What follows belongs to an exercise in optimizing a design on an open flow for small area; a production flow would make more cautious choices. At most, simulation tests tie the RTL to the original design; equivalence was not proved. Not every run is shown, and edits may drop behaviour that the tests do not exercise. Only the layout flow was run in runs 2, 3, 5 and 6; the RTL was not checked for function there. Power is estimated from default activity; no workload was simulated.

--- flow/config.mk ---
export PLATFORM = sky130hd
export DESIGN_NAME = HandwashSensor
export DESIGN_NICKNAME = HandwashSensor
export VERILOG_FILES = /design/flow/design.v
export SDC_FILE = /design/flow/constraint.sdc
export NUM_CORES = 4
export LEC_CHECK = 0
export CAP_MARGIN = 20
export CORE_MARGIN = 2
export CORE_UTILIZATION = 40
export SLEW_MARGIN = 20
--- flow/constraint.sdc ---
create_clock -name core_clock -period 7.0 [get_ports {clk}]
set_input_delay 1.4000 -clock core_clock [delete_from_list [all_inputs] [get_ports {clk}]]
set_output_delay 1.4000 -clock core_clock [all_outputs]
set_load 0.01 [all_outputs]
--- flow/design.v ---
module HandwashSensor(
    input clk,
    input reset,
    input acceptLeftHandDistance,
    input [15:0] leftHandDistance,
    input acceptLeftHandGain,
    input [7:0] leftHandGain,
    input acceptRightHandDistance,
    input [15:0] rightHandDistance,
    input acceptRightHandGain,
    input [7:0] rightHandGain,
    output waterOn
);
reg [15:0] leftHandDistanceHeld;
 always@(posedge clk)  begin
     if(reset)
         leftHandDistanceHeld <= 0;
     else if(acceptLeftHandDistance)
         leftHandDistanceHeld <= leftHandDistance;
     else
         leftHandDistanceHeld <= leftHandDistanceHeld;
 end
reg [7:0] leftHandGainHeld;
 always@(posedge clk)  begin
     if(reset)
         leftHandGainHeld <= 0;
     else if(acceptLeftHandGain)
         leftHandGainHeld <= leftHandGain;
     else
         leftHandGainHeld <= leftHandGainHeld;
 end
reg [15:0] rightHandDistanceHeld;
 always@(posedge clk)  begin
     if(reset)
         rightHandDistanceHeld <= 0;
     else if(acceptRightHandDistance)
         rightHandDistanceHeld <= rightHandDistance;
     else
         rightHandDistanceHeld <= rightHandDistanceHeld;
 end
reg [7:0] rightHandGainHeld;
 always@(posedge clk)  begin
     if(reset)
         rightHandGainHeld <= 0;
     else if(acceptRightHandGain)
         rightHandGainHeld <= rightHandGain;
     else
         rightHandGainHeld <= rightHandGainHeld;
 end
wire [15:0] leftHand;
 wire [23:0] leftHandDistanceHeld_Mult_leftHandGainHeld;
 DSP48_AxB dsp_leftHandDistanceHeld_Mult_leftHandGainHeld(
     .CLK(clk),
     .A({ {9{1'b0}}, leftHandDistanceHeld}),
     .B({ {10{1'b0}}, leftHandGainHeld}),
     .P(leftHandDistanceHeld_Mult_leftHandGainHeld)
 );
 reg [16:0] leftHandDistanceHeld_Mult_leftHandGainHeld_ShiftR_7;
 always@(posedge clk) begin
     if(reset)
         leftHandDistanceHeld_Mult_leftHandGainHeld_ShiftR_7 <= 0;
     else
         leftHandDistanceHeld_Mult_leftHandGainHeld_ShiftR_7 <= leftHandDistanceHeld_Mult_leftHandGainHeld >> 7;
 end
 assign leftHand = leftHandDistanceHeld_Mult_leftHandGainHeld_ShiftR_7;
wire [15:0] rightHand;
 wire [23:0] rightHandDistanceHeld_Mult_rightHandGainHeld;
 DSP48_AxB dsp_rightHandDistanceHeld_Mult_rightHandGainHeld(
     .CLK(clk),
     .A({ {9{1'b0}}, rightHandDistanceHeld}),
     .B({ {10{1'b0}}, rightHandGainHeld}),
     .P(rightHandDistanceHeld_Mult_rightHandGainHeld)
 );
 reg [16:0] rightHandDistanceHeld_Mult_rightHandGainHeld_ShiftR_7;
 always@(posedge clk) begin
     if(reset)
         rightHandDistanceHeld_Mult_rightHandGainHeld_ShiftR_7 <= 0;
     else
         rightHandDistanceHeld_Mult_rightHandGainHeld_ShiftR_7 <= rightHandDistanceHeld_Mult_rightHandGainHeld >> 7;
 end
 assign rightHand = rightHandDistanceHeld_Mult_rightHandGainHeld_ShiftR_7;
parameter threshold = 1500;
assign waterOn = leftHand != 0 && rightHand != 0 && (leftHand < threshold || rightHand < threshold);
endmodule
module DSP48_AxB
   (CLK,
    A,
    B,
    P);
  input CLK;
  input [24:0]A;
  input [17:0]B;
  output [42:0]P;
assign P = A*B;
endmodule
--- flow/run.sh ---
#!/bin/bash
# synth_recipe.tcl (not shown) runs the flow's synth.tcl, then flattens the netlist and writes it again
# the make line also repeats each setting of config.mk as NAME=value (left out here)
make -C /OpenROAD-flow-scripts/flow DESIGN_CONFIG=/design/flow/config.mk WORK_HOME=/design/flow/orfs CLKGATE_MAP_FILE= SYNTH_SCRIPT=/design/flow/synth_recipe.tcl finish
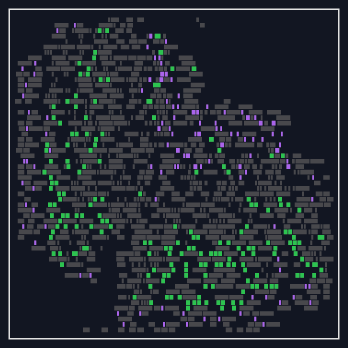
Fig. 1. Logic cells by family (run 1).
Drawn at 2 px/µm.
- nor cells: purple (cells 112; where spread over the die)
- and/or cells: green (cells 186)

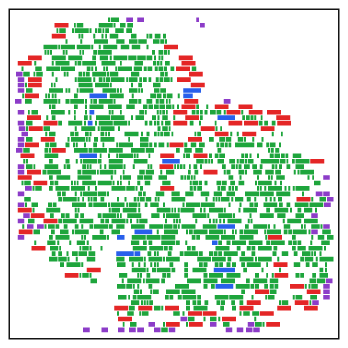
Fig. 2. Cell classes on the final placement (run 1).
Drawn at 2 px/µm.
- clock drivers and dummy loads: blue (cells 16; share of their area 2.9%)
- sequential cells: red (cells 80; share of their area 15%)
- remaining buffers and delay cells: purple (cells 55; share of their area 5.0%)
- combinational and other logic: green (cells 1020; share of their area 78%)
# rows: 58
Layout Cell Area excl Fill: 11400 µm²
fraction of area in registers: 0.141
Core ar.: 25200 µm²
fin util: 0.451

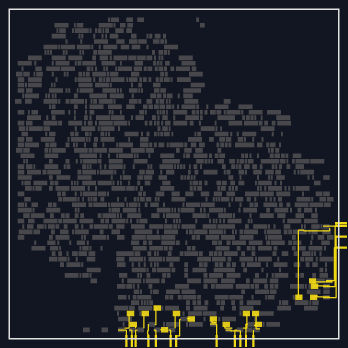
Fig. 3. Nets reached from selected ports (run 1).
Drawn at 2 px/µm.
- leftHandDistance: yellow (bits 16; direction input; end cells 16; buffers 16; wire 333 µm)
# IOs: 55
Port-buffer cells: 54

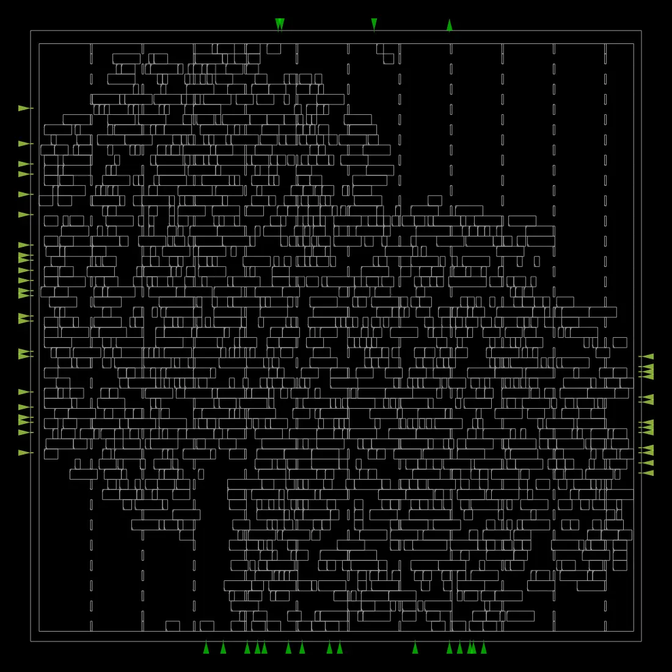
Fig. 4. Placed standard cells (run 1).
Fill cells: 2487
Finished Layout Cells: 1501
Tap Count: 330
sequential cell count: 80

==> run notes, run 1 <==
outcome no timing/DRC/antenna violations; Critical Path Start leftHandGainHeld[2]$_SDFFE_PP0P_; mean post-synth cell area 8.99 µm²; Layout Area Growth over Synthesis 11.0%; post-synthesis sequential element count 80; Post-Synth XOR/XNOR Area 0.0265; FF/Latch Area around 1600 µm²; WS Path Type register to register; RD Place Congestion 0.833; Mapped Cells approximately 1100; DR iter-0 viols about 290; Pleak roughly 5.6 nW; Min Hold Slack 0.622 ns; Biggest consumer sequential cells; ClkCell Share 0.0275; Seq/Total Area, Yosys 0.156; critical path required time 7.25 ns; Worst Tran Pin Value ~0.97 ns; initial antenna violation count 0; most numerous cell in the Yosys netlist inv_1; Final Max Tran Viols 0; placed cells around 1500; Root Buffer clkbuf_16; Worst Path Buf+Inv 3; drt pass-1 iters 4; CTS Buf Count 9; commonest cells after routing, fill and taps aside inv_1, and2_1, fa_1; final setup TNS 0 ns; invs w/o clock 189; Nets between 1000 and 1500; clock buffer depth 2; Top FF cell, synth dfxtp_1; Worst Hold Class register to register; fraction of area in multi-input gates 0.685; fmax between 0.15 and 0.2 GHz; maximum vdd ir drop approximately 0.000089 V; die extent in x between 150 and 200 µm; Post-synth EDFFs 0; clock network fraction of design power 0.371; via density per instance 4.85; grt total ovfl 0; Tot Pwr between 1 and 1.5 mW; Synth Area in Simple Gates 0.207; Clk power 522 µW; Syn Nets roughly 1400; GRT Max-Usage Layer met2; WP data arrival between 5 and 6 ns; Synth Area in Adders 0.416; Flop pwr share 0.388; final hold vios 0; Worst Slack Setup Final 1.90 ns; CP max stage cell dfxtp_1; crit share post-route 0.729; DRT antenna net count 0; Met1 Wirelength between 9 and 10 mm; max_cap viols 0; CTS tree built; met3 usage 0.0250; PostCTS Resize Cnt 0; ys async rst share 0; buffer share of cell area 0.0478; FF-to-FF setup slack about 1.9 ns; Non-CTS buffers 55; largest net degree at the start of global routing roughly 90; cell class ranked first by area multi-input combinational cells; Worst R2R Path Depth 16; CP max stage delay 0.62 ns; Largest delay share family, worst path adder cells; crit end category register; RSZ-0062 raised after global routing false; cell taking the most area after synthesis fa_1; final WL roughly 22 mm; P per Cell Area around 120 nW/µm²; Post-DP Area approximately 11000 µm²; met1 Resource Use GR 0.223; commonest non-fill, non-tap cell in the layout inv_1; mapped cell area 10200 µm²; top cells by area, synth fa_1, dfxtp_1, and2_1, ha_1, inv_1; DRC viols 0; via count between 7000 and 8000; total global-route track usage 0.177; post-CTS setup buffer count 0; proportion of synthesized area in mux cells 0.0502; Net Switching 468 µW; multi-input combinational cell area approximately 7800 µm²; overall die height 164 µm; hold buffer count at cts 0; met3 wire length 542 µm; final-layout clock buffer total 10; Internal Power 941 µW; Distinct cells, synth 53; top post-synthesis cells by count inv_1, and2_1, fa_1; clock sinks 80; Power Sequential about 550 µW; post-DP HPWL about 17 mm; largest family of logic cells by synthesized area adder cells; endpoints failing setup 0; Worst Min Path Start rightHandDistanceHeld[0]$_SDFFE_PP0P_; switching portion of total power 0.332; detailed-route wire length per cell around 14 µm; Layout Skew roughly 0.015 ns; compound-gate portion of the synthesized area 0.0609; CP Depth 16; reg-to-reg critical path startpoint leftHandGainHeld[2]$_SDFFE_PP0P_; Multi-input comb cells ~830; CTS H-tree depth 3; clk slew on worst S/H paths around 0.08 ns; Power Combinational around 340 µW; antenna cell count 0
## Run 2: files that changed since run 1, shown whole
==> flow/design.v <==
module HandwashSensor(
    input clk,
    input reset,
    input acceptLeftHandDistance,
    input [15:0] leftHandDistance,
    input acceptLeftHandGain,
    input [7:0] leftHandGain,
    input acceptRightHandDistance,
    input [15:0] rightHandDistance,
    input acceptRightHandGain,
    input [7:0] rightHandGain,
    output waterOn
);
reg [15:0] leftHandDistanceHeld;
reg [7:0]  leftHandGainHeld;
reg [15:0] rightHandDistanceHeld;
reg [7:0]  rightHandGainHeld;
always @(posedge clk) begin
    if (reset) begin
        leftHandDistanceHeld  <= 16'd0;
        leftHandGainHeld      <= 8'd0;
        rightHandDistanceHeld <= 16'd0;
        rightHandGainHeld     <= 8'd0;
    end else begin
        if (acceptLeftHandDistance)  leftHandDistanceHeld  <= leftHandDistance;
        if (acceptLeftHandGain)      leftHandGainHeld      <= leftHandGain;
        if (acceptRightHandDistance) rightHandDistanceHeld <= rightHandDistance;
        if (acceptRightHandGain)     rightHandGainHeld     <= rightHandGain;
    end
end
wire l_pp_0_0 = leftHandDistanceHeld[0] & leftHandGainHeld[0];
wire l_pp_0_1 = leftHandDistanceHeld[0] & leftHandGainHeld[1];
wire l_pp_0_2 = leftHandDistanceHeld[0] & leftHandGainHeld[2];
wire l_pp_0_3 = leftHandDistanceHeld[0] & leftHandGainHeld[3];
wire l_pp_0_4 = leftHandDistanceHeld[0] & leftHandGainHeld[4];
wire l_pp_0_5 = leftHandDistanceHeld[0] & leftHandGainHeld[5];
wire l_pp_0_6 = leftHandDistanceHeld[0] & leftHandGainHeld[6];
wire l_pp_0_7 = leftHandDistanceHeld[0] & leftHandGainHeld[7];
wire l_pp_1_0 = leftHandDistanceHeld[1] & leftHandGainHeld[0];
wire l_pp_1_1 = leftHandDistanceHeld[1] & leftHandGainHeld[1];
wire l_pp_1_2 = leftHandDistanceHeld[1] & leftHandGainHeld[2];
wire l_pp_1_3 = leftHandDistanceHeld[1] & leftHandGainHeld[3];
wire l_pp_1_4 = leftHandDistanceHeld[1] & leftHandGainHeld[4];
wire l_pp_1_5 = leftHandDistanceHeld[1] & leftHandGainHeld[5];
wire l_pp_1_6 = leftHandDistanceHeld[1] & leftHandGainHeld[6];
wire l_pp_1_7 = leftHandDistanceHeld[1] & leftHandGainHeld[7];
wire l_pp_2_0 = leftHandDistanceHeld[2] & leftHandGainHeld[0];
wire l_pp_2_1 = leftHandDistanceHeld[2] & leftHandGainHeld[1];
wire l_pp_2_2 = leftHandDistanceHeld[2] & leftHandGainHeld[2];
wire l_pp_2_3 = leftHandDistanceHeld[2] & leftHandGainHeld[3];
wire l_pp_2_4 = leftHandDistanceHeld[2] & leftHandGainHeld[4];
wire l_pp_2_5 = leftHandDistanceHeld[2] & leftHandGainHeld[5];
wire l_pp_2_6 = leftHandDistanceHeld[2] & leftHandGainHeld[6];
wire l_pp_2_7 = leftHandDistanceHeld[2] & leftHandGainHeld[7];
wire l_pp_3_0 = leftHandDistanceHeld[3] & leftHandGainHeld[0];
wire l_pp_3_1 = leftHandDistanceHeld[3] & leftHandGainHeld[1];
wire l_pp_3_2 = leftHandDistanceHeld[3] & leftHandGainHeld[2];
wire l_pp_3_3 = leftHandDistanceHeld[3] & leftHandGainHeld[3];
wire l_pp_3_4 = leftHandDistanceHeld[3] & leftHandGainHeld[4];
wire l_pp_3_5 = leftHandDistanceHeld[3] & leftHandGainHeld[5];
wire l_pp_3_6 = leftHandDistanceHeld[3] & leftHandGainHeld[6];
wire l_pp_3_7 = leftHandDistanceHeld[3] & leftHandGainHeld[7];
wire l_pp_4_0 = leftHandDistanceHeld[4] & leftHandGainHeld[0];
wire l_pp_4_1 = leftHandDistanceHeld[4] & leftHandGainHeld[1];
wire l_pp_4_2 = leftHandDistanceHeld[4] & leftHandGainHeld[2];
wire l_pp_4_3 = leftHandDistanceHeld[4] & leftHandGainHeld[3];
wire l_pp_4_4 = leftHandDistanceHeld[4] & leftHandGainHeld[4];
wire l_pp_4_5 = leftHandDistanceHeld[4] & leftHandGainHeld[5];
wire l_pp_4_6 = leftHandDistanceHeld[4] & leftHandGainHeld[6];
wire l_pp_4_7 = leftHandDistanceHeld[4] & leftHandGainHeld[7];
wire l_pp_5_0 = leftHandDistanceHeld[5] & leftHandGainHeld[0];
wire l_pp_5_1 = leftHandDistanceHeld[5] & leftHandGainHeld[1];
wire l_pp_5_2 = leftHandDistanceHeld[5] & leftHandGainHeld[2];
wire l_pp_5_3 = leftHandDistanceHeld[5] & leftHandGainHeld[3];
wire l_pp_5_4 = leftHandDistanceHeld[5] & leftHandGainHeld[4];
wire l_pp_5_5 = leftHandDistanceHeld[5] & leftHandGainHeld[5];
wire l_pp_5_6 = leftHandDistanceHeld[5] & leftHandGainHeld[6];
wire l_pp_5_7 = leftHandDistanceHeld[5] & leftHandGainHeld[7];
wire l_pp_6_0 = leftHandDistanceHeld[6] & leftHandGainHeld[0];
wire l_pp_6_1 = leftHandDistanceHeld[6] & leftHandGainHeld[1];
wire l_pp_6_2 = leftHandDistanceHeld[6] & leftHandGainHeld[2];
wire l_pp_6_3 = leftHandDistanceHeld[6] & leftHandGainHeld[3];
wire l_pp_6_4 = leftHandDistanceHeld[6] & leftHandGainHeld[4];
wire l_pp_6_5 = leftHandDistanceHeld[6] & leftHandGainHeld[5];
wire l_pp_6_6 = leftHandDistanceHeld[6] & leftHandGainHeld[6];
wire l_pp_6_7 = leftHandDistanceHeld[6] & leftHandGainHeld[7];
wire l_pp_7_0 = leftHandDistanceHeld[7] & leftHandGainHeld[0];
wire l_pp_7_1 = leftHandDistanceHeld[7] & leftHandGainHeld[1];
wire l_pp_7_2 = leftHandDistanceHeld[7] & leftHandGainHeld[2];
wire l_pp_7_3 = leftHandDistanceHeld[7] & leftHandGainHeld[3];
wire l_pp_7_4 = leftHandDistanceHeld[7] & leftHandGainHeld[4];
wire l_pp_7_5 = leftHandDistanceHeld[7] & leftHandGainHeld[5];
wire l_pp_7_6 = leftHandDistanceHeld[7] & leftHandGainHeld[6];
wire l_pp_7_7 = leftHandDistanceHeld[7] & leftHandGainHeld[7];
wire l_pp_8_0 = leftHandDistanceHeld[8] & leftHandGainHeld[0];
wire l_pp_8_1 = leftHandDistanceHeld[8] & leftHandGainHeld[1];
wire l_pp_8_2 = leftHandDistanceHeld[8] & leftHandGainHeld[2];
wire l_pp_8_3 = leftHandDistanceHeld[8] & leftHandGainHeld[3];
wire l_pp_8_4 = leftHandDistanceHeld[8] & leftHandGainHeld[4];
wire l_pp_8_5 = leftHandDistanceHeld[8] & leftHandGainHeld[5];
wire l_pp_8_6 = leftHandDistanceHeld[8] & leftHandGainHeld[6];
wire l_pp_8_7 = leftHandDistanceHeld[8] & leftHandGainHeld[7];
wire l_pp_9_0 = leftHandDistanceHeld[9] & leftHandGainHeld[0];
wire l_pp_9_1 = leftHandDistanceHeld[9] & leftHandGainHeld[1];
wire l_pp_9_2 = leftHandDistanceHeld[9] & leftHandGainHeld[2];
wire l_pp_9_3 = leftHandDistanceHeld[9] & leftHandGainHeld[3];
wire l_pp_9_4 = leftHandDistanceHeld[9] & leftHandGainHeld[4];
wire l_pp_9_5 = leftHandDistanceHeld[9] & leftHandGainHeld[5];
wire l_pp_9_6 = leftHandDistanceHeld[9] & leftHandGainHeld[6];
wire l_pp_9_7 = leftHandDistanceHeld[9] & leftHandGainHeld[7];
wire l_pp_10_0 = leftHandDistanceHeld[10] & leftHandGainHeld[0];
wire l_pp_10_1 = leftHandDistanceHeld[10] & leftHandGainHeld[1];
wire l_pp_10_2 = leftHandDistanceHeld[10] & leftHandGainHeld[2];
wire l_pp_10_3 = leftHandDistanceHeld[10] & leftHandGainHeld[3];
wire l_pp_10_4 = leftHandDistanceHeld[10] & leftHandGainHeld[4];
wire l_pp_10_5 = leftHandDistanceHeld[10] & leftHandGainHeld[5];
wire l_pp_10_6 = leftHandDistanceHeld[10] & leftHandGainHeld[6];
wire l_pp_10_7 = leftHandDistanceHeld[10] & leftHandGainHeld[7];
wire l_pp_11_0 = leftHandDistanceHeld[11] & leftHandGainHeld[0];
wire l_pp_11_1 = leftHandDistanceHeld[11] & leftHandGainHeld[1];
wire l_pp_11_2 = leftHandDistanceHeld[11] & leftHandGainHeld[2];
wire l_pp_11_3 = leftHandDistanceHeld[11] & leftHandGainHeld[3];
wire l_pp_11_4 = leftHandDistanceHeld[11] & leftHandGainHeld[4];
wire l_pp_11_5 = leftHandDistanceHeld[11] & leftHandGainHeld[5];
wire l_pp_11_6 = leftHandDistanceHeld[11] & leftHandGainHeld[6];
wire l_pp_11_7 = leftHandDistanceHeld[11] & leftHandGainHeld[7];
wire l_pp_12_0 = leftHandDistanceHeld[12] & leftHandGainHeld[0];
wire l_pp_12_1 = leftHandDistanceHeld[12] & leftHandGainHeld[1];
wire l_pp_12_2 = leftHandDistanceHeld[12] & leftHandGainHeld[2];
wire l_pp_12_3 = leftHandDistanceHeld[12] & leftHandGainHeld[3];
wire l_pp_12_4 = leftHandDistanceHeld[12] & leftHandGainHeld[4];
wire l_pp_12_5 = leftHandDistanceHeld[12] & leftHandGainHeld[5];
wire l_pp_12_6 = leftHandDistanceHeld[12] & leftHandGainHeld[6];
wire l_pp_12_7 = leftHandDistanceHeld[12] & leftHandGainHeld[7];
wire l_pp_13_0 = leftHandDistanceHeld[13] & leftHandGainHeld[0];
wire l_pp_13_1 = leftHandDistanceHeld[13] & leftHandGainHeld[1];
wire l_pp_13_2 = leftHandDistanceHeld[13] & leftHandGainHeld[2];
wire l_pp_13_3 = leftHandDistanceHeld[13] & leftHandGainHeld[3];
wire l_pp_13_4 = leftHandDistanceHeld[13] & leftHandGainHeld[4];
wire l_pp_13_5 = leftHandDistanceHeld[13] & leftHandGainHeld[5];
wire l_pp_13_6 = leftHandDistanceHeld[13] & leftHandGainHeld[6];
wire l_pp_13_7 = leftHandDistanceHeld[13] & leftHandGainHeld[7];
wire l_pp_14_0 = leftHandDistanceHeld[14] & leftHandGainHeld[0];
wire l_pp_14_1 = leftHandDistanceHeld[14] & leftHandGainHeld[1];
wire l_pp_14_2 = leftHandDistanceHeld[14] & leftHandGainHeld[2];
wire l_pp_14_3 = leftHandDistanceHeld[14] & leftHandGainHeld[3];
wire l_pp_14_4 = leftHandDistanceHeld[14] & leftHandGainHeld[4];
wire l_pp_14_5 = leftHandDistanceHeld[14] & leftHandGainHeld[5];
wire l_pp_14_6 = leftHandDistanceHeld[14] & leftHandGainHeld[6];
wire l_pp_14_7 = leftHandDistanceHeld[14] & leftHandGainHeld[7];
wire l_pp_15_0 = leftHandDistanceHeld[15] & leftHandGainHeld[0];
wire l_pp_15_1 = leftHandDistanceHeld[15] & leftHandGainHeld[1];
wire l_pp_15_2 = leftHandDistanceHeld[15] & leftHandGainHeld[2];
wire l_pp_15_3 = leftHandDistanceHeld[15] & leftHandGainHeld[3];
wire l_pp_15_4 = leftHandDistanceHeld[15] & leftHandGainHeld[4];
wire l_pp_15_5 = leftHandDistanceHeld[15] & leftHandGainHeld[5];
wire l_pp_15_6 = leftHandDistanceHeld[15] & leftHandGainHeld[6];
wire l_pp_15_7 = leftHandDistanceHeld[15] & leftHandGainHeld[7];
wire l_c1 = l_pp_0_1 & l_pp_1_0;
wire l_c2 = (l_pp_0_2 & l_pp_1_1) | ((l_pp_0_2 | l_pp_1_1) & l_pp_2_0);
wire l_s3 = l_pp_0_2 ^ l_pp_1_1 ^ l_pp_2_0;
wire l_c4 = l_c1 & l_s3;
wire l_c5 = (l_pp_0_3 & l_pp_1_2) | ((l_pp_0_3 | l_pp_1_2) & l_pp_2_1);
wire l_s6 = l_pp_0_3 ^ l_pp_1_2 ^ l_pp_2_1;
wire l_c7 = (l_pp_3_0 & l_c2) | ((l_pp_3_0 | l_c2) & l_s6);
wire l_s8 = l_pp_3_0 ^ l_c2 ^ l_s6;
wire l_c9 = l_c4 & l_s8;
wire l_c10 = (l_pp_0_4 & l_pp_1_3) | ((l_pp_0_4 | l_pp_1_3) & l_pp_2_2);
wire l_s11 = l_pp_0_4 ^ l_pp_1_3 ^ l_pp_2_2;
wire l_c12 = (l_pp_3_1 & l_pp_4_0) | ((l_pp_3_1 | l_pp_4_0) & l_c5);
wire l_s13 = l_pp_3_1 ^ l_pp_4_0 ^ l_c5;
wire l_c14 = (l_s11 & l_c7) | ((l_s11 | l_c7) & l_s13);
wire l_s15 = l_s11 ^ l_c7 ^ l_s13;
wire l_c16 = l_c9 & l_s15;
wire l_c17 = (l_pp_0_5 & l_pp_1_4) | ((l_pp_0_5 | l_pp_1_4) & l_pp_2_3);
wire l_s18 = l_pp_0_5 ^ l_pp_1_4 ^ l_pp_2_3;
wire l_c19 = (l_pp_3_2 & l_pp_4_1) | ((l_pp_3_2 | l_pp_4_1) & l_pp_5_0);
wire l_s20 = l_pp_3_2 ^ l_pp_4_1 ^ l_pp_5_0;
wire l_c21 = (l_c10 & l_s18) | ((l_c10 | l_s18) & l_s20);
wire l_s22 = l_c10 ^ l_s18 ^ l_s20;
wire l_c23 = (l_c12 & l_s22) | ((l_c12 | l_s22) & l_c14);
wire l_s24 = l_c12 ^ l_s22 ^ l_c14;
wire l_c25 = l_c16 & l_s24;
wire l_c26 = (l_pp_0_6 & l_pp_1_5) | ((l_pp_0_6 | l_pp_1_5) & l_pp_2_4);
wire l_s27 = l_pp_0_6 ^ l_pp_1_5 ^ l_pp_2_4;
wire l_c28 = (l_pp_3_3 & l_pp_4_2) | ((l_pp_3_3 | l_pp_4_2) & l_pp_5_1);
wire l_s29 = l_pp_3_3 ^ l_pp_4_2 ^ l_pp_5_1;
wire l_c30 = (l_pp_6_0 & l_c17) | ((l_pp_6_0 | l_c17) & l_c19);
wire l_s31 = l_pp_6_0 ^ l_c17 ^ l_c19;
wire l_c32 = (l_s27 & l_s29) | ((l_s27 | l_s29) & l_c21);
wire l_s33 = l_s27 ^ l_s29 ^ l_c21;
wire l_c34 = (l_s31 & l_s33) | ((l_s31 | l_s33) & l_c23);
wire l_s35 = l_s31 ^ l_s33 ^ l_c23;
wire l_c36 = l_c25 & l_s35;
wire l_c37 = (l_pp_0_7 & l_pp_1_6) | ((l_pp_0_7 | l_pp_1_6) & l_pp_2_5);
wire l_s38 = l_pp_0_7 ^ l_pp_1_6 ^ l_pp_2_5;
wire l_c39 = (l_pp_3_4 & l_pp_4_3) | ((l_pp_3_4 | l_pp_4_3) & l_pp_5_2);
wire l_s40 = l_pp_3_4 ^ l_pp_4_3 ^ l_pp_5_2;
wire l_c41 = (l_pp_6_1 & l_pp_7_0) | ((l_pp_6_1 | l_pp_7_0) & l_c26);
wire l_s42 = l_pp_6_1 ^ l_pp_7_0 ^ l_c26;
wire l_c43 = (l_c28 & l_s38) | ((l_c28 | l_s38) & l_s40);
wire l_s44 = l_c28 ^ l_s38 ^ l_s40;
wire l_c45 = (l_c30 & l_s42) | ((l_c30 | l_s42) & l_s44);
wire l_s46 = l_c30 ^ l_s42 ^ l_s44;
wire l_c47 = (l_c32 & l_s46) | ((l_c32 | l_s46) & l_c34);
wire l_s48 = l_c32 ^ l_s46 ^ l_c34;
wire l_c49 = l_c36 & l_s48;
wire l_s50 = l_c36 ^ l_s48;
wire l_c51 = (l_pp_1_7 & l_pp_2_6) | ((l_pp_1_7 | l_pp_2_6) & l_pp_3_5);
wire l_s52 = l_pp_1_7 ^ l_pp_2_6 ^ l_pp_3_5;
wire l_c53 = (l_pp_4_4 & l_pp_5_3) | ((l_pp_4_4 | l_pp_5_3) & l_pp_6_2);
wire l_s54 = l_pp_4_4 ^ l_pp_5_3 ^ l_pp_6_2;
wire l_c55 = (l_pp_7_1 & l_pp_8_0) | ((l_pp_7_1 | l_pp_8_0) & l_c37);
wire l_s56 = l_pp_7_1 ^ l_pp_8_0 ^ l_c37;
wire l_c57 = (l_c39 & l_s52) | ((l_c39 | l_s52) & l_s54);
wire l_s58 = l_c39 ^ l_s52 ^ l_s54;
wire l_c59 = (l_c41 & l_c43) | ((l_c41 | l_c43) & l_s56);
wire l_s60 = l_c41 ^ l_c43 ^ l_s56;
wire l_c61 = (l_s58 & l_c45) | ((l_s58 | l_c45) & l_s60);
wire l_s62 = l_s58 ^ l_c45 ^ l_s60;
wire l_c63 = (l_s62 & l_c47) | ((l_s62 | l_c47) & l_c49);
wire l_s64 = l_s62 ^ l_c47 ^ l_c49;
wire l_c65 = (l_pp_2_7 & l_pp_3_6) | ((l_pp_2_7 | l_pp_3_6) & l_pp_4_5);
wire l_s66 = l_pp_2_7 ^ l_pp_3_6 ^ l_pp_4_5;
wire l_c67 = (l_pp_5_4 & l_pp_6_3) | ((l_pp_5_4 | l_pp_6_3) & l_pp_7_2);
wire l_s68 = l_pp_5_4 ^ l_pp_6_3 ^ l_pp_7_2;
wire l_c69 = (l_pp_8_1 & l_pp_9_0) | ((l_pp_8_1 | l_pp_9_0) & l_c51);
wire l_s70 = l_pp_8_1 ^ l_pp_9_0 ^ l_c51;
wire l_c71 = (l_c53 & l_s66) | ((l_c53 | l_s66) & l_s68);
wire l_s72 = l_c53 ^ l_s66 ^ l_s68;
wire l_c73 = (l_c55 & l_c57) | ((l_c55 | l_c57) & l_s70);
wire l_s74 = l_c55 ^ l_c57 ^ l_s70;
wire l_c75 = (l_s72 & l_c59) | ((l_s72 | l_c59) & l_s74);
wire l_s76 = l_s72 ^ l_c59 ^ l_s74;
wire l_c77 = (l_c61 & l_s76) | ((l_c61 | l_s76) & l_c63);
wire l_s78 = l_c61 ^ l_s76 ^ l_c63;
wire l_c79 = (l_pp_10_0 & l_pp_3_7) | ((l_pp_10_0 | l_pp_3_7) & l_pp_4_6);
wire l_s80 = l_pp_10_0 ^ l_pp_3_7 ^ l_pp_4_6;
wire l_c81 = (l_pp_5_5 & l_pp_6_4) | ((l_pp_5_5 | l_pp_6_4) & l_pp_7_3);
wire l_s82 = l_pp_5_5 ^ l_pp_6_4 ^ l_pp_7_3;
wire l_c83 = (l_pp_8_2 & l_pp_9_1) | ((l_pp_8_2 | l_pp_9_1) & l_c65);
wire l_s84 = l_pp_8_2 ^ l_pp_9_1 ^ l_c65;
wire l_c85 = (l_c67 & l_s80) | ((l_c67 | l_s80) & l_s82);
wire l_s86 = l_c67 ^ l_s80 ^ l_s82;
wire l_c87 = (l_c69 & l_c71) | ((l_c69 | l_c71) & l_s84);
wire l_s88 = l_c69 ^ l_c71 ^ l_s84;
wire l_c89 = (l_s86 & l_c73) | ((l_s86 | l_c73) & l_s88);
wire l_s90 = l_s86 ^ l_c73 ^ l_s88;
wire l_c91 = (l_c75 & l_s90) | ((l_c75 | l_s90) & l_c77);
wire l_s92 = l_c75 ^ l_s90 ^ l_c77;
wire l_c93 = (l_pp_10_1 & l_pp_11_0) | ((l_pp_10_1 | l_pp_11_0) & l_pp_4_7);
wire l_s94 = l_pp_10_1 ^ l_pp_11_0 ^ l_pp_4_7;
wire l_c95 = (l_pp_5_6 & l_pp_6_5) | ((l_pp_5_6 | l_pp_6_5) & l_pp_7_4);
wire l_s96 = l_pp_5_6 ^ l_pp_6_5 ^ l_pp_7_4;
wire l_c97 = (l_pp_8_3 & l_pp_9_2) | ((l_pp_8_3 | l_pp_9_2) & l_c79);
wire l_s98 = l_pp_8_3 ^ l_pp_9_2 ^ l_c79;
wire l_c99 = (l_c81 & l_s94) | ((l_c81 | l_s94) & l_s96);
wire l_s100 = l_c81 ^ l_s94 ^ l_s96;
wire l_c101 = (l_c83 & l_c85) | ((l_c83 | l_c85) & l_s98);
wire l_s102 = l_c83 ^ l_c85 ^ l_s98;
wire l_c103 = (l_s100 & l_c87) | ((l_s100 | l_c87) & l_s102);
wire l_s104 = l_s100 ^ l_c87 ^ l_s102;
wire l_c105 = (l_c89 & l_s104) | ((l_c89 | l_s104) & l_c91);
wire l_s106 = l_c89 ^ l_s104 ^ l_c91;
wire l_c107 = (l_pp_10_2 & l_pp_11_1) | ((l_pp_10_2 | l_pp_11_1) & l_pp_12_0);
wire l_s108 = l_pp_10_2 ^ l_pp_11_1 ^ l_pp_12_0;
wire l_c109 = (l_pp_5_7 & l_pp_6_6) | ((l_pp_5_7 | l_pp_6_6) & l_pp_7_5);
wire l_s110 = l_pp_5_7 ^ l_pp_6_6 ^ l_pp_7_5;
wire l_c111 = (l_pp_8_4 & l_pp_9_3) | ((l_pp_8_4 | l_pp_9_3) & l_c93);
wire l_s112 = l_pp_8_4 ^ l_pp_9_3 ^ l_c93;
wire l_c113 = (l_c95 & l_s108) | ((l_c95 | l_s108) & l_s110);
wire l_s114 = l_c95 ^ l_s108 ^ l_s110;
wire l_c115 = (l_c97 & l_c99) | ((l_c97 | l_c99) & l_s112);
wire l_s116 = l_c97 ^ l_c99 ^ l_s112;
wire l_c117 = (l_s114 & l_c101) | ((l_s114 | l_c101) & l_s116);
wire l_s118 = l_s114 ^ l_c101 ^ l_s116;
wire l_c119 = (l_c103 & l_s118) | ((l_c103 | l_s118) & l_c105);
wire l_s120 = l_c103 ^ l_s118 ^ l_c105;
wire l_c121 = (l_pp_10_3 & l_pp_11_2) | ((l_pp_10_3 | l_pp_11_2) & l_pp_12_1);
wire l_s122 = l_pp_10_3 ^ l_pp_11_2 ^ l_pp_12_1;
wire l_c123 = (l_pp_13_0 & l_pp_6_7) | ((l_pp_13_0 | l_pp_6_7) & l_pp_7_6);
wire l_s124 = l_pp_13_0 ^ l_pp_6_7 ^ l_pp_7_6;
wire l_c125 = (l_pp_8_5 & l_pp_9_4) | ((l_pp_8_5 | l_pp_9_4) & l_c107);
wire l_s126 = l_pp_8_5 ^ l_pp_9_4 ^ l_c107;
wire l_c127 = (l_c109 & l_s122) | ((l_c109 | l_s122) & l_s124);
wire l_s128 = l_c109 ^ l_s122 ^ l_s124;
wire l_c129 = (l_c111 & l_c113) | ((l_c111 | l_c113) & l_s126);
wire l_s130 = l_c111 ^ l_c113 ^ l_s126;
wire l_c131 = (l_s128 & l_c115) | ((l_s128 | l_c115) & l_s130);
wire l_s132 = l_s128 ^ l_c115 ^ l_s130;
wire l_c133 = (l_c117 & l_s132) | ((l_c117 | l_s132) & l_c119);
wire l_s134 = l_c117 ^ l_s132 ^ l_c119;
wire l_c135 = (l_pp_10_4 & l_pp_11_3) | ((l_pp_10_4 | l_pp_11_3) & l_pp_12_2);
wire l_s136 = l_pp_10_4 ^ l_pp_11_3 ^ l_pp_12_2;
wire l_c137 = (l_pp_13_1 & l_pp_14_0) | ((l_pp_13_1 | l_pp_14_0) & l_pp_7_7);
wire l_s138 = l_pp_13_1 ^ l_pp_14_0 ^ l_pp_7_7;
wire l_c139 = (l_pp_8_6 & l_pp_9_5) | ((l_pp_8_6 | l_pp_9_5) & l_c121);
wire l_s140 = l_pp_8_6 ^ l_pp_9_5 ^ l_c121;
wire l_c141 = (l_c123 & l_s136) | ((l_c123 | l_s136) & l_s138);
wire l_s142 = l_c123 ^ l_s136 ^ l_s138;
wire l_c143 = (l_c125 & l_c127) | ((l_c125 | l_c127) & l_s140);
wire l_s144 = l_c125 ^ l_c127 ^ l_s140;
wire l_c145 = (l_s142 & l_c129) | ((l_s142 | l_c129) & l_s144);
wire l_s146 = l_s142 ^ l_c129 ^ l_s144;
wire l_c147 = (l_c131 & l_s146) | ((l_c131 | l_s146) & l_c133);
wire l_s148 = l_c131 ^ l_s146 ^ l_c133;
wire l_c149 = (l_pp_10_5 & l_pp_11_4) | ((l_pp_10_5 | l_pp_11_4) & l_pp_12_3);
wire l_s150 = l_pp_10_5 ^ l_pp_11_4 ^ l_pp_12_3;
wire l_c151 = (l_pp_13_2 & l_pp_14_1) | ((l_pp_13_2 | l_pp_14_1) & l_pp_15_0);
wire l_s152 = l_pp_13_2 ^ l_pp_14_1 ^ l_pp_15_0;
wire l_c153 = (l_pp_8_7 & l_pp_9_6) | ((l_pp_8_7 | l_pp_9_6) & l_c135);
wire l_s154 = l_pp_8_7 ^ l_pp_9_6 ^ l_c135;
wire l_c155 = (l_c137 & l_s150) | ((l_c137 | l_s150) & l_s152);
wire l_s156 = l_c137 ^ l_s150 ^ l_s152;
wire l_c157 = (l_c139 & l_c141) | ((l_c139 | l_c141) & l_s154);
wire l_s158 = l_c139 ^ l_c141 ^ l_s154;
wire l_c159 = (l_s156 & l_c143) | ((l_s156 | l_c143) & l_s158);
wire l_s160 = l_s156 ^ l_c143 ^ l_s158;
wire l_c161 = (l_c145 & l_s160) | ((l_c145 | l_s160) & l_c147);
wire l_s162 = l_c145 ^ l_s160 ^ l_c147;
wire l_c163 = (l_pp_10_6 & l_pp_11_5) | ((l_pp_10_6 | l_pp_11_5) & l_pp_12_4);
wire l_s164 = l_pp_10_6 ^ l_pp_11_5 ^ l_pp_12_4;
wire l_c165 = (l_pp_13_3 & l_pp_14_2) | ((l_pp_13_3 | l_pp_14_2) & l_pp_15_1);
wire l_s166 = l_pp_13_3 ^ l_pp_14_2 ^ l_pp_15_1;
wire l_c167 = (l_pp_9_7 & l_c149) | ((l_pp_9_7 | l_c149) & l_c151);
wire l_s168 = l_pp_9_7 ^ l_c149 ^ l_c151;
wire l_c169 = (l_s164 & l_s166) | ((l_s164 | l_s166) & l_c153);
wire l_s170 = l_s164 ^ l_s166 ^ l_c153;
wire l_c171 = (l_c155 & l_s168) | ((l_c155 | l_s168) & l_c157);
wire l_s172 = l_c155 ^ l_s168 ^ l_c157;
wire l_c173 = (l_s170 & l_c159) | ((l_s170 | l_c159) & l_s172);
wire l_s174 = l_s170 ^ l_c159 ^ l_s172;
wire l_c175 = l_s174 & l_c161;
wire l_s176 = l_s174 ^ l_c161;
wire l_c177 = (l_pp_10_7 & l_pp_11_6) | ((l_pp_10_7 | l_pp_11_6) & l_pp_12_5);
wire l_s178 = l_pp_10_7 ^ l_pp_11_6 ^ l_pp_12_5;
wire l_c179 = (l_pp_13_4 & l_pp_14_3) | ((l_pp_13_4 | l_pp_14_3) & l_pp_15_2);
wire l_s180 = l_pp_13_4 ^ l_pp_14_3 ^ l_pp_15_2;
wire l_c181 = (l_c163 & l_c165) | ((l_c163 | l_c165) & l_s178);
wire l_s182 = l_c163 ^ l_c165 ^ l_s178;
wire l_c183 = (l_s180 & l_c167) | ((l_s180 | l_c167) & l_s182);
wire l_s184 = l_s180 ^ l_c167 ^ l_s182;
wire l_c185 = (l_c169 & l_s184) | ((l_c169 | l_s184) & l_c171);
wire l_s186 = l_c169 ^ l_s184 ^ l_c171;
wire l_c187 = (l_c173 & l_s186) | ((l_c173 | l_s186) & l_c175);
wire l_s188 = l_c173 ^ l_s186 ^ l_c175;
wire l_c189 = (l_pp_11_7 & l_pp_12_6) | ((l_pp_11_7 | l_pp_12_6) & l_pp_13_5);
wire l_s190 = l_pp_11_7 ^ l_pp_12_6 ^ l_pp_13_5;
wire l_c191 = (l_pp_14_4 & l_pp_15_3) | ((l_pp_14_4 | l_pp_15_3) & l_c177);
wire l_s192 = l_pp_14_4 ^ l_pp_15_3 ^ l_c177;
wire l_c193 = (l_c179 & l_s190) | ((l_c179 | l_s190) & l_c181);
wire l_s194 = l_c179 ^ l_s190 ^ l_c181;
wire l_c195 = (l_s192 & l_c183) | ((l_s192 | l_c183) & l_s194);
wire l_s196 = l_s192 ^ l_c183 ^ l_s194;
wire l_c197 = (l_s196 & l_c185) | ((l_s196 | l_c185) & l_c187);
wire l_s198 = l_s196 ^ l_c185 ^ l_c187;
wire l_c199 = (l_pp_12_7 & l_pp_13_6) | ((l_pp_12_7 | l_pp_13_6) & l_pp_14_5);
wire l_s200 = l_pp_12_7 ^ l_pp_13_6 ^ l_pp_14_5;
wire l_c201 = (l_pp_15_4 & l_c189) | ((l_pp_15_4 | l_c189) & l_s200);
wire l_s202 = l_pp_15_4 ^ l_c189 ^ l_s200;
wire l_c203 = (l_c191 & l_s202) | ((l_c191 | l_s202) & l_c193);
wire l_s204 = l_c191 ^ l_s202 ^ l_c193;
wire l_c205 = (l_c195 & l_s204) | ((l_c195 | l_s204) & l_c197);
wire l_s206 = l_c195 ^ l_s204 ^ l_c197;
wire l_c207 = (l_pp_13_7 & l_pp_14_6) | ((l_pp_13_7 | l_pp_14_6) & l_pp_15_5);
wire l_s208 = l_pp_13_7 ^ l_pp_14_6 ^ l_pp_15_5;
wire l_c209 = (l_c199 & l_s208) | ((l_c199 | l_s208) & l_c201);
wire l_s210 = l_c199 ^ l_s208 ^ l_c201;
wire l_c211 = (l_s210 & l_c203) | ((l_s210 | l_c203) & l_c205);
wire l_s212 = l_s210 ^ l_c203 ^ l_c205;
wire l_c213 = (l_pp_14_7 & l_pp_15_6) | ((l_pp_14_7 | l_pp_15_6) & l_c207);
wire l_s214 = l_pp_14_7 ^ l_pp_15_6 ^ l_c207;
wire l_c215 = (l_s214 & l_c209) | ((l_s214 | l_c209) & l_c211);
wire l_s216 = l_s214 ^ l_c209 ^ l_c211;
wire l_s217 = l_pp_15_7 ^ l_c213 ^ l_c215;
wire [15:0] lHand = {l_s217, l_s216, l_s212, l_s206, l_s198, l_s188, l_s176, l_s162, l_s148, l_s134, l_s120, l_s106, l_s92, l_s78, l_s64, l_s50};
wire r_pp_0_0 = rightHandDistanceHeld[0] & rightHandGainHeld[0];
wire r_pp_0_1 = rightHandDistanceHeld[0] & rightHandGainHeld[1];
wire r_pp_0_2 = rightHandDistanceHeld[0] & rightHandGainHeld[2];
wire r_pp_0_3 = rightHandDistanceHeld[0] & rightHandGainHeld[3];
wire r_pp_0_4 = rightHandDistanceHeld[0] & rightHandGainHeld[4];
wire r_pp_0_5 = rightHandDistanceHeld[0] & rightHandGainHeld[5];
wire r_pp_0_6 = rightHandDistanceHeld[0] & rightHandGainHeld[6];
wire r_pp_0_7 = rightHandDistanceHeld[0] & rightHandGainHeld[7];
wire r_pp_1_0 = rightHandDistanceHeld[1] & rightHandGainHeld[0];
wire r_pp_1_1 = rightHandDistanceHeld[1] & rightHandGainHeld[1];
wire r_pp_1_2 = rightHandDistanceHeld[1] & rightHandGainHeld[2];
wire r_pp_1_3 = rightHandDistanceHeld[1] & rightHandGainHeld[3];
wire r_pp_1_4 = rightHandDistanceHeld[1] & rightHandGainHeld[4];
wire r_pp_1_5 = rightHandDistanceHeld[1] & rightHandGainHeld[5];
wire r_pp_1_6 = rightHandDistanceHeld[1] & rightHandGainHeld[6];
wire r_pp_1_7 = rightHandDistanceHeld[1] & rightHandGainHeld[7];
wire r_pp_2_0 = rightHandDistanceHeld[2] & rightHandGainHeld[0];
wire r_pp_2_1 = rightHandDistanceHeld[2] & rightHandGainHeld[1];
wire r_pp_2_2 = rightHandDistanceHeld[2] & rightHandGainHeld[2];
wire r_pp_2_3 = rightHandDistanceHeld[2] & rightHandGainHeld[3];
wire r_pp_2_4 = rightHandDistanceHeld[2] & rightHandGainHeld[4];
wire r_pp_2_5 = rightHandDistanceHeld[2] & rightHandGainHeld[5];
wire r_pp_2_6 = rightHandDistanceHeld[2] & rightHandGainHeld[6];
wire r_pp_2_7 = rightHandDistanceHeld[2] & rightHandGainHeld[7];
wire r_pp_3_0 = rightHandDistanceHeld[3] & rightHandGainHeld[0];
wire r_pp_3_1 = rightHandDistanceHeld[3] & rightHandGainHeld[1];
wire r_pp_3_2 = rightHandDistanceHeld[3] & rightHandGainHeld[2];
wire r_pp_3_3 = rightHandDistanceHeld[3] & rightHandGainHeld[3];
wire r_pp_3_4 = rightHandDistanceHeld[3] & rightHandGainHeld[4];
wire r_pp_3_5 = rightHandDistanceHeld[3] & rightHandGainHeld[5];
wire r_pp_3_6 = rightHandDistanceHeld[3] & rightHandGainHeld[6];
wire r_pp_3_7 = rightHandDistanceHeld[3] & rightHandGainHeld[7];
wire r_pp_4_0 = rightHandDistanceHeld[4] & rightHandGainHeld[0];
wire r_pp_4_1 = rightHandDistanceHeld[4] & rightHandGainHeld[1];
wire r_pp_4_2 = rightHandDistanceHeld[4] & rightHandGainHeld[2];
wire r_pp_4_3 = rightHandDistanceHeld[4] & rightHandGainHeld[3];
wire r_pp_4_4 = rightHandDistanceHeld[4] & rightHandGainHeld[4];
wire r_pp_4_5 = rightHandDistanceHeld[4] & rightHandGainHeld[5];
wire r_pp_4_6 = rightHandDistanceHeld[4] & rightHandGainHeld[6];
wire r_pp_4_7 = rightHandDistanceHeld[4] & rightHandGainHeld[7];
wire r_pp_5_0 = rightHandDistanceHeld[5] & rightHandGainHeld[0];
wire r_pp_5_1 = rightHandDistanceHeld[5] & rightHandGainHeld[1];
wire r_pp_5_2 = rightHandDistanceHeld[5] & rightHandGainHeld[2];
wire r_pp_5_3 = rightHandDistanceHeld[5] & rightHandGainHeld[3];
wire r_pp_5_4 = rightHandDistanceHeld[5] & rightHandGainHeld[4];
wire r_pp_5_5 = rightHandDistanceHeld[5] & rightHandGainHeld[5];
wire r_pp_5_6 = rightHandDistanceHeld[5] & rightHandGainHeld[6];
wire r_pp_5_7 = rightHandDistanceHeld[5] & rightHandGainHeld[7];
wire r_pp_6_0 = rightHandDistanceHeld[6] & rightHandGainHeld[0];
wire r_pp_6_1 = rightHandDistanceHeld[6] & rightHandGainHeld[1];
wire r_pp_6_2 = rightHandDistanceHeld[6] & rightHandGainHeld[2];
wire r_pp_6_3 = rightHandDistanceHeld[6] & rightHandGainHeld[3];
wire r_pp_6_4 = rightHandDistanceHeld[6] & rightHandGainHeld[4];
wire r_pp_6_5 = rightHandDistanceHeld[6] & rightHandGainHeld[5];
wire r_pp_6_6 = rightHandDistanceHeld[6] & rightHandGainHeld[6];
wire r_pp_6_7 = rightHandDistanceHeld[6] & rightHandGainHeld[7];
wire r_pp_7_0 = rightHandDistanceHeld[7] & rightHandGainHeld[0];
wire r_pp_7_1 = rightHandDistanceHeld[7] & rightHandGainHeld[1];
wire r_pp_7_2 = rightHandDistanceHeld[7] & rightHandGainHeld[2];
wire r_pp_7_3 = rightHandDistanceHeld[7] & rightHandGainHeld[3];
wire r_pp_7_4 = rightHandDistanceHeld[7] & rightHandGainHeld[4];
wire r_pp_7_5 = rightHandDistanceHeld[7] & rightHandGainHeld[5];
wire r_pp_7_6 = rightHandDistanceHeld[7] & rightHandGainHeld[6];
wire r_pp_7_7 = rightHandDistanceHeld[7] & rightHandGainHeld[7];
wire r_pp_8_0 = rightHandDistanceHeld[8] & rightHandGainHeld[0];
wire r_pp_8_1 = rightHandDistanceHeld[8] & rightHandGainHeld[1];
wire r_pp_8_2 = rightHandDistanceHeld[8] & rightHandGainHeld[2];
wire r_pp_8_3 = rightHandDistanceHeld[8] & rightHandGainHeld[3];
wire r_pp_8_4 = rightHandDistanceHeld[8] & rightHandGainHeld[4];
wire r_pp_8_5 = rightHandDistanceHeld[8] & rightHandGainHeld[5];
wire r_pp_8_6 = rightHandDistanceHeld[8] & rightHandGainHeld[6];
wire r_pp_8_7 = rightHandDistanceHeld[8] & rightHandGainHeld[7];
wire r_pp_9_0 = rightHandDistanceHeld[9] & rightHandGainHeld[0];
wire r_pp_9_1 = rightHandDistanceHeld[9] & rightHandGainHeld[1];
wire r_pp_9_2 = rightHandDistanceHeld[9] & rightHandGainHeld[2];
wire r_pp_9_3 = rightHandDistanceHeld[9] & rightHandGainHeld[3];
wire r_pp_9_4 = rightHandDistanceHeld[9] & rightHandGainHeld[4];
wire r_pp_9_5 = rightHandDistanceHeld[9] & rightHandGainHeld[5];
wire r_pp_9_6 = rightHandDistanceHeld[9] & rightHandGainHeld[6];
wire r_pp_9_7 = rightHandDistanceHeld[9] & rightHandGainHeld[7];
wire r_pp_10_0 = rightHandDistanceHeld[10] & rightHandGainHeld[0];
wire r_pp_10_1 = rightHandDistanceHeld[10] & rightHandGainHeld[1];
wire r_pp_10_2 = rightHandDistanceHeld[10] & rightHandGainHeld[2];
wire r_pp_10_3 = rightHandDistanceHeld[10] & rightHandGainHeld[3];
wire r_pp_10_4 = rightHandDistanceHeld[10] & rightHandGainHeld[4];
wire r_pp_10_5 = rightHandDistanceHeld[10] & rightHandGainHeld[5];
wire r_pp_10_6 = rightHandDistanceHeld[10] & rightHandGainHeld[6];
wire r_pp_10_7 = rightHandDistanceHeld[10] & rightHandGainHeld[7];
wire r_pp_11_0 = rightHandDistanceHeld[11] & rightHandGainHeld[0];
wire r_pp_11_1 = rightHandDistanceHeld[11] & rightHandGainHeld[1];
wire r_pp_11_2 = rightHandDistanceHeld[11] & rightHandGainHeld[2];
wire r_pp_11_3 = rightHandDistanceHeld[11] & rightHandGainHeld[3];
wire r_pp_11_4 = rightHandDistanceHeld[11] & rightHandGainHeld[4];
wire r_pp_11_5 = rightHandDistanceHeld[11] & rightHandGainHeld[5];
wire r_pp_11_6 = rightHandDistanceHeld[11] & rightHandGainHeld[6];
wire r_pp_11_7 = rightHandDistanceHeld[11] & rightHandGainHeld[7];
wire r_pp_12_0 = rightHandDistanceHeld[12] & rightHandGainHeld[0];
wire r_pp_12_1 = rightHandDistanceHeld[12] & rightHandGainHeld[1];
wire r_pp_12_2 = rightHandDistanceHeld[12] & rightHandGainHeld[2];
wire r_pp_12_3 = rightHandDistanceHeld[12] & rightHandGainHeld[3];
wire r_pp_12_4 = rightHandDistanceHeld[12] & rightHandGainHeld[4];
wire r_pp_12_5 = rightHandDistanceHeld[12] & rightHandGainHeld[5];
wire r_pp_12_6 = rightHandDistanceHeld[12] & rightHandGainHeld[6];
wire r_pp_12_7 = rightHandDistanceHeld[12] & rightHandGainHeld[7];
wire r_pp_13_0 = rightHandDistanceHeld[13] & rightHandGainHeld[0];
wire r_pp_13_1 = rightHandDistanceHeld[13] & rightHandGainHeld[1];
wire r_pp_13_2 = rightHandDistanceHeld[13] & rightHandGainHeld[2];
wire r_pp_13_3 = rightHandDistanceHeld[13] & rightHandGainHeld[3];
wire r_pp_13_4 = rightHandDistanceHeld[13] & rightHandGainHeld[4];
wire r_pp_13_5 = rightHandDistanceHeld[13] & rightHandGainHeld[5];
wire r_pp_13_6 = rightHandDistanceHeld[13] & rightHandGainHeld[6];
wire r_pp_13_7 = rightHandDistanceHeld[13] & rightHandGainHeld[7];
wire r_pp_14_0 = rightHandDistanceHeld[14] & rightHandGainHeld[0];
wire r_pp_14_1 = rightHandDistanceHeld[14] & rightHandGainHeld[1];
wire r_pp_14_2 = rightHandDistanceHeld[14] & rightHandGainHeld[2];
wire r_pp_14_3 = rightHandDistanceHeld[14] & rightHandGainHeld[3];
wire r_pp_14_4 = rightHandDistanceHeld[14] & rightHandGainHeld[4];
wire r_pp_14_5 = rightHandDistanceHeld[14] & rightHandGainHeld[5];
wire r_pp_14_6 = rightHandDistanceHeld[14] & rightHandGainHeld[6];
wire r_pp_14_7 = rightHandDistanceHeld[14] & rightHandGainHeld[7];
wire r_pp_15_0 = rightHandDistanceHeld[15] & rightHandGainHeld[0];
wire r_pp_15_1 = rightHandDistanceHeld[15] & rightHandGainHeld[1];
wire r_pp_15_2 = rightHandDistanceHeld[15] & rightHandGainHeld[2];
wire r_pp_15_3 = rightHandDistanceHeld[15] & rightHandGainHeld[3];
wire r_pp_15_4 = rightHandDistanceHeld[15] & rightHandGainHeld[4];
wire r_pp_15_5 = rightHandDistanceHeld[15] & rightHandGainHeld[5];
wire r_pp_15_6 = rightHandDistanceHeld[15] & rightHandGainHeld[6];
wire r_pp_15_7 = rightHandDistanceHeld[15] & rightHandGainHeld[7];
wire r_c1 = r_pp_0_1 & r_pp_1_0;
wire r_c2 = (r_pp_0_2 & r_pp_1_1) | ((r_pp_0_2 | r_pp_1_1) & r_pp_2_0);
wire r_s3 = r_pp_0_2 ^ r_pp_1_1 ^ r_pp_2_0;
wire r_c4 = r_c1 & r_s3;
wire r_c5 = (r_pp_0_3 & r_pp_1_2) | ((r_pp_0_3 | r_pp_1_2) & r_pp_2_1);
wire r_s6 = r_pp_0_3 ^ r_pp_1_2 ^ r_pp_2_1;
wire r_c7 = (r_pp_3_0 & r_c2) | ((r_pp_3_0 | r_c2) & r_s6);
wire r_s8 = r_pp_3_0 ^ r_c2 ^ r_s6;
wire r_c9 = r_c4 & r_s8;
wire r_c10 = (r_pp_0_4 & r_pp_1_3) | ((r_pp_0_4 | r_pp_1_3) & r_pp_2_2);
wire r_s11 = r_pp_0_4 ^ r_pp_1_3 ^ r_pp_2_2;
wire r_c12 = (r_pp_3_1 & r_pp_4_0) | ((r_pp_3_1 | r_pp_4_0) & r_c5);
wire r_s13 = r_pp_3_1 ^ r_pp_4_0 ^ r_c5;
wire r_c14 = (r_s11 & r_c7) | ((r_s11 | r_c7) & r_s13);
wire r_s15 = r_s11 ^ r_c7 ^ r_s13;
wire r_c16 = r_c9 & r_s15;
wire r_c17 = (r_pp_0_5 & r_pp_1_4) | ((r_pp_0_5 | r_pp_1_4) & r_pp_2_3);
wire r_s18 = r_pp_0_5 ^ r_pp_1_4 ^ r_pp_2_3;
wire r_c19 = (r_pp_3_2 & r_pp_4_1) | ((r_pp_3_2 | r_pp_4_1) & r_pp_5_0);
wire r_s20 = r_pp_3_2 ^ r_pp_4_1 ^ r_pp_5_0;
wire r_c21 = (r_c10 & r_s18) | ((r_c10 | r_s18) & r_s20);
wire r_s22 = r_c10 ^ r_s18 ^ r_s20;
wire r_c23 = (r_c12 & r_s22) | ((r_c12 | r_s22) & r_c14);
wire r_s24 = r_c12 ^ r_s22 ^ r_c14;
wire r_c25 = r_c16 & r_s24;
wire r_c26 = (r_pp_0_6 & r_pp_1_5) | ((r_pp_0_6 | r_pp_1_5) & r_pp_2_4);
wire r_s27 = r_pp_0_6 ^ r_pp_1_5 ^ r_pp_2_4;
wire r_c28 = (r_pp_3_3 & r_pp_4_2) | ((r_pp_3_3 | r_pp_4_2) & r_pp_5_1);
wire r_s29 = r_pp_3_3 ^ r_pp_4_2 ^ r_pp_5_1;
wire r_c30 = (r_pp_6_0 & r_c17) | ((r_pp_6_0 | r_c17) & r_c19);
wire r_s31 = r_pp_6_0 ^ r_c17 ^ r_c19;
wire r_c32 = (r_s27 & r_s29) | ((r_s27 | r_s29) & r_c21);
wire r_s33 = r_s27 ^ r_s29 ^ r_c21;
wire r_c34 = (r_s31 & r_s33) | ((r_s31 | r_s33) & r_c23);
wire r_s35 = r_s31 ^ r_s33 ^ r_c23;
wire r_c36 = r_c25 & r_s35;
wire r_c37 = (r_pp_0_7 & r_pp_1_6) | ((r_pp_0_7 | r_pp_1_6) & r_pp_2_5);
wire r_s38 = r_pp_0_7 ^ r_pp_1_6 ^ r_pp_2_5;
wire r_c39 = (r_pp_3_4 & r_pp_4_3) | ((r_pp_3_4 | r_pp_4_3) & r_pp_5_2);
wire r_s40 = r_pp_3_4 ^ r_pp_4_3 ^ r_pp_5_2;
wire r_c41 = (r_pp_6_1 & r_pp_7_0) | ((r_pp_6_1 | r_pp_7_0) & r_c26);
wire r_s42 = r_pp_6_1 ^ r_pp_7_0 ^ r_c26;
wire r_c43 = (r_c28 & r_s38) | ((r_c28 | r_s38) & r_s40);
wire r_s44 = r_c28 ^ r_s38 ^ r_s40;
wire r_c45 = (r_c30 & r_s42) | ((r_c30 | r_s42) & r_s44);
wire r_s46 = r_c30 ^ r_s42 ^ r_s44;
wire r_c47 = (r_c32 & r_s46) | ((r_c32 | r_s46) & r_c34);
wire r_s48 = r_c32 ^ r_s46 ^ r_c34;
wire r_c49 = r_c36 & r_s48;
wire r_s50 = r_c36 ^ r_s48;
wire r_c51 = (r_pp_1_7 & r_pp_2_6) | ((r_pp_1_7 | r_pp_2_6) & r_pp_3_5);
wire r_s52 = r_pp_1_7 ^ r_pp_2_6 ^ r_pp_3_5;
wire r_c53 = (r_pp_4_4 & r_pp_5_3) | ((r_pp_4_4 | r_pp_5_3) & r_pp_6_2);
wire r_s54 = r_pp_4_4 ^ r_pp_5_3 ^ r_pp_6_2;
wire r_c55 = (r_pp_7_1 & r_pp_8_0) | ((r_pp_7_1 | r_pp_8_0) & r_c37);
wire r_s56 = r_pp_7_1 ^ r_pp_8_0 ^ r_c37;
wire r_c57 = (r_c39 & r_s52) | ((r_c39 | r_s52) & r_s54);
wire r_s58 = r_c39 ^ r_s52 ^ r_s54;
wire r_c59 = (r_c41 & r_c43) | ((r_c41 | r_c43) & r_s56);
wire r_s60 = r_c41 ^ r_c43 ^ r_s56;
wire r_c61 = (r_s58 & r_c45) | ((r_s58 | r_c45) & r_s60);
wire r_s62 = r_s58 ^ r_c45 ^ r_s60;
wire r_c63 = (r_s62 & r_c47) | ((r_s62 | r_c47) & r_c49);
wire r_s64 = r_s62 ^ r_c47 ^ r_c49;
wire r_c65 = (r_pp_2_7 & r_pp_3_6) | ((r_pp_2_7 | r_pp_3_6) & r_pp_4_5);
wire r_s66 = r_pp_2_7 ^ r_pp_3_6 ^ r_pp_4_5;
wire r_c67 = (r_pp_5_4 & r_pp_6_3) | ((r_pp_5_4 | r_pp_6_3) & r_pp_7_2);
wire r_s68 = r_pp_5_4 ^ r_pp_6_3 ^ r_pp_7_2;
wire r_c69 = (r_pp_8_1 & r_pp_9_0) | ((r_pp_8_1 | r_pp_9_0) & r_c51);
wire r_s70 = r_pp_8_1 ^ r_pp_9_0 ^ r_c51;
wire r_c71 = (r_c53 & r_s66) | ((r_c53 | r_s66) & r_s68);
wire r_s72 = r_c53 ^ r_s66 ^ r_s68;
wire r_c73 = (r_c55 & r_c57) | ((r_c55 | r_c57) & r_s70);
wire r_s74 = r_c55 ^ r_c57 ^ r_s70;
wire r_c75 = (r_s72 & r_c59) | ((r_s72 | r_c59) & r_s74);
wire r_s76 = r_s72 ^ r_c59 ^ r_s74;
wire r_c77 = (r_c61 & r_s76) | ((r_c61 | r_s76) & r_c63);
wire r_s78 = r_c61 ^ r_s76 ^ r_c63;
wire r_c79 = (r_pp_10_0 & r_pp_3_7) | ((r_pp_10_0 | r_pp_3_7) & r_pp_4_6);
wire r_s80 = r_pp_10_0 ^ r_pp_3_7 ^ r_pp_4_6;
wire r_c81 = (r_pp_5_5 & r_pp_6_4) | ((r_pp_5_5 | r_pp_6_4) & r_pp_7_3);
wire r_s82 = r_pp_5_5 ^ r_pp_6_4 ^ r_pp_7_3;
wire r_c83 = (r_pp_8_2 & r_pp_9_1) | ((r_pp_8_2 | r_pp_9_1) & r_c65);
wire r_s84 = r_pp_8_2 ^ r_pp_9_1 ^ r_c65;
wire r_c85 = (r_c67 & r_s80) | ((r_c67 | r_s80) & r_s82);
wire r_s86 = r_c67 ^ r_s80 ^ r_s82;
wire r_c87 = (r_c69 & r_c71) | ((r_c69 | r_c71) & r_s84);
wire r_s88 = r_c69 ^ r_c71 ^ r_s84;
wire r_c89 = (r_s86 & r_c73) | ((r_s86 | r_c73) & r_s88);
wire r_s90 = r_s86 ^ r_c73 ^ r_s88;
wire r_c91 = (r_c75 & r_s90) | ((r_c75 | r_s90) & r_c77);
wire r_s92 = r_c75 ^ r_s90 ^ r_c77;
wire r_c93 = (r_pp_10_1 & r_pp_11_0) | ((r_pp_10_1 | r_pp_11_0) & r_pp_4_7);
wire r_s94 = r_pp_10_1 ^ r_pp_11_0 ^ r_pp_4_7;
wire r_c95 = (r_pp_5_6 & r_pp_6_5) | ((r_pp_5_6 | r_pp_6_5) & r_pp_7_4);
wire r_s96 = r_pp_5_6 ^ r_pp_6_5 ^ r_pp_7_4;
wire r_c97 = (r_pp_8_3 & r_pp_9_2) | ((r_pp_8_3 | r_pp_9_2) & r_c79);
wire r_s98 = r_pp_8_3 ^ r_pp_9_2 ^ r_c79;
wire r_c99 = (r_c81 & r_s94) | ((r_c81 | r_s94) & r_s96);
wire r_s100 = r_c81 ^ r_s94 ^ r_s96;
wire r_c101 = (r_c83 & r_c85) | ((r_c83 | r_c85) & r_s98);
wire r_s102 = r_c83 ^ r_c85 ^ r_s98;
wire r_c103 = (r_s100 & r_c87) | ((r_s100 | r_c87) & r_s102);
wire r_s104 = r_s100 ^ r_c87 ^ r_s102;
wire r_c105 = (r_c89 & r_s104) | ((r_c89 | r_s104) & r_c91);
wire r_s106 = r_c89 ^ r_s104 ^ r_c91;
wire r_c107 = (r_pp_10_2 & r_pp_11_1) | ((r_pp_10_2 | r_pp_11_1) & r_pp_12_0);
wire r_s108 = r_pp_10_2 ^ r_pp_11_1 ^ r_pp_12_0;
wire r_c109 = (r_pp_5_7 & r_pp_6_6) | ((r_pp_5_7 | r_pp_6_6) & r_pp_7_5);
wire r_s110 = r_pp_5_7 ^ r_pp_6_6 ^ r_pp_7_5;
wire r_c111 = (r_pp_8_4 & r_pp_9_3) | ((r_pp_8_4 | r_pp_9_3) & r_c93);
wire r_s112 = r_pp_8_4 ^ r_pp_9_3 ^ r_c93;
wire r_c113 = (r_c95 & r_s108) | ((r_c95 | r_s108) & r_s110);
wire r_s114 = r_c95 ^ r_s108 ^ r_s110;
wire r_c115 = (r_c97 & r_c99) | ((r_c97 | r_c99) & r_s112);
wire r_s116 = r_c97 ^ r_c99 ^ r_s112;
wire r_c117 = (r_s114 & r_c101) | ((r_s114 | r_c101) & r_s116);
wire r_s118 = r_s114 ^ r_c101 ^ r_s116;
wire r_c119 = (r_c103 & r_s118) | ((r_c103 | r_s118) & r_c105);
wire r_s120 = r_c103 ^ r_s118 ^ r_c105;
wire r_c121 = (r_pp_10_3 & r_pp_11_2) | ((r_pp_10_3 | r_pp_11_2) & r_pp_12_1);
wire r_s122 = r_pp_10_3 ^ r_pp_11_2 ^ r_pp_12_1;
wire r_c123 = (r_pp_13_0 & r_pp_6_7) | ((r_pp_13_0 | r_pp_6_7) & r_pp_7_6);
wire r_s124 = r_pp_13_0 ^ r_pp_6_7 ^ r_pp_7_6;
wire r_c125 = (r_pp_8_5 & r_pp_9_4) | ((r_pp_8_5 | r_pp_9_4) & r_c107);
wire r_s126 = r_pp_8_5 ^ r_pp_9_4 ^ r_c107;
wire r_c127 = (r_c109 & r_s122) | ((r_c109 | r_s122) & r_s124);
wire r_s128 = r_c109 ^ r_s122 ^ r_s124;
wire r_c129 = (r_c111 & r_c113) | ((r_c111 | r_c113) & r_s126);
wire r_s130 = r_c111 ^ r_c113 ^ r_s126;
wire r_c131 = (r_s128 & r_c115) | ((r_s128 | r_c115) & r_s130);
wire r_s132 = r_s128 ^ r_c115 ^ r_s130;
wire r_c133 = (r_c117 & r_s132) | ((r_c117 | r_s132) & r_c119);
wire r_s134 = r_c117 ^ r_s132 ^ r_c119;
wire r_c135 = (r_pp_10_4 & r_pp_11_3) | ((r_pp_10_4 | r_pp_11_3) & r_pp_12_2);
wire r_s136 = r_pp_10_4 ^ r_pp_11_3 ^ r_pp_12_2;
wire r_c137 = (r_pp_13_1 & r_pp_14_0) | ((r_pp_13_1 | r_pp_14_0) & r_pp_7_7);
wire r_s138 = r_pp_13_1 ^ r_pp_14_0 ^ r_pp_7_7;
wire r_c139 = (r_pp_8_6 & r_pp_9_5) | ((r_pp_8_6 | r_pp_9_5) & r_c121);
wire r_s140 = r_pp_8_6 ^ r_pp_9_5 ^ r_c121;
wire r_c141 = (r_c123 & r_s136) | ((r_c123 | r_s136) & r_s138);
wire r_s142 = r_c123 ^ r_s136 ^ r_s138;
wire r_c143 = (r_c125 & r_c127) | ((r_c125 | r_c127) & r_s140);
wire r_s144 = r_c125 ^ r_c127 ^ r_s140;
wire r_c145 = (r_s142 & r_c129) | ((r_s142 | r_c129) & r_s144);
wire r_s146 = r_s142 ^ r_c129 ^ r_s144;
wire r_c147 = (r_c131 & r_s146) | ((r_c131 | r_s146) & r_c133);
wire r_s148 = r_c131 ^ r_s146 ^ r_c133;
wire r_c149 = (r_pp_10_5 & r_pp_11_4) | ((r_pp_10_5 | r_pp_11_4) & r_pp_12_3);
wire r_s150 = r_pp_10_5 ^ r_pp_11_4 ^ r_pp_12_3;
wire r_c151 = (r_pp_13_2 & r_pp_14_1) | ((r_pp_13_2 | r_pp_14_1) & r_pp_15_0);
wire r_s152 = r_pp_13_2 ^ r_pp_14_1 ^ r_pp_15_0;
wire r_c153 = (r_pp_8_7 & r_pp_9_6) | ((r_pp_8_7 | r_pp_9_6) & r_c135);
wire r_s154 = r_pp_8_7 ^ r_pp_9_6 ^ r_c135;
wire r_c155 = (r_c137 & r_s150) | ((r_c137 | r_s150) & r_s152);
wire r_s156 = r_c137 ^ r_s150 ^ r_s152;
wire r_c157 = (r_c139 & r_c141) | ((r_c139 | r_c141) & r_s154);
wire r_s158 = r_c139 ^ r_c141 ^ r_s154;
wire r_c159 = (r_s156 & r_c143) | ((r_s156 | r_c143) & r_s158);
wire r_s160 = r_s156 ^ r_c143 ^ r_s158;
wire r_c161 = (r_c145 & r_s160) | ((r_c145 | r_s160) & r_c147);
wire r_s162 = r_c145 ^ r_s160 ^ r_c147;
wire r_c163 = (r_pp_10_6 & r_pp_11_5) | ((r_pp_10_6 | r_pp_11_5) & r_pp_12_4);
wire r_s164 = r_pp_10_6 ^ r_pp_11_5 ^ r_pp_12_4;
wire r_c165 = (r_pp_13_3 & r_pp_14_2) | ((r_pp_13_3 | r_pp_14_2) & r_pp_15_1);
wire r_s166 = r_pp_13_3 ^ r_pp_14_2 ^ r_pp_15_1;
wire r_c167 = (r_pp_9_7 & r_c149) | ((r_pp_9_7 | r_c149) & r_c151);
wire r_s168 = r_pp_9_7 ^ r_c149 ^ r_c151;
wire r_c169 = (r_s164 & r_s166) | ((r_s164 | r_s166) & r_c153);
wire r_s170 = r_s164 ^ r_s166 ^ r_c153;
wire r_c171 = (r_c155 & r_s168) | ((r_c155 | r_s168) & r_c157);
wire r_s172 = r_c155 ^ r_s168 ^ r_c157;
wire r_c173 = (r_s170 & r_c159) | ((r_s170 | r_c159) & r_s172);
wire r_s174 = r_s170 ^ r_c159 ^ r_s172;
wire r_c175 = r_s174 & r_c161;
wire r_s176 = r_s174 ^ r_c161;
wire r_c177 = (r_pp_10_7 & r_pp_11_6) | ((r_pp_10_7 | r_pp_11_6) & r_pp_12_5);
wire r_s178 = r_pp_10_7 ^ r_pp_11_6 ^ r_pp_12_5;
wire r_c179 = (r_pp_13_4 & r_pp_14_3) | ((r_pp_13_4 | r_pp_14_3) & r_pp_15_2);
wire r_s180 = r_pp_13_4 ^ r_pp_14_3 ^ r_pp_15_2;
wire r_c181 = (r_c163 & r_c165) | ((r_c163 | r_c165) & r_s178);
wire r_s182 = r_c163 ^ r_c165 ^ r_s178;
wire r_c183 = (r_s180 & r_c167) | ((r_s180 | r_c167) & r_s182);
wire r_s184 = r_s180 ^ r_c167 ^ r_s182;
wire r_c185 = (r_c169 & r_s184) | ((r_c169 | r_s184) & r_c171);
wire r_s186 = r_c169 ^ r_s184 ^ r_c171;
wire r_c187 = (r_c173 & r_s186) | ((r_c173 | r_s186) & r_c175);
wire r_s188 = r_c173 ^ r_s186 ^ r_c175;
wire r_c189 = (r_pp_11_7 & r_pp_12_6) | ((r_pp_11_7 | r_pp_12_6) & r_pp_13_5);
wire r_s190 = r_pp_11_7 ^ r_pp_12_6 ^ r_pp_13_5;
wire r_c191 = (r_pp_14_4 & r_pp_15_3) | ((r_pp_14_4 | r_pp_15_3) & r_c177);
wire r_s192 = r_pp_14_4 ^ r_pp_15_3 ^ r_c177;
wire r_c193 = (r_c179 & r_s190) | ((r_c179 | r_s190) & r_c181);
wire r_s194 = r_c179 ^ r_s190 ^ r_c181;
wire r_c195 = (r_s192 & r_c183) | ((r_s192 | r_c183) & r_s194);
wire r_s196 = r_s192 ^ r_c183 ^ r_s194;
wire r_c197 = (r_s196 & r_c185) | ((r_s196 | r_c185) & r_c187);
wire r_s198 = r_s196 ^ r_c185 ^ r_c187;
wire r_c199 = (r_pp_12_7 & r_pp_13_6) | ((r_pp_12_7 | r_pp_13_6) & r_pp_14_5);
wire r_s200 = r_pp_12_7 ^ r_pp_13_6 ^ r_pp_14_5;
wire r_c201 = (r_pp_15_4 & r_c189) | ((r_pp_15_4 | r_c189) & r_s200);
wire r_s202 = r_pp_15_4 ^ r_c189 ^ r_s200;
wire r_c203 = (r_c191 & r_s202) | ((r_c191 | r_s202) & r_c193);
wire r_s204 = r_c191 ^ r_s202 ^ r_c193;
wire r_c205 = (r_c195 & r_s204) | ((r_c195 | r_s204) & r_c197);
wire r_s206 = r_c195 ^ r_s204 ^ r_c197;
wire r_c207 = (r_pp_13_7 & r_pp_14_6) | ((r_pp_13_7 | r_pp_14_6) & r_pp_15_5);
wire r_s208 = r_pp_13_7 ^ r_pp_14_6 ^ r_pp_15_5;
wire r_c209 = (r_c199 & r_s208) | ((r_c199 | r_s208) & r_c201);
wire r_s210 = r_c199 ^ r_s208 ^ r_c201;
wire r_c211 = (r_s210 & r_c203) | ((r_s210 | r_c203) & r_c205);
wire r_s212 = r_s210 ^ r_c203 ^ r_c205;
wire r_c213 = (r_pp_14_7 & r_pp_15_6) | ((r_pp_14_7 | r_pp_15_6) & r_c207);
wire r_s214 = r_pp_14_7 ^ r_pp_15_6 ^ r_c207;
wire r_c215 = (r_s214 & r_c209) | ((r_s214 | r_c209) & r_c211);
wire r_s216 = r_s214 ^ r_c209 ^ r_c211;
wire r_s217 = r_pp_15_7 ^ r_c213 ^ r_c215;
wire [15:0] rHand = {r_s217, r_s216, r_s212, r_s206, r_s198, r_s188, r_s176, r_s162, r_s148, r_s134, r_s120, r_s106, r_s92, r_s78, r_s64, r_s50};
reg waterOnReg;
always @(posedge clk) begin
    if (reset)
        waterOnReg <= 1'b0;
    else
        waterOnReg <= lHand != 16'd0 && rHand != 16'd0 &&
                      (lHand < 16'd1500 || rHand < 16'd1500);
end
assign waterOn = waterOnReg;
endmodule
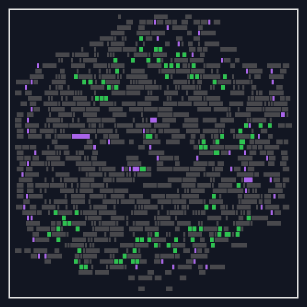
Fig. 5. Logic cells by family (run 2).
Drawn at 2 px/µm.
- nor cells: purple (cells 59; where spread over the die)
- and/or cells: green (cells 88)

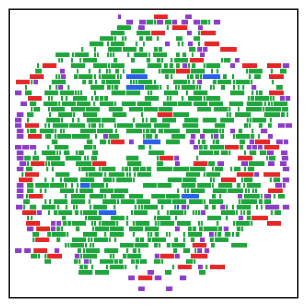
Fig. 6. Cell classes on the final placement (run 2).
Drawn at 2 px/µm.
- combinational and other logic: green (cells 693; share of their area 76%)
- clock drivers and dummy loads: blue (cells 8; share of their area 1.9%)
- remaining buffers and delay cells: purple (cells 112; share of their area 11%)
- sequential cells: red (cells 49; share of their area 11%)
Layout Cell Area excl Fill: 9240 µm²
# rows: 51
fin util: 0.479

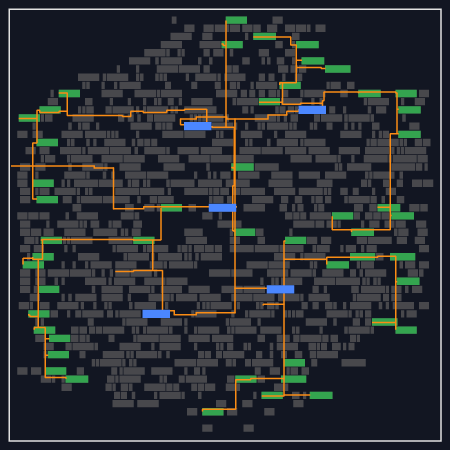
Fig. 7. Clock wires, drivers and flops (run 2).
Drawn at 3 px/µm.
- clock wires: orange (length 973 µm)
- flip-flops: green (count 49)
- clock drivers: blue (count 5)
- routed clock nets: 6
- flops lie: spread over the die

==> run notes, run 2 <==
endpoints failing setup 1; met1 Resource Use GR 0.283; clk slew on worst S/H paths roughly 0.070 ns; ys async rst share 0; Root Buffer clkbuf_16; Non-CTS buffers 112; invs w/o clock approximately 100; fmax 0.121 GHz; clock network fraction of design power 0.319; WS Path Type register to register; via count 5461; antenna cell count 0; placed cells around 1100; fraction of area in registers 0.110; DRC viols 0; Layout Area Growth over Synthesis 18.8%; hold buffer count at cts 0; initial antenna violation count 0; final setup TNS -1.29 ns; Critical Path Source Type register; CP max stage cell fa_1; post-synthesis sequential element count 49; Pleak 3.05 nW; Net Switching approximately 320 µW; fraction of area in multi-input gates 0.687; top cells by area, synth fa_1, dfxtp_1, nand2_1, and2_1, mux2i_1; RSZ-0062 raised after global routing true; max_cap viols 0; Fill cells around 1900; FF/Latch Area approximately 1000 µm²; Tot Pwr about 960 µW; Syn Nets around 1000; post-CTS setup buffer count 2; CTS Buf Count 5; post-DP HPWL around 15 mm; CTS H-tree depth 2; Port-buffer cells between 50 and 60; grt total ovfl 0; largest family of logic cells by synthesized area adder cells; Worst Path Buf+Inv 8; crit end category register; mapped cell area between 7000 and 8000 µm²; Core ar. slightly below 20000 µm²; die extent in x 143 µm; mean post-synth cell area between 9 and 10 µm²; final hold vios 0; CP Depth 34; multi-input combinational cell area between 6000 and 7000 µm²; overall die height 143 µm; cell class ranked first by area multi-input combinational cells; Mapped Cells about 790; Worst Min Path Start rightHandGainHeld[3]$_SDFFE_PP0P_; Clk power ~310 µW; Nets approximately 1100; clock sinks between 40 and 50; DR iter-0 viols between 200 and 300; clock buffer depth 2; Seq/Total Area, Yosys 0.126; drt pass-1 iters 5; final-layout clock buffer total 7; switching portion of total power 0.338; commonest cells after routing, fill and taps aside fa_1, nand2_1, inv_1; Synth Area in Simple Gates 0.188; CTS tree built; most numerous cell in the Yosys netlist fa_1; Biggest consumer combinational cells; maximum vdd ir drop 0.0000847 V; yosys warns 1; Tap Count about 270; Layout Skew approximately 0.005 ns; # IOs 55; CP max stage delay ~0.57 ns; Critical Path Start rightHandGainHeld[3]$_SDFFE_PP0P_; WP data arrival around 8.5 ns; outcome failed layout checks; Post-synth EDFFs 0; Worst R2R Path Depth 34; Worst Tran Pin Value just over 1 ns; Worst Hold Class register to register; critical path required time ~7.2 ns; Distinct cells, synth 31; Internal Power roughly 630 µW; Final Max Tran Viols 0; buffer share of cell area 0.106; met3 usage 0.0347; commonest non-fill, non-tap cell in the layout fa_1; ClkCell Share 0.0187; PostCTS Resize Cnt 8; Top FF cell, synth dfxtp_1; sequential cell count 49; top post-synthesis cells by count fa_1, nand2_1, inv_1; Power Combinational approximately 330 µW; SO Viols negative setup slack; proportion of synthesized area in mux cells 0.0618; crit share post-route 1.18; Multi-input comb cells around 600; largest net degree at the start of global routing 50; FF-to-FF setup slack -1.29 ns; cell taking the most area after synthesis fa_1; GRT Max-Usage Layer met2; met3 wire length 1.06 mm; detailed-route wire length per cell 16.4 µm; Worst Slack Setup Final -1.29 ns; DRT antenna net count 0
==> inputs of run 3 (changes only) <==
--- a/flow/design.v
+++ b/flow/design.v
@@ -316,8 +316,8 @@
 wire l_s158 = l_c139 ^ l_c141 ^ l_s154;
 wire l_c159 = (l_s156 & l_c143) | ((l_s156 | l_c143) & l_s158);
 wire l_s160 = l_s156 ^ l_c143 ^ l_s158;
-wire l_c161 = (l_c145 & l_s160) | ((l_c145 | l_s160) & l_c147);
-wire l_s162 = l_c145 ^ l_s160 ^ l_c147;
+wire l_c161 = l_c145 & l_s160;
+wire l_s162 = l_c145 ^ l_s160;
 wire l_c163 = (l_pp_10_6 & l_pp_11_5) | ((l_pp_10_6 | l_pp_11_5) & l_pp_12_4);
 wire l_s164 = l_pp_10_6 ^ l_pp_11_5 ^ l_pp_12_4;
 wire l_c165 = (l_pp_13_3 & l_pp_14_2) | ((l_pp_13_3 | l_pp_14_2) & l_pp_15_1);
@@ -330,18 +330,18 @@
 wire l_s172 = l_c155 ^ l_s168 ^ l_c157;
 wire l_c173 = (l_s170 & l_c159) | ((l_s170 | l_c159) & l_s172);
 wire l_s174 = l_s170 ^ l_c159 ^ l_s172;
-wire l_c175 = l_s174 & l_c161;
-wire l_s176 = l_s174 ^ l_c161;
+wire l_c175 = l_c161 & l_s174;
+wire l_s176 = l_c161 ^ l_s174;
 wire l_c177 = (l_pp_10_7 & l_pp_11_6) | ((l_pp_10_7 | l_pp_11_6) & l_pp_12_5);
 wire l_s178 = l_pp_10_7 ^ l_pp_11_6 ^ l_pp_12_5;
 wire l_c179 = (l_pp_13_4 & l_pp_14_3) | ((l_pp_13_4 | l_pp_14_3) & l_pp_15_2);
 wire l_s180 = l_pp_13_4 ^ l_pp_14_3 ^ l_pp_15_2;
 wire l_c181 = (l_c163 & l_c165) | ((l_c163 | l_c165) & l_s178);
 wire l_s182 = l_c163 ^ l_c165 ^ l_s178;
-wire l_c183 = (l_s180 & l_c167) | ((l_s180 | l_c167) & l_s182);
-wire l_s184 = l_s180 ^ l_c167 ^ l_s182;
-wire l_c185 = (l_c169 & l_s184) | ((l_c169 | l_s184) & l_c171);
-wire l_s186 = l_c169 ^ l_s184 ^ l_c171;
+wire l_c183 = (l_s180 & l_c167) | ((l_s180 | l_c167) & l_c169);
+wire l_s184 = l_s180 ^ l_c167 ^ l_c169;
+wire l_c185 = (l_s182 & l_c171) | ((l_s182 | l_c171) & l_s184);
+wire l_s186 = l_s182 ^ l_c171 ^ l_s184;
 wire l_c187 = (l_c173 & l_s186) | ((l_c173 | l_s186) & l_c175);
 wire l_s188 = l_c173 ^ l_s186 ^ l_c175;
 wire l_c189 = (l_pp_11_7 & l_pp_12_6) | ((l_pp_11_7 | l_pp_12_6) & l_pp_13_5);
@@ -352,8 +352,8 @@
 wire l_s194 = l_c179 ^ l_s190 ^ l_c181;
 wire l_c195 = (l_s192 & l_c183) | ((l_s192 | l_c183) & l_s194);
 wire l_s196 = l_s192 ^ l_c183 ^ l_s194;
-wire l_c197 = (l_s196 & l_c185) | ((l_s196 | l_c185) & l_c187);
-wire l_s198 = l_s196 ^ l_c185 ^ l_c187;
+wire l_c197 = (l_c185 & l_s196) | ((l_c185 | l_s196) & l_c187);
+wire l_s198 = l_c185 ^ l_s196 ^ l_c187;
 wire l_c199 = (l_pp_12_7 & l_pp_13_6) | ((l_pp_12_7 | l_pp_13_6) & l_pp_14_5);
 wire l_s200 = l_pp_12_7 ^ l_pp_13_6 ^ l_pp_14_5;
 wire l_c201 = (l_pp_15_4 & l_c189) | ((l_pp_15_4 | l_c189) & l_s200);
@@ -373,7 +373,14 @@
 wire l_c215 = (l_s214 & l_c209) | ((l_s214 | l_c209) & l_c211);
 wire l_s216 = l_s214 ^ l_c209 ^ l_c211;
 wire l_s217 = l_pp_15_7 ^ l_c213 ^ l_c215;
-wire [15:0] lHand = {l_s217, l_s216, l_s212, l_s206, l_s198, l_s188, l_s176, l_s162, l_s148, l_s134, l_s120, l_s106, l_s92, l_s78, l_s64, l_s50};
+wire [7:0] l_top = {l_s217, l_s216, l_s212, l_s206, l_s198, l_s188, l_s176, l_s162};
+wire [7:0] l_low = {l_s148, l_s134, l_s120, l_s106, l_s92, l_s78, l_s64, l_s50};
+wire l_cK = l_c147;
+wire l_topZero = l_cK ? (l_top == 8'd255) : (l_top == 8'd0);
+wire l_topLtQ = l_cK ? ((l_top < 8'd4) | (l_top == 8'd255)) : (l_top < 8'd5);
+wire l_topEqQ = l_cK ? (l_top == 8'd4) : (l_top == 8'd5);
+wire l_nonZero = ~(l_topZero & (l_low == 8'd0));
+wire l_belowThreshold = l_topLtQ | (l_topEqQ & (l_low < 8'd220));
 wire r_pp_0_0 = rightHandDistanceHeld[0] & rightHandGainHeld[0];
 wire r_pp_0_1 = rightHandDistanceHeld[0] & rightHandGainHeld[1];
 wire r_pp_0_2 = rightHandDistanceHeld[0] & rightHandGainHeld[2];
@@ -662,8 +669,8 @@
 wire r_s158 = r_c139 ^ r_c141 ^ r_s154;
 wire r_c159 = (r_s156 & r_c143) | ((r_s156 | r_c143) & r_s158);
 wire r_s160 = r_s156 ^ r_c143 ^ r_s158;
-wire r_c161 = (r_c145 & r_s160) | ((r_c145 | r_s160) & r_c147);
-wire r_s162 = r_c145 ^ r_s160 ^ r_c147;
+wire r_c161 = r_c145 & r_s160;
+wire r_s162 = r_c145 ^ r_s160;
 wire r_c163 = (r_pp_10_6 & r_pp_11_5) | ((r_pp_10_6 | r_pp_11_5) & r_pp_12_4);
 wire r_s164 = r_pp_10_6 ^ r_pp_11_5 ^ r_pp_12_4;
 wire r_c165 = (r_pp_13_3 & r_pp_14_2) | ((r_pp_13_3 | r_pp_14_2) & r_pp_15_1);
@@ -676,18 +683,18 @@
 wire r_s172 = r_c155 ^ r_s168 ^ r_c157;
 wire r_c173 = (r_s170 & r_c159) | ((r_s170 | r_c159) & r_s172);
 wire r_s174 = r_s170 ^ r_c159 ^ r_s172;
-wire r_c175 = r_s174 & r_c161;
-wire r_s176 = r_s174 ^ r_c161;
+wire r_c175 = r_c161 & r_s174;
+wire r_s176 = r_c161 ^ r_s174;
 wire r_c177 = (r_pp_10_7 & r_pp_11_6) | ((r_pp_10_7 | r_pp_11_6) & r_pp_12_5);
 wire r_s178 = r_pp_10_7 ^ r_pp_11_6 ^ r_pp_12_5;
 wire r_c179 = (r_pp_13_4 & r_pp_14_3) | ((r_pp_13_4 | r_pp_14_3) & r_pp_15_2);
 wire r_s180 = r_pp_13_4 ^ r_pp_14_3 ^ r_pp_15_2;
 wire r_c181 = (r_c163 & r_c165) | ((r_c163 | r_c165) & r_s178);
 wire r_s182 = r_c163 ^ r_c165 ^ r_s178;
-wire r_c183 = (r_s180 & r_c167) | ((r_s180 | r_c167) & r_s182);
-wire r_s184 = r_s180 ^ r_c167 ^ r_s182;
-wire r_c185 = (r_c169 & r_s184) | ((r_c169 | r_s184) & r_c171);
-wire r_s186 = r_c169 ^ r_s184 ^ r_c171;
+wire r_c183 = (r_s180 & r_c167) | ((r_s180 | r_c167) & r_c169);
+wire r_s184 = r_s180 ^ r_c167 ^ r_c169;
+wire r_c185 = (r_s182 & r_c171) | ((r_s182 | r_c171) & r_s184);
+wire r_s186 = r_s182 ^ r_c171 ^ r_s184;
 wire r_c187 = (r_c173 & r_s186) | ((r_c173 | r_s186) & r_c175);
 wire r_s188 = r_c173 ^ r_s186 ^ r_c175;
 wire r_c189 = (r_pp_11_7 & r_pp_12_6) | ((r_pp_11_7 | r_pp_12_6) & r_pp_13_5);
@@ -698,8 +705,8 @@
 wire r_s194 = r_c179 ^ r_s190 ^ r_c181;
 wire r_c195 = (r_s192 & r_c183) | ((r_s192 | r_c183) & r_s194);
 wire r_s196 = r_s192 ^ r_c183 ^ r_s194;
-wire r_c197 = (r_s196 & r_c185) | ((r_s196 | r_c185) & r_c187);
-wire r_s198 = r_s196 ^ r_c185 ^ r_c187;
+wire r_c197 = (r_c185 & r_s196) | ((r_c185 | r_s196) & r_c187);
+wire r_s198 = r_c185 ^ r_s196 ^ r_c187;
 wire r_c199 = (r_pp_12_7 & r_pp_13_6) | ((r_pp_12_7 | r_pp_13_6) & r_pp_14_5);
 wire r_s200 = r_pp_12_7 ^ r_pp_13_6 ^ r_pp_14_5;
 wire r_c201 = (r_pp_15_4 & r_c189) | ((r_pp_15_4 | r_c189) & r_s200);
@@ -719,14 +726,20 @@
 wire r_c215 = (r_s214 & r_c209) | ((r_s214 | r_c209) & r_c211);
 wire r_s216 = r_s214 ^ r_c209 ^ r_c211;
 wire r_s217 = r_pp_15_7 ^ r_c213 ^ r_c215;
-wire [15:0] rHand = {r_s217, r_s216, r_s212, r_s206, r_s198, r_s188, r_s176, r_s162, r_s148, r_s134, r_s120, r_s106, r_s92, r_s78, r_s64, r_s50};
+wire [7:0] r_top = {r_s217, r_s216, r_s212, r_s206, r_s198, r_s188, r_s176, r_s162};
+wire [7:0] r_low = {r_s148, r_s134, r_s120, r_s106, r_s92, r_s78, r_s64, r_s50};
+wire r_cK = r_c147;
+wire r_topZero = r_cK ? (r_top == 8'd255) : (r_top == 8'd0);
+wire r_topLtQ = r_cK ? ((r_top < 8'd4) | (r_top == 8'd255)) : (r_top < 8'd5);
+wire r_topEqQ = r_cK ? (r_top == 8'd4) : (r_top == 8'd5);
+wire r_nonZero = ~(r_topZero & (r_low == 8'd0));
+wire r_belowThreshold = r_topLtQ | (r_topEqQ & (r_low < 8'd220));
 reg waterOnReg;
 always @(posedge clk) begin
     if (reset)
         waterOnReg <= 1'b0;
     else
-        waterOnReg <= lHand != 16'd0 && rHand != 16'd0 &&
-                      (lHand < 16'd1500 || rHand < 16'd1500);
+        waterOnReg <= l_nonZero & r_nonZero & (l_belowThreshold | r_belowThreshold);
 end
 assign waterOn = waterOnReg;
 endmodule
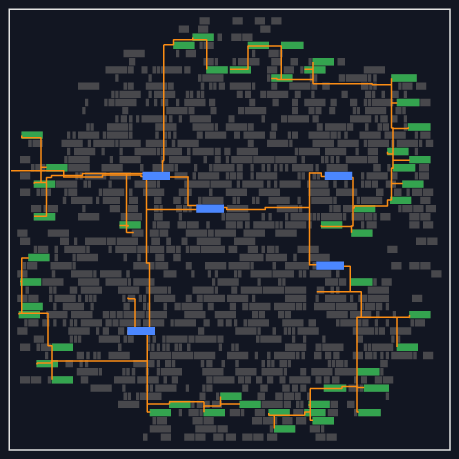
Fig. 8. Clock wires, drivers and flops (run 3).
Drawn at 3 px/µm.
- clock drivers: blue (count 5)
- clock wires: orange (length 934 µm)
- flip-flops: green (count 49)
- routed clock nets: 6
- flops lie: spread over the die
Layout Skew: 0.00497 ns
clock network fraction of design power: 0.298
Clk power: 269 µW
Skew-Pair Late Insertion Delay: 0.31 ns

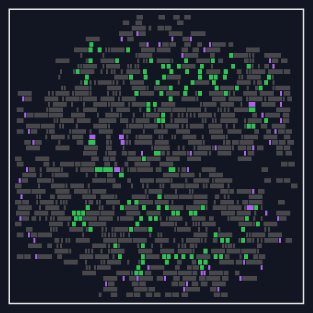
Fig. 9. Logic cells by family (run 3).
Drawn at 2 px/µm.
- and/or cells: green (cells 120)
- nor cells: purple (cells 58; where spread over the die)

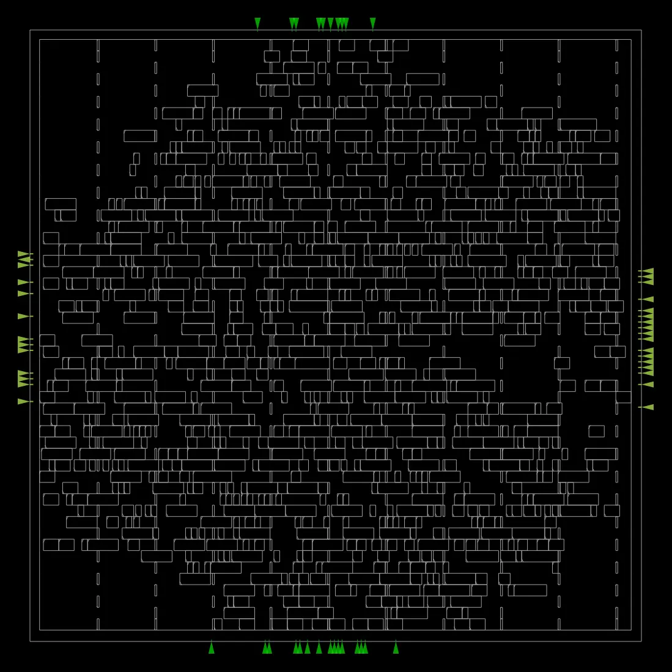
Fig. 10. Placed standard cells (run 3).
# rows: 52
sequential cell count: 49
Fill cells: 1971
fin util: 0.463
fraction of area in registers: 0.108

==> run notes, run 3 <==
fmax around 0.15 GHz; critical path required time a little over 7 ns; CP Depth 27; die extent in x roughly 150 µm; Power Sequential ~320 µW; grt total ovfl 0; Final Max Tran Viols 0; Flop pwr share 0.358; Power Combinational between 300 and 400 µW; final-layout clock buffer total 5; commonest cells after routing, fill and taps aside fa_1, inv_1, nand2_1; top post-synthesis cells by count fa_1, inv_1, nand2_1; total global-route track usage 0.184; GRT Max-Usage Layer met2; detailed-route wire length per cell 15.5 µm; compound-gate portion of the synthesized area 0.0120; placed cells roughly 1200; Critical Path Source Type register; initial antenna violation count 0; antenna cell count 0; mapped cell area 8120 µm²; post-CTS setup buffer count 0; Non-CTS buffers 89; P per Cell Area around 98 nW/µm²; crit end category register; final hold vios 0; Tap Count 270; RSZ-0062 raised after global routing false; Mapped Cells 848; CTS Buf Count 5; cell class ranked first by area multi-input combinational cells; Post-Synth XOR/XNOR Area 0.00524; # IOs 55; Worst Hold Class register to register; drt pass-1 iters 6; FF/Latch Area ~1000 µm²; outcome no timing/DRC/antenna violations; WP data arrival 6.92 ns; WS Path Type register to register; ys async rst share 0; met3 wire length 630 µm; CTS H-tree depth 2; met3 usage 0.0250; max_cap viols 0; Seq/Total Area, Yosys 0.121; Port-buffer cells 54; switching portion of total power 0.361; multi-input combinational cell area roughly 6400 µm²; commonest non-fill, non-tap cell in the layout fa_1; via density per instance about 4.8; final setup TNS 0 ns; Biggest consumer sequential cells; Critical Path Start rightHandGainHeld[1]$_SDFFE_PP0P_; buffer share of cell area 0.0855; Finished Layout Cells roughly 1200; Synth Area in Simple Gates 0.200; clock sinks approximately 50; Pleak just under 4 nW; invs w/o clock 150; clock buffer depth 2; hold buffer count at cts 0; Top FF cell, synth dfxtp_1; CTS tree built; RD Place Congestion 0.809; yosys warns 1; Root Buffer clkbuf_16; Min Hold Slack a little over 0.5 ns; Tot Pwr 905 µW; via count around 5700; Net Switching about 330 µW; final WL ~18 mm; maximum vdd ir drop 0.0000817 V; FF-to-FF setup slack around 0.31 ns; Distinct cells, synth 35; Largest delay share family, worst path adder cells; reg-to-reg critical path startpoint rightHandGainHeld[1]$_SDFFE_PP0P_; cell taking the most area after synthesis fa_1; mean post-synth cell area 9.57 µm²; Largest regs leftHandDistanceHeld: 16 flops, rightHandDistanceHeld: 16 flops; largest net degree at the start of global routing between 50 and 60; post-synthesis sequential element count a little under 50; top cells by area, synth fa_1, dfxtp_1, and2_1, inv_1, nand2_1; Met1 Wirelength between 7 and 8 mm; CP max stage cell or4b_2; endpoints failing setup 0; overall die height 146 µm; Layout Cell Area excl Fill 9270 µm²; Worst Min Path Start leftHandDistanceHeld[0]$_SDFFE_PP0P_; DRC viols 0; Multi-input comb cells ~610; Syn Nets roughly 1100; post-DP HPWL ~15 mm; met1 Resource Use GR 0.240; largest family of logic cells by synthesized area adder cells; DR iter-0 viols about 220; Worst R2R Path Depth 27; Nets approximately 1200; most numerous cell in the Yosys netlist fa_1; Worst Tran Pin Value roughly 1.1 ns; DRT antenna net count 0; fraction of area in multi-input gates 0.693
==> inputs of run 4 (changes only) <==
--- a/flow/design.v
+++ b/flow/design.v
@@ -302,8 +302,8 @@
 wire l_s144 = l_c125 ^ l_c127 ^ l_s140;
 wire l_c145 = (l_s142 & l_c129) | ((l_s142 | l_c129) & l_s144);
 wire l_s146 = l_s142 ^ l_c129 ^ l_s144;
-wire l_c147 = (l_c131 & l_s146) | ((l_c131 | l_s146) & l_c133);
-wire l_s148 = l_c131 ^ l_s146 ^ l_c133;
+wire l_c147 = l_c131 & l_s146;
+wire l_s148 = l_c131 ^ l_s146;
 wire l_c149 = (l_pp_10_5 & l_pp_11_4) | ((l_pp_10_5 | l_pp_11_4) & l_pp_12_3);
 wire l_s150 = l_pp_10_5 ^ l_pp_11_4 ^ l_pp_12_3;
 wire l_c151 = (l_pp_13_2 & l_pp_14_1) | ((l_pp_13_2 | l_pp_14_1) & l_pp_15_0);
@@ -316,8 +316,8 @@
 wire l_s158 = l_c139 ^ l_c141 ^ l_s154;
 wire l_c159 = (l_s156 & l_c143) | ((l_s156 | l_c143) & l_s158);
 wire l_s160 = l_s156 ^ l_c143 ^ l_s158;
-wire l_c161 = l_c145 & l_s160;
-wire l_s162 = l_c145 ^ l_s160;
+wire l_c161 = (l_c145 & l_s160) | ((l_c145 | l_s160) & l_c147);
+wire l_s162 = l_c145 ^ l_s160 ^ l_c147;
 wire l_c163 = (l_pp_10_6 & l_pp_11_5) | ((l_pp_10_6 | l_pp_11_5) & l_pp_12_4);
 wire l_s164 = l_pp_10_6 ^ l_pp_11_5 ^ l_pp_12_4;
 wire l_c165 = (l_pp_13_3 & l_pp_14_2) | ((l_pp_13_3 | l_pp_14_2) & l_pp_15_1);
@@ -330,8 +330,8 @@
 wire l_s172 = l_c155 ^ l_s168 ^ l_c157;
 wire l_c173 = (l_s170 & l_c159) | ((l_s170 | l_c159) & l_s172);
 wire l_s174 = l_s170 ^ l_c159 ^ l_s172;
-wire l_c175 = l_c161 & l_s174;
-wire l_s176 = l_c161 ^ l_s174;
+wire l_c175 = l_s174 & l_c161;
+wire l_s176 = l_s174 ^ l_c161;
 wire l_c177 = (l_pp_10_7 & l_pp_11_6) | ((l_pp_10_7 | l_pp_11_6) & l_pp_12_5);
 wire l_s178 = l_pp_10_7 ^ l_pp_11_6 ^ l_pp_12_5;
 wire l_c179 = (l_pp_13_4 & l_pp_14_3) | ((l_pp_13_4 | l_pp_14_3) & l_pp_15_2);
@@ -373,14 +373,14 @@
 wire l_c215 = (l_s214 & l_c209) | ((l_s214 | l_c209) & l_c211);
 wire l_s216 = l_s214 ^ l_c209 ^ l_c211;
 wire l_s217 = l_pp_15_7 ^ l_c213 ^ l_c215;
-wire [7:0] l_top = {l_s217, l_s216, l_s212, l_s206, l_s198, l_s188, l_s176, l_s162};
-wire [7:0] l_low = {l_s148, l_s134, l_s120, l_s106, l_s92, l_s78, l_s64, l_s50};
-wire l_cK = l_c147;
-wire l_topZero = l_cK ? (l_top == 8'd255) : (l_top == 8'd0);
-wire l_topLtQ = l_cK ? ((l_top < 8'd4) | (l_top == 8'd255)) : (l_top < 8'd5);
-wire l_topEqQ = l_cK ? (l_top == 8'd4) : (l_top == 8'd5);
-wire l_nonZero = ~(l_topZero & (l_low == 8'd0));
-wire l_belowThreshold = l_topLtQ | (l_topEqQ & (l_low < 8'd220));
+wire [8:0] l_top = {l_s217, l_s216, l_s212, l_s206, l_s198, l_s188, l_s176, l_s162, l_s148};
+wire [6:0] l_low = {l_s134, l_s120, l_s106, l_s92, l_s78, l_s64, l_s50};
+wire l_cK = l_c133;
+wire l_topZero = l_cK ? (l_top == 9'd511) : (l_top == 9'd0);
+wire l_topLtQ = l_cK ? ((l_top < 9'd10) | (l_top == 9'd511)) : (l_top < 9'd11);
+wire l_topEqQ = l_cK ? (l_top == 9'd10) : (l_top == 9'd11);
+wire l_nonZero = ~(l_topZero & (l_low == 7'd0));
+wire l_belowThreshold = l_topLtQ | (l_topEqQ & (l_low < 7'd92));
 wire r_pp_0_0 = rightHandDistanceHeld[0] & rightHandGainHeld[0];
 wire r_pp_0_1 = rightHandDistanceHeld[0] & rightHandGainHeld[1];
 wire r_pp_0_2 = rightHandDistanceHeld[0] & rightHandGainHeld[2];
@@ -655,8 +655,8 @@
 wire r_s144 = r_c125 ^ r_c127 ^ r_s140;
 wire r_c145 = (r_s142 & r_c129) | ((r_s142 | r_c129) & r_s144);
 wire r_s146 = r_s142 ^ r_c129 ^ r_s144;
-wire r_c147 = (r_c131 & r_s146) | ((r_c131 | r_s146) & r_c133);
-wire r_s148 = r_c131 ^ r_s146 ^ r_c133;
+wire r_c147 = r_c131 & r_s146;
+wire r_s148 = r_c131 ^ r_s146;
 wire r_c149 = (r_pp_10_5 & r_pp_11_4) | ((r_pp_10_5 | r_pp_11_4) & r_pp_12_3);
 wire r_s150 = r_pp_10_5 ^ r_pp_11_4 ^ r_pp_12_3;
 wire r_c151 = (r_pp_13_2 & r_pp_14_1) | ((r_pp_13_2 | r_pp_14_1) & r_pp_15_0);
@@ -669,8 +669,8 @@
 wire r_s158 = r_c139 ^ r_c141 ^ r_s154;
 wire r_c159 = (r_s156 & r_c143) | ((r_s156 | r_c143) & r_s158);
 wire r_s160 = r_s156 ^ r_c143 ^ r_s158;
-wire r_c161 = r_c145 & r_s160;
-wire r_s162 = r_c145 ^ r_s160;
+wire r_c161 = (r_c145 & r_s160) | ((r_c145 | r_s160) & r_c147);
+wire r_s162 = r_c145 ^ r_s160 ^ r_c147;
 wire r_c163 = (r_pp_10_6 & r_pp_11_5) | ((r_pp_10_6 | r_pp_11_5) & r_pp_12_4);
 wire r_s164 = r_pp_10_6 ^ r_pp_11_5 ^ r_pp_12_4;
 wire r_c165 = (r_pp_13_3 & r_pp_14_2) | ((r_pp_13_3 | r_pp_14_2) & r_pp_15_1);
@@ -683,8 +683,8 @@
 wire r_s172 = r_c155 ^ r_s168 ^ r_c157;
 wire r_c173 = (r_s170 & r_c159) | ((r_s170 | r_c159) & r_s172);
 wire r_s174 = r_s170 ^ r_c159 ^ r_s172;
-wire r_c175 = r_c161 & r_s174;
-wire r_s176 = r_c161 ^ r_s174;
+wire r_c175 = r_s174 & r_c161;
+wire r_s176 = r_s174 ^ r_c161;
 wire r_c177 = (r_pp_10_7 & r_pp_11_6) | ((r_pp_10_7 | r_pp_11_6) & r_pp_12_5);
 wire r_s178 = r_pp_10_7 ^ r_pp_11_6 ^ r_pp_12_5;
 wire r_c179 = (r_pp_13_4 & r_pp_14_3) | ((r_pp_13_4 | r_pp_14_3) & r_pp_15_2);
@@ -726,14 +726,14 @@
 wire r_c215 = (r_s214 & r_c209) | ((r_s214 | r_c209) & r_c211);
 wire r_s216 = r_s214 ^ r_c209 ^ r_c211;
 wire r_s217 = r_pp_15_7 ^ r_c213 ^ r_c215;
-wire [7:0] r_top = {r_s217, r_s216, r_s212, r_s206, r_s198, r_s188, r_s176, r_s162};
-wire [7:0] r_low = {r_s148, r_s134, r_s120, r_s106, r_s92, r_s78, r_s64, r_s50};
-wire r_cK = r_c147;
-wire r_topZero = r_cK ? (r_top == 8'd255) : (r_top == 8'd0);
-wire r_topLtQ = r_cK ? ((r_top < 8'd4) | (r_top == 8'd255)) : (r_top < 8'd5);
-wire r_topEqQ = r_cK ? (r_top == 8'd4) : (r_top == 8'd5);
-wire r_nonZero = ~(r_topZero & (r_low == 8'd0));
-wire r_belowThreshold = r_topLtQ | (r_topEqQ & (r_low < 8'd220));
+wire [8:0] r_top = {r_s217, r_s216, r_s212, r_s206, r_s198, r_s188, r_s176, r_s162, r_s148};
+wire [6:0] r_low = {r_s134, r_s120, r_s106, r_s92, r_s78, r_s64, r_s50};
+wire r_cK = r_c133;
+wire r_topZero = r_cK ? (r_top == 9'd511) : (r_top == 9'd0);
+wire r_topLtQ = r_cK ? ((r_top < 9'd10) | (r_top == 9'd511)) : (r_top < 9'd11);
+wire r_topEqQ = r_cK ? (r_top == 9'd10) : (r_top == 9'd11);
+wire r_nonZero = ~(r_topZero & (r_low == 7'd0));
+wire r_belowThreshold = r_topLtQ | (r_topEqQ & (r_low < 7'd92));
 reg waterOnReg;
 always @(posedge clk) begin
     if (reset)
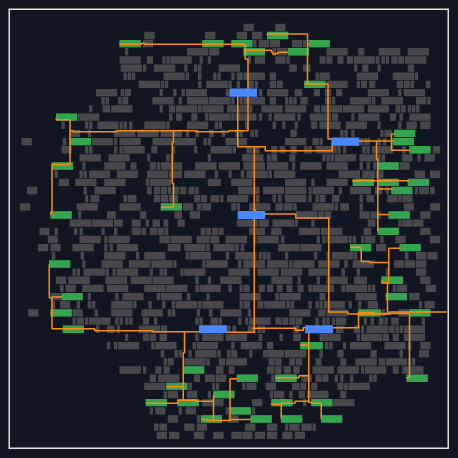
Fig. 11. Clock wires, drivers and flops (run 4).
Drawn at 3 px/µm.
- clock wires: orange (length 984 µm)
- flip-flops: green (count 49)
- clock drivers: blue (count 5)
- routed clock nets: 6
- flops lie: spread over the die
Clk power: 249 µW
Layout Skew: 0.00801 ns
clock network fraction of design power: 0.280

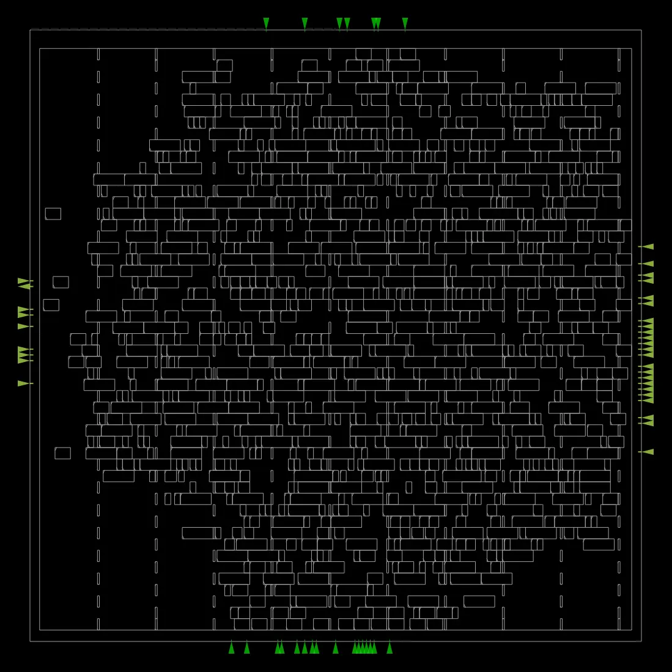
Fig. 12. Placed standard cells (run 4).
fin util: 0.463
fraction of area in registers: 0.108
Core ar.: 19600 µm²
Fill cells: 1942

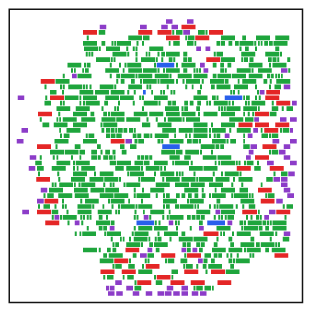
Fig. 13. Cell classes on the final placement (run 4).
Drawn at 2 px/µm.
- sequential cells: red (cells 49; share of their area 11%)
- combinational and other logic: green (cells 749; share of their area 79%)
- remaining buffers and delay cells: purple (cells 81; share of their area 8.4%)
- clock drivers and dummy loads: blue (cells 6; share of their area 1.5%)

==> run notes, run 4 <==
ClkCell Share 0.0143; Tot Pwr 888 µW; Critical Path Source Type register; top post-synthesis cells by count fa_1, nand2_1, inv_1; Net Switching about 320 µW; Seq/Total Area, Yosys 0.122; Worst Path Buf+Inv 4; proportion of synthesized area in mux cells 0.0597; Non-CTS buffers a little over 80; RSZ-0062 raised after global routing false; total global-route track usage 0.191; CP max stage delay approximately 0.54 ns; # rows between 50 and 60; largest family of logic cells by synthesized area adder cells; Internal Power 571 µW; crit end category register; P per Cell Area between 90 and 100 nW/µm²; CP Depth 21; mean post-synth cell area 9.53 µm²; Critical Path Start leftHandDistanceHeld[12]$_SDFFE_PP0P_; Flop pwr share 0.382; die area between 20000 and 25000 µm²; Min Hold Slack 0.542 ns; post-DP HPWL 15.0 mm; Tap Count between 200 and 300; Pleak between 3 and 4 nW; CP max stage cell fa_1; Post-synth EDFFs 0; cell taking the most area after synthesis fa_1; Final Max Tran Viols 0; placed cells 1144; crit share post-route 0.937; commonest cells after routing, fill and taps aside fa_1, nand2_1, inv_1; largest net degree at the start of global routing 51; Syn Nets approximately 1100; buffer share of cell area 0.0808; PostCTS Resize Cnt 0; via density per instance about 4.9; Worst Hold Class register to register; fraction of area in multi-input gates 0.703; die extent in x ~150 µm; Worst Min Path Start leftHandDistanceHeld[5]$_SDFFE_PP0P_; DR iter-0 viols 219; DRT antenna net count 0; max_cap viols 0; grt total ovfl 0; fmax roughly 0.15 GHz; # IOs 55; Met1 Wirelength ~8 mm; endpoints failing setup 0; Root Buffer clkbuf_16; via count about 5600; Post-Synth XOR/XNOR Area 0.00544; Biggest consumer sequential cells; outcome no timing/DRC/antenna violations; clock buffer depth 2; Worst Slack Setup Final ~0.44 ns; post-synthesis sequential element count 49; Layout Area Growth over Synthesis 12.7%; FF-to-FF setup slack roughly 0.44 ns; Power Sequential about 340 µW; Worst R2R Path Depth 21; overall die height 146 µm; Layout Cell Area excl Fill ~9100 µm²; top cells by area, synth fa_1, dfxtp_1, and2_1, nand2_1, inv_1; yosys warns 1; ys async rst share 0; commonest non-fill, non-tap cell in the layout fa_1; Power Combinational roughly 300 µW; sequential cell count a little under 50; FF/Latch Area 983 µm²; invs w/o clock 137; GRT Max-Usage Layer met2; Largest regs leftHandDistanceHeld: 16 flops, rightHandDistanceHeld: 16 flops; hold buffer count at cts 0; WS Path Type register to register; RD Place Congestion roughly 0.83; compound-gate portion of the synthesized area 0.0129; detailed-route wire length per cell about 16 µm; Top FF cell, synth dfxtp_1; Mapped Cells 845; Synth Area in Adders 0.517; critical path required time 7.21 ns; DRC viols 0; Multi-input comb cells between 600 and 700; CTS H-tree depth 2; most numerous cell in the Yosys netlist fa_1; final hold vios 0; Port-buffer cells between 50 and 60; Post-DP Area ~9000 µm²; maximum vdd ir drop 0.0000814 V; final-layout clock buffer total 5; clock sinks about 50; antenna cell count 0; mapped cell area 8050 µm²; WP data arrival a little under 7 ns; Largest delay share family, worst path adder cells
--- run 5: outline of the changes from run 4 ---
flow/design.v: 745 -> 745 lines; modules unchanged: 0
  HandwashSensor: edited, 745 -> 745 lines
==> flow/flow/run.sh (new file) <==
#!/bin/bash
# Own layout flow: the standard synthesis, then its combinational logic
# is rebuilt as an explicit gate netlist (flow/mulgen.py, same adder tree as
# the RTL, with inverted partial products so the full adders chain without
# inverters), then the standard layout steps from floorplan to finish.
set -euo pipefail
K=14
RES=orfs/results/${FLOW_PLATFORM}/HandwashSensor/base
LIB=${FLOW_HOME}/platforms/${FLOW_PLATFORM}/lib/sky130_fd_sc_hd__tt_025C_1v80.lib
YOSYS=$(command -v yosys || echo "${FLOW_HOME}/../tools/install/yosys/bin/yosys")

bash standard.sh synth > 1_standard_synth.log 2>&1
cp "$RES/1_2_yosys.v" standard_netlist.v
python3 flow/mulgen.py net "$K" standard_netlist.v net_pre.v > 2_mulgen.log 2>&1
MAP_LIB="$LIB" MAP_IN=net_pre.v MAP_TOP="$FLOW_TOP" MAP_OUT=net_post.v \
  "$YOSYS" -c flow/map.ys.tcl > 3_map_yosys.log 2>&1
cp net_post.v "$RES/1_2_yosys.v"
rm -f "$RES/1_synth.odb" "$RES/1_synth.sdc"
bash standard.sh finish \
  "BUFFER_PORTS_ARGS=-buffer_cell sky130_fd_sc_hd__buf_1" > 4_layout.log 2>&1
==> flow/flow/map.ys.tcl (new file) <==
# Map the tail logic of the rewritten netlist; cells already instantiated stay as they are.
set lib $::env(MAP_LIB)
yosys read_liberty -lib $lib
yosys read_verilog $::env(MAP_IN)
yosys hierarchy -check -top $::env(MAP_TOP)
yosys proc
yosys opt -fast
yosys techmap
yosys opt -fast
yosys abc -liberty $lib -dont_use sky130_fd_sc_hd__probe_p_8 -dont_use sky130_fd_sc_hd__probec_p_8 -dont_use sky130_fd_sc_hd__lpflow_* -D 7000
yosys opt_clean -purge
yosys hilomap -singleton -hicell sky130_fd_sc_hd__conb_1 HI -locell sky130_fd_sc_hd__conb_1 LO
yosys splitnets
yosys opt_clean -purge
yosys stat -liberty $lib
yosys check -assert
yosys write_verilog -noattr -nohex -nodec $::env(MAP_OUT)
==> flow/flow/mulgen.py (new file) <==
#!/usr/bin/env python3
"""Shared generator for the HandwashSensor datapath.

build(K) returns, per hand, the list of adder operations of the scaled
product dist*gain (bits [22:7]): a timing-ordered carry-save tree whose
last merges ripple.  The columns are split at K: the low section's
final carry (cK) is kept apart, and the tests on the top section are
made for both values of cK and selected.

emit_rtl() writes the design's Verilog; emit_net() writes a gate-level
netlist of the same structure (see run.sh)."""
import sys

T_PP = 0.9
D_FA_S, D_FA_C = 0.50, 0.30
D_HA_S, D_HA_C = 0.30, 0.20
HANDS = (("l", "leftHandDistanceHeld", "leftHandGainHeld"),
         ("r", "rightHandDistanceHeld", "rightHandGainHeld"))


def build(p, K):
    """ops: list of (kind, out_sum, out_carry, inputs); kind fa/ha.
    out_sum/out_carry are names or None when unused."""
    ops = []
    cols = [[] for _ in range(24)]
    for i in range(16):
        for j in range(8):
            cols[i + j].append((T_PP, ("pp", i, j)))
    cnt = [0]

    def new(kind):
        cnt[0] += 1
        return f"{p}_{kind}{cnt[0]}"
    final = {}
    chain = None
    for c in range(23):
        col = cols[c]
        keep_sum = c >= 7
        keep_carry = c < 22
        while len(col) > 1:
            col.sort(key=lambda x: x[0])
            if len(col) >= 3:
                (ta, a), (tb, b), (tc, cc) = col[:3]
                col = col[3:]
                t = max(ta, tb, tc)
                last = len(col) == 0
                co = s = None
                if keep_carry:
                    co = new("c")
                    if last and c == K - 1:
                        chain = (t + D_FA_C, co)
                    else:
                        cols[c + 1].append((t + D_FA_C, co))
                if not (last and not keep_sum):
                    s = new("s")
                    col.append((t + D_FA_S, s))
                ops.append(("fa", s, co, (a, b, cc)))
                if s is None:
                    break
            else:
                (ta, a), (tb, b) = col[:2]
                col = []
                t = max(ta, tb)
                co = s = None
                if keep_carry:
                    co = new("c")
                    if c == K - 1:
                        chain = (t + D_HA_C, co)
                    else:
                        cols[c + 1].append((t + D_HA_C, co))
                if keep_sum:
                    s = new("s")
                    col.append((t + D_HA_S, s))
                ops.append(("ha", s, co, (a, b)))
        cols[c] = col
        if keep_sum:
            assert col
            final[c] = col[0]
    return ops, final, chain


def tail_lines(p, K, final, chain, sig):
    """Zero / threshold tests; sig(x) gives the expression for signal x."""
    k = K - 7
    m = 23 - K
    q = 1500 >> k
    r = 1500 & ((1 << k) - 1)
    assert q >= 1
    top = [sig(final[c][1]) for c in range(K, 23)]
    low = [sig(final[c][1]) for c in range(7, K)]
    S, L, CK = f"{p}_top", f"{p}_low", f"{p}_cK"
    all1 = (1 << m) - 1
    return [
        f"wire [{m-1}:0] {S} = {{{', '.join(reversed(top))}}};",
        f"wire [{k-1}:0] {L} = {{{', '.join(reversed(low))}}};",
        f"wire {CK} = {sig(chain[1])};",
        f"wire {p}_topZero = {CK} ? ({S} == {m}'d{all1}) : ({S} == {m}'d0);",
        f"wire {p}_topLtQ = {CK} ? (({S} < {m}'d{q-1}) | ({S} == {m}'d{all1})) : ({S} < {m}'d{q});",
        f"wire {p}_topEqQ = {CK} ? ({S} == {m}'d{q-1}) : ({S} == {m}'d{q});",
        f"wire {p}_nonZero = ~({p}_topZero & ({L} == {k}'d0));",
        f"wire {p}_belowThreshold = {p}_topLtQ | ({p}_topEqQ & ({L} < {k}'d{r}));",
    ]


def emit_rtl(K, template, out):
    body = []
    for p, d, g in HANDS:
        ops, final, chain = build(p, K)

        def nm(x):
            return f"{p}_pp_{x[1]}_{x[2]}" if isinstance(x, tuple) else x
        for i in range(16):
            for j in range(8):
                body.append(f"wire {p}_pp_{i}_{j} = {d}[{i}] & {g}[{j}];")
        for kind, s, co, ins in ops:
            if kind == "fa":
                a, b, c = map(nm, ins)
                if co:
                    body.append(f"wire {co} = ({a} & {b}) | (({a} | {b}) & {c});")
                if s:
                    body.append(f"wire {s} = {a} ^ {b} ^ {c};")
            else:
                a, b = map(nm, ins)
                if co:
                    body.append(f"wire {co} = {a} & {b};")
                if s:
                    body.append(f"wire {s} = {a} ^ {b};")
        body += tail_lines(p, K, final, chain, nm)
    open(out, "w").write(open(template).read().replace("//@MULT@", "\n".join(body)))


CELL = "sky130_fd_sc_hd__"


class Net:
    def __init__(self):
        self.cells = []
        self.n = 0

    def cell(self, typ, pins):
        self.n += 1
        name = f"mg_{typ}_{self.n}"
        pl = ", ".join(f".{k}({v} )" if v.startswith("\\") else f".{k}({v})"
                       for k, v in pins.items())
        self.cells.append(f"  {CELL}{typ} {name} ({pl});")

    def wire(self, base):
        self.n += 1
        return f"mgn_{base}_{self.n}"


def emit_net(K, std_netlist, out):
    """Rewrite the standard netlist: keep its ports and flip-flops, and
    replace all combinational logic by the structure below.  Tail logic
    is left as assign statements for Yosys/ABC to map."""
    import re
    src = open(std_netlist).read()
    flops = re.findall(r"(sky130_fd_sc_hd__df\w+)\s+(\\\S+|\S+)\s*\((.*?)\);", src, re.S)
    header = src[src.index("module "):]
    header = header[:header.index(";") + 1]
    ports = re.findall(r"^\s*(input|output)\s*(\[\d+:\d+\])?\s*(\w+);", src, re.M)
    regs = {}
    for typ, name, body in flops:
        pins = dict((k, v.strip()) for k, v in re.findall(r"\.(\w+)\(([^()]*)\)", body))
        base = name.lstrip("\\").split("$")[0]
        regs[base] = (typ, name, pins)
    N = Net()
    W = []          # extra wire declarations
    A = []          # assigns
    dnet = {}       # register bit -> D net name
    for base in regs:
        dnet[base] = N.wire("d")
    # hold registers
    groups = [("acceptLeftHandDistance", "leftHandDistance", "leftHandDistanceHeld", 16),
              ("acceptLeftHandGain", "leftHandGain", "leftHandGainHeld", 8),
              ("acceptRightHandDistance", "rightHandDistance", "rightHandDistanceHeld", 16),
              ("acceptRightHandGain", "rightHandGain", "rightHandGainHeld", 8)]
    for acc, inp, held, w in groups:
        load, keep = N.wire("load"), N.wire("keep")
        N.cell("nor2b_1", {"A": "reset", "B_N": acc, "Y": load})
        N.cell("nor2_1", {"A": acc, "B": "reset", "Y": keep})
        for i in range(w):
            b = f"{held}[{i}]"
            q = regs[b][2]["Q"]
            N.cell("a22o_1", {"A1": load, "A2": f"{inp}[{i}]", "B1": keep, "B2": q,
                              "X": dnet[b]})
    body_tail = []
    for p, d, g in HANDS:
        ops, final, chain = build(p, K)
        pol = {}    # signal -> (net, inverted)
        qd = [regs[f"{d}[{i}]"][2]["Q"] for i in range(16)]
        qg = [regs[f"{g}[{j}]"][2]["Q"] for j in range(8)]
        for i in range(16):
            for j in range(8):
                n = N.wire(f"{p}pp")
                N.cell("nand2_1", {"A": qd[i], "B": qg[j], "Y": n})
                pol[("pp", i, j)] = (n, True)

        def get(x, want):
            net, inv = pol[x]
            if inv == want:
                return net
            n = N.wire("inv")
            N.cell("inv_1", {"A": net, "Y": n})
            return n
        for kind, s, co, ins in ops:
            invs = [pol[x][1] for x in ins]
            if kind == "fa":
                P = sum(invs) >= 2
                a, b, c = (get(x, P) for x in ins)
                if s and co:
                    ns, nc = N.wire("s"), N.wire("c")
                    N.cell("fa_1", {"A": a, "B": b, "CIN": c, "COUT": nc, "SUM": ns})
                    pol[s] = (ns, P)
                    pol[co] = (nc, P)
                elif co:
                    nc = N.wire("c")
                    N.cell("maj3_1", {"A": a, "B": b, "C": c, "X": nc})
                    pol[co] = (nc, P)
                else:
                    t, ns = N.wire("t"), N.wire("s")
                    N.cell("xor2_1", {"A": a, "B": b, "X": t})
                    N.cell("xor2_1", {"A": t, "B": c, "X": ns})
                    # xor of (possibly inverted) inputs: inverted iff P (odd count)
                    pol[s] = (ns, P)
            else:
                P = sum(invs) >= 1 and (sum(invs) == 2 or invs[0])
                a, b = (get(x, P) for x in ins)
                if not P:
                    if s and co:
                        ns, nc = N.wire("s"), N.wire("c")
                        N.cell("ha_1", {"A": a, "B": b, "COUT": nc, "SUM": ns})
                        pol[s], pol[co] = (ns, False), (nc, False)
                    elif co:
                        nc = N.wire("c")
                        N.cell("and2_1", {"A": a, "B": b, "X": nc})
                        pol[co] = (nc, False)
                    else:
                        ns = N.wire("s")
                        N.cell("xor2_1", {"A": a, "B": b, "X": ns})
                        pol[s] = (ns, False)
                else:
                    # inputs carry ~a, ~b: ~(a&b) = ~a | ~b, ~(a^b) = xnor(~a, ~b)
                    if co:
                        nc = N.wire("c")
                        N.cell("or2_1", {"A": a, "B": b, "X": nc})
                        pol[co] = (nc, True)
                    if s:
                        ns = N.wire("s")
                        N.cell("xnor2_1", {"A": a, "B": b, "Y": ns})
                        pol[s] = (ns, True)

        def sig(x):
            net, inv = pol[x]
            return f"~{net}" if inv else net
        body_tail += tail_lines(p, K, final, chain, sig)
    A.append(f"assign {dnet['waterOnReg']} = ~reset & l_nonZero & r_nonZero & (l_belowThreshold | r_belowThreshold);")
    assert set(regs) == set(dnet)
    lines = [header]
    for io, rng, nm in ports:
        lines.append(f"  {io} {rng + ' ' if rng else ''}{nm};")
    qnets = set()
    for base, (typ, name, pins) in regs.items():
        qn = pins["Q"]
        if not qn.startswith("waterOn") or qn != "waterOn":
            qnets.add(qn)
    for qn in sorted(qnets):
        lines.append(f"  wire {qn if not qn.startswith(chr(92)) else qn + ' '};")
    decl = set()
    for c in N.cells:
        for v in re.findall(r"\((mgn_\w+)\)", c):
            decl.add(v)
    decl.update(dnet.values())
    for v in sorted(decl):
        lines.append(f"  wire {v};")
    for base, (typ, name, pins) in regs.items():
        lines.append(f"  {typ} {name} (.CLK({pins['CLK']}), .D({dnet[base]}), .Q({pins['Q']}{' ' if pins['Q'].startswith(chr(92)) else ''}));")
    lines += N.cells
    lines += ["  " + x for x in body_tail]
    lines += ["  " + x for x in A]
    lines.append("endmodule")
    open(out, "w").write("\n".join(lines) + "\n")


if __name__ == "__main__":
    cmd = sys.argv[1]
    K = int(sys.argv[2])
    if cmd == "rtl":
        emit_rtl(K, sys.argv[3], sys.argv[4])
    else:
        emit_net(K, sys.argv[3], sys.argv[4])
==> flow/standard.sh (new file) <==
#!/bin/bash
# synth_recipe.tcl (not shown) runs the flow's synth.tcl, then flattens the netlist and writes it again
# the make line also repeats each setting of config.mk as NAME=value (left out here)
make -C /OpenROAD-flow-scripts/flow DESIGN_CONFIG=/design/flow/config.mk WORK_HOME=/design/flow/orfs CLKGATE_MAP_FILE= SYNTH_SCRIPT=/design/flow/synth_recipe.tcl "${@:-finish}"
removed: flow/run.sh
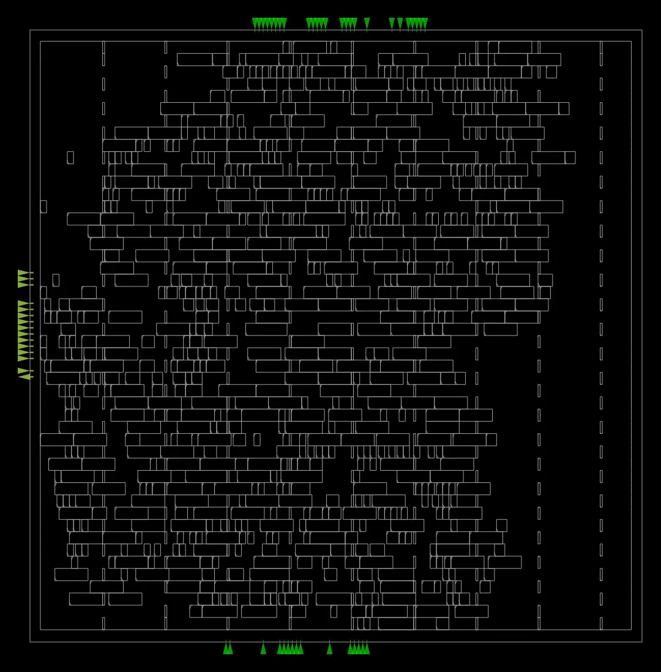
Fig. 14. Placed standard cells (run 5).
Tap Count: 225
Fill cells: 1608

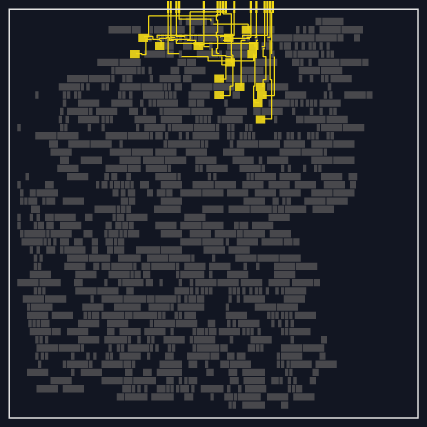
Fig. 15. Nets reached from selected ports (run 5).
Drawn at 3 px/µm.
- leftHandDistance: yellow (bits 16; direction input; end cells 16; buffers 16; wire 530 µm)

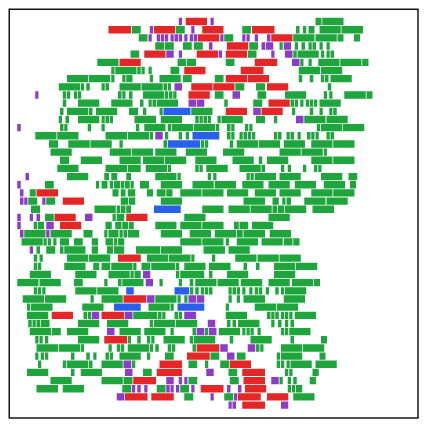
Fig. 16. Cell classes on the final placement (run 5).
Drawn at 3 px/µm.
- sequential cells: red (cells 49; share of their area 13%)
- remaining buffers and delay cells: purple (cells 90; share of their area 6.2%)
- clock drivers and dummy loads: blue (cells 8; share of their area 2.3%)
- combinational and other logic: green (cells 588; share of their area 78%)
Core ar.: 17100 µm²
fin util: 0.463
# rows: 48

==> run notes, run 5 <==
outcome no timing/DRC/antenna violations; invs w/o clock 1; drt pass-1 iters 5; via density per instance between 5 and 6; final WL around 17 mm; Worst Min Path Start rightHandDistanceHeld[9]$_SDFFE_PP0P_; met3 wire length roughly 700 µm; Biggest consumer sequential cells; sequential cell count 49; Power Sequential 335 µW; Layout Cell Area excl Fill 7930 µm²; Tot Pwr around 890 µW; DR iter-0 viols 325; CTS tree built; Port-buffer cells 54; Non-CTS buffers 90; post-CTS setup buffer count 0; Worst Hold Class register to register; Clk power 292 µW; placed cells 950; Multi-input comb cells ~600; reg-to-reg critical path startpoint rightHandGainHeld[6]$_SDFFE_PP0P_; max_cap viols 0; Syn Nets about 900; Min Hold Slack ~0.55 ns; met3 usage 0.0217; clock network fraction of design power 0.330; antenna cell count 0; Worst Path Buf+Inv 0; DRC viols 0; clock buffer depth 2; final setup TNS 0 ns; cell class ranked first by area multi-input combinational cells; Worst Slack Setup Final 0.248 ns; clock sinks approximately 50; fraction of area in multi-input gates 0.755; clk slew on worst S/H paths 0.07 ns; CP max stage cell fa_1; yosys warns 1; multi-input combinational cell area between 5000 and 6000 µm²; Skew-Pair Late Insertion Delay around 0.30 ns; Layout Skew ~0.0056 ns; final-layout clock buffer total 6; Met1 Wirelength 7.19 mm; detailed-route wire length per cell around 18 µm; maximum vdd ir drop between 0.0001 and 0.00015 V; Post-DP Area ~7700 µm²; via count 5237; CP max stage delay 0.59 ns; Nets between 900 and 1000; buffer share of cell area 0.0601; Pleak 1.60 nW; Root Buffer clkbuf_16; fmax ~0.15 GHz; CTS Buf Count 5; Critical Path Source Type register; Largest delay share family, worst path adder cells; GRT Max-Usage Layer met2; commonest cells after routing, fill and taps aside nand2_1, fa_1, buf_1; initial antenna violation count 0; Largest regs leftHandDistanceHeld: 16 flops, rightHandDistanceHeld: 16 flops; Worst R2R Path Depth 19; largest net degree at the start of global routing 17; Worst Tran Pin Value 0.792 ns; DRT antenna net count 0; # IOs 55; Critical Path Start rightHandGainHeld[6]$_SDFFE_PP0P_; P per Cell Area approximately 110 nW/µm²; mean post-synth cell area approximately 11 µm²; Finished Layout Cells 960; PostCTS Resize Cnt 0; overall die height about 140 µm; Final Max Tran Viols 0
==> inputs of run 6 (changes only) <==
--- a/flow/config.mk
+++ b/flow/config.mk
@@ -8,4 +8,5 @@
 export CAP_MARGIN = 20
 export CORE_MARGIN = 2
 export CORE_UTILIZATION = 40
+export GPL_TIMING_DRIVEN = 0
 export SLEW_MARGIN = 20
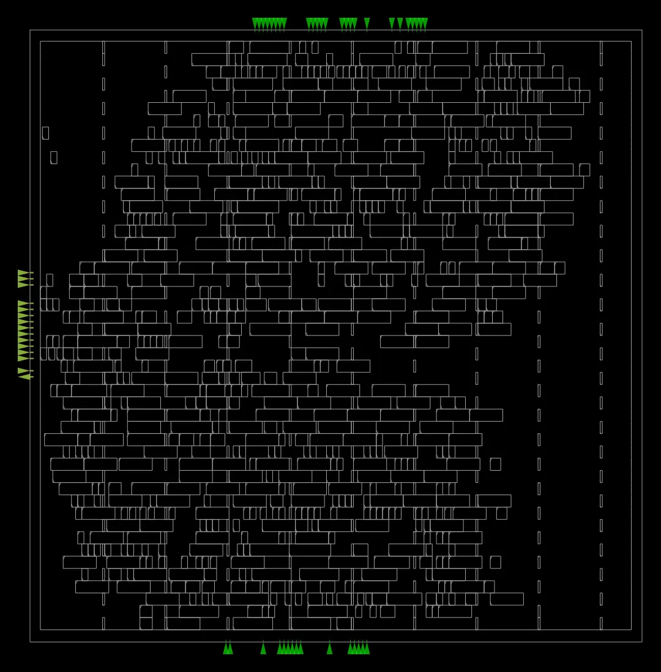
Fig. 17. Placed standard cells (run 6).
Fill cells: 1596
fraction of area in registers: 0.135
Finished Layout Cells: 948
fin util: 0.460

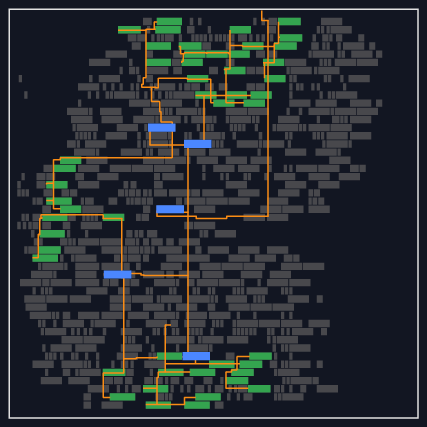
Fig. 18. Clock wires, drivers and flops (run 6).
Drawn at 3 px/µm.
- flip-flops: green (count 49)
- clock wires: orange (length 775 µm)
- clock drivers: blue (count 5)
- routed clock nets: 6

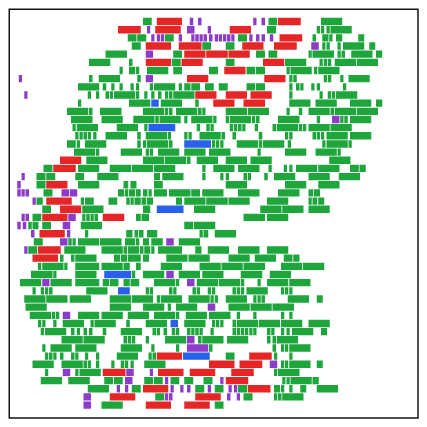
Fig. 19. Cell classes on the final placement (run 6).
Drawn at 3 px/µm.
- sequential cells: red (cells 49; share of their area 14%)
- clock drivers and dummy loads: blue (cells 8; share of their area 2.0%)
- remaining buffers and delay cells: purple (cells 78; share of their area 5.2%)
- combinational and other logic: green (cells 588; share of their area 79%)
Layout Cell Area excl Fill: 7880 µm²

==> run notes, run 6 <==
outcome no timing/DRC/antenna violations; Tot Pwr 841 µW; final-layout clock buffer total 5; multi-input combinational cell area roughly 6000 µm²; # rows 48; endpoints failing setup 0; detailed-route wire length per cell approximately 18 µm; antenna cell count 0; invs w/o clock 1; Flop pwr share 0.419; commonest cells after routing, fill and taps aside nand2_1, fa_1, buf_1; GRT Max-Usage Layer met2; switching portion of total power 0.360; WP data arrival around 7 ns; FF-to-FF setup slack about 0.28 ns; clk slew on worst S/H paths 0.07 ns; Mapped Cells around 640; Biggest consumer sequential cells; Power Sequential 352 µW; grt total ovfl 0; Power Combinational roughly 230 µW; Port-buffer cells 54; cell class ranked first by area multi-input combinational cells; fmax around 0.15 GHz; Syn Nets between 800 and 900; Pleak around 1.5 nW; max_cap viols 0; Skew-Pair Late Insertion Delay roughly 0.3 ns; largest net degree at the start of global routing 18; crit end category register; CP max stage delay 0.55 ns; Worst Path Buf+Inv 0; Clk power ~260 µW; Post-DP Area roughly 7400 µm²; overall die height ~140 µm; CTS tree built; # IOs 55; maximum vdd ir drop between 0.00007 and 0.00008 V; Core ar. approximately 17000 µm²; CP max stage cell or4_4

[re-timing with driven ports]
Ports are ideal in the flow. The routed layouts listed here were re-timed in OpenROAD.
Step 1 sets driving cells, clkbuf_16 on the clock port and buf_2 on the other inputs (assumed; they add their load-dependent delay and slew).
Step 2 moves the port delays by t, midway between the first and last clock arrival at a register: inputs arrive t later, outputs are due t later. That takes back most of the time a late clock gives input paths.
Slacks: ideal ports / drivers / drivers and shift; pairs: ideal ports / drivers.
run | shift t [ns] | setup slack, ns | worst hold slack (ns) | clock arrival spread, ns | worst slew at a driven data input, ns
run 1 | 0.406 | 1.897 / 1.897 / 1.897 | 0.622 / 0.622 / 0.622 | 0.016 / 0.016 | 0.06
run 2 | 0.341 | -1.292 / -1.292 / -1.292 | 0.546 / 0.546 / 0.546 | 0.005 / 0.005 | 0.06
run 3 | 0.342 | 0.315 / 0.315 / 0.315 | 0.510 / 0.510 / 0.510 | 0.010 / 0.009 | 0.05
run 4 | 0.343 | 0.444 / 0.444 / 0.444 | 0.542 / 0.542 / 0.542 | 0.009 / 0.008 | 0.05
run 5 | 0.335 | 0.248 / 0.248 / 0.248 | 0.548 / 0.548 / 0.548 | 0.009 / 0.008 | 0.05
run 6 | 0.342 | 0.277 / 0.277 / 0.277 | 0.557 / 0.557 / 0.557 | 0.010 / 0.010 | 0.05
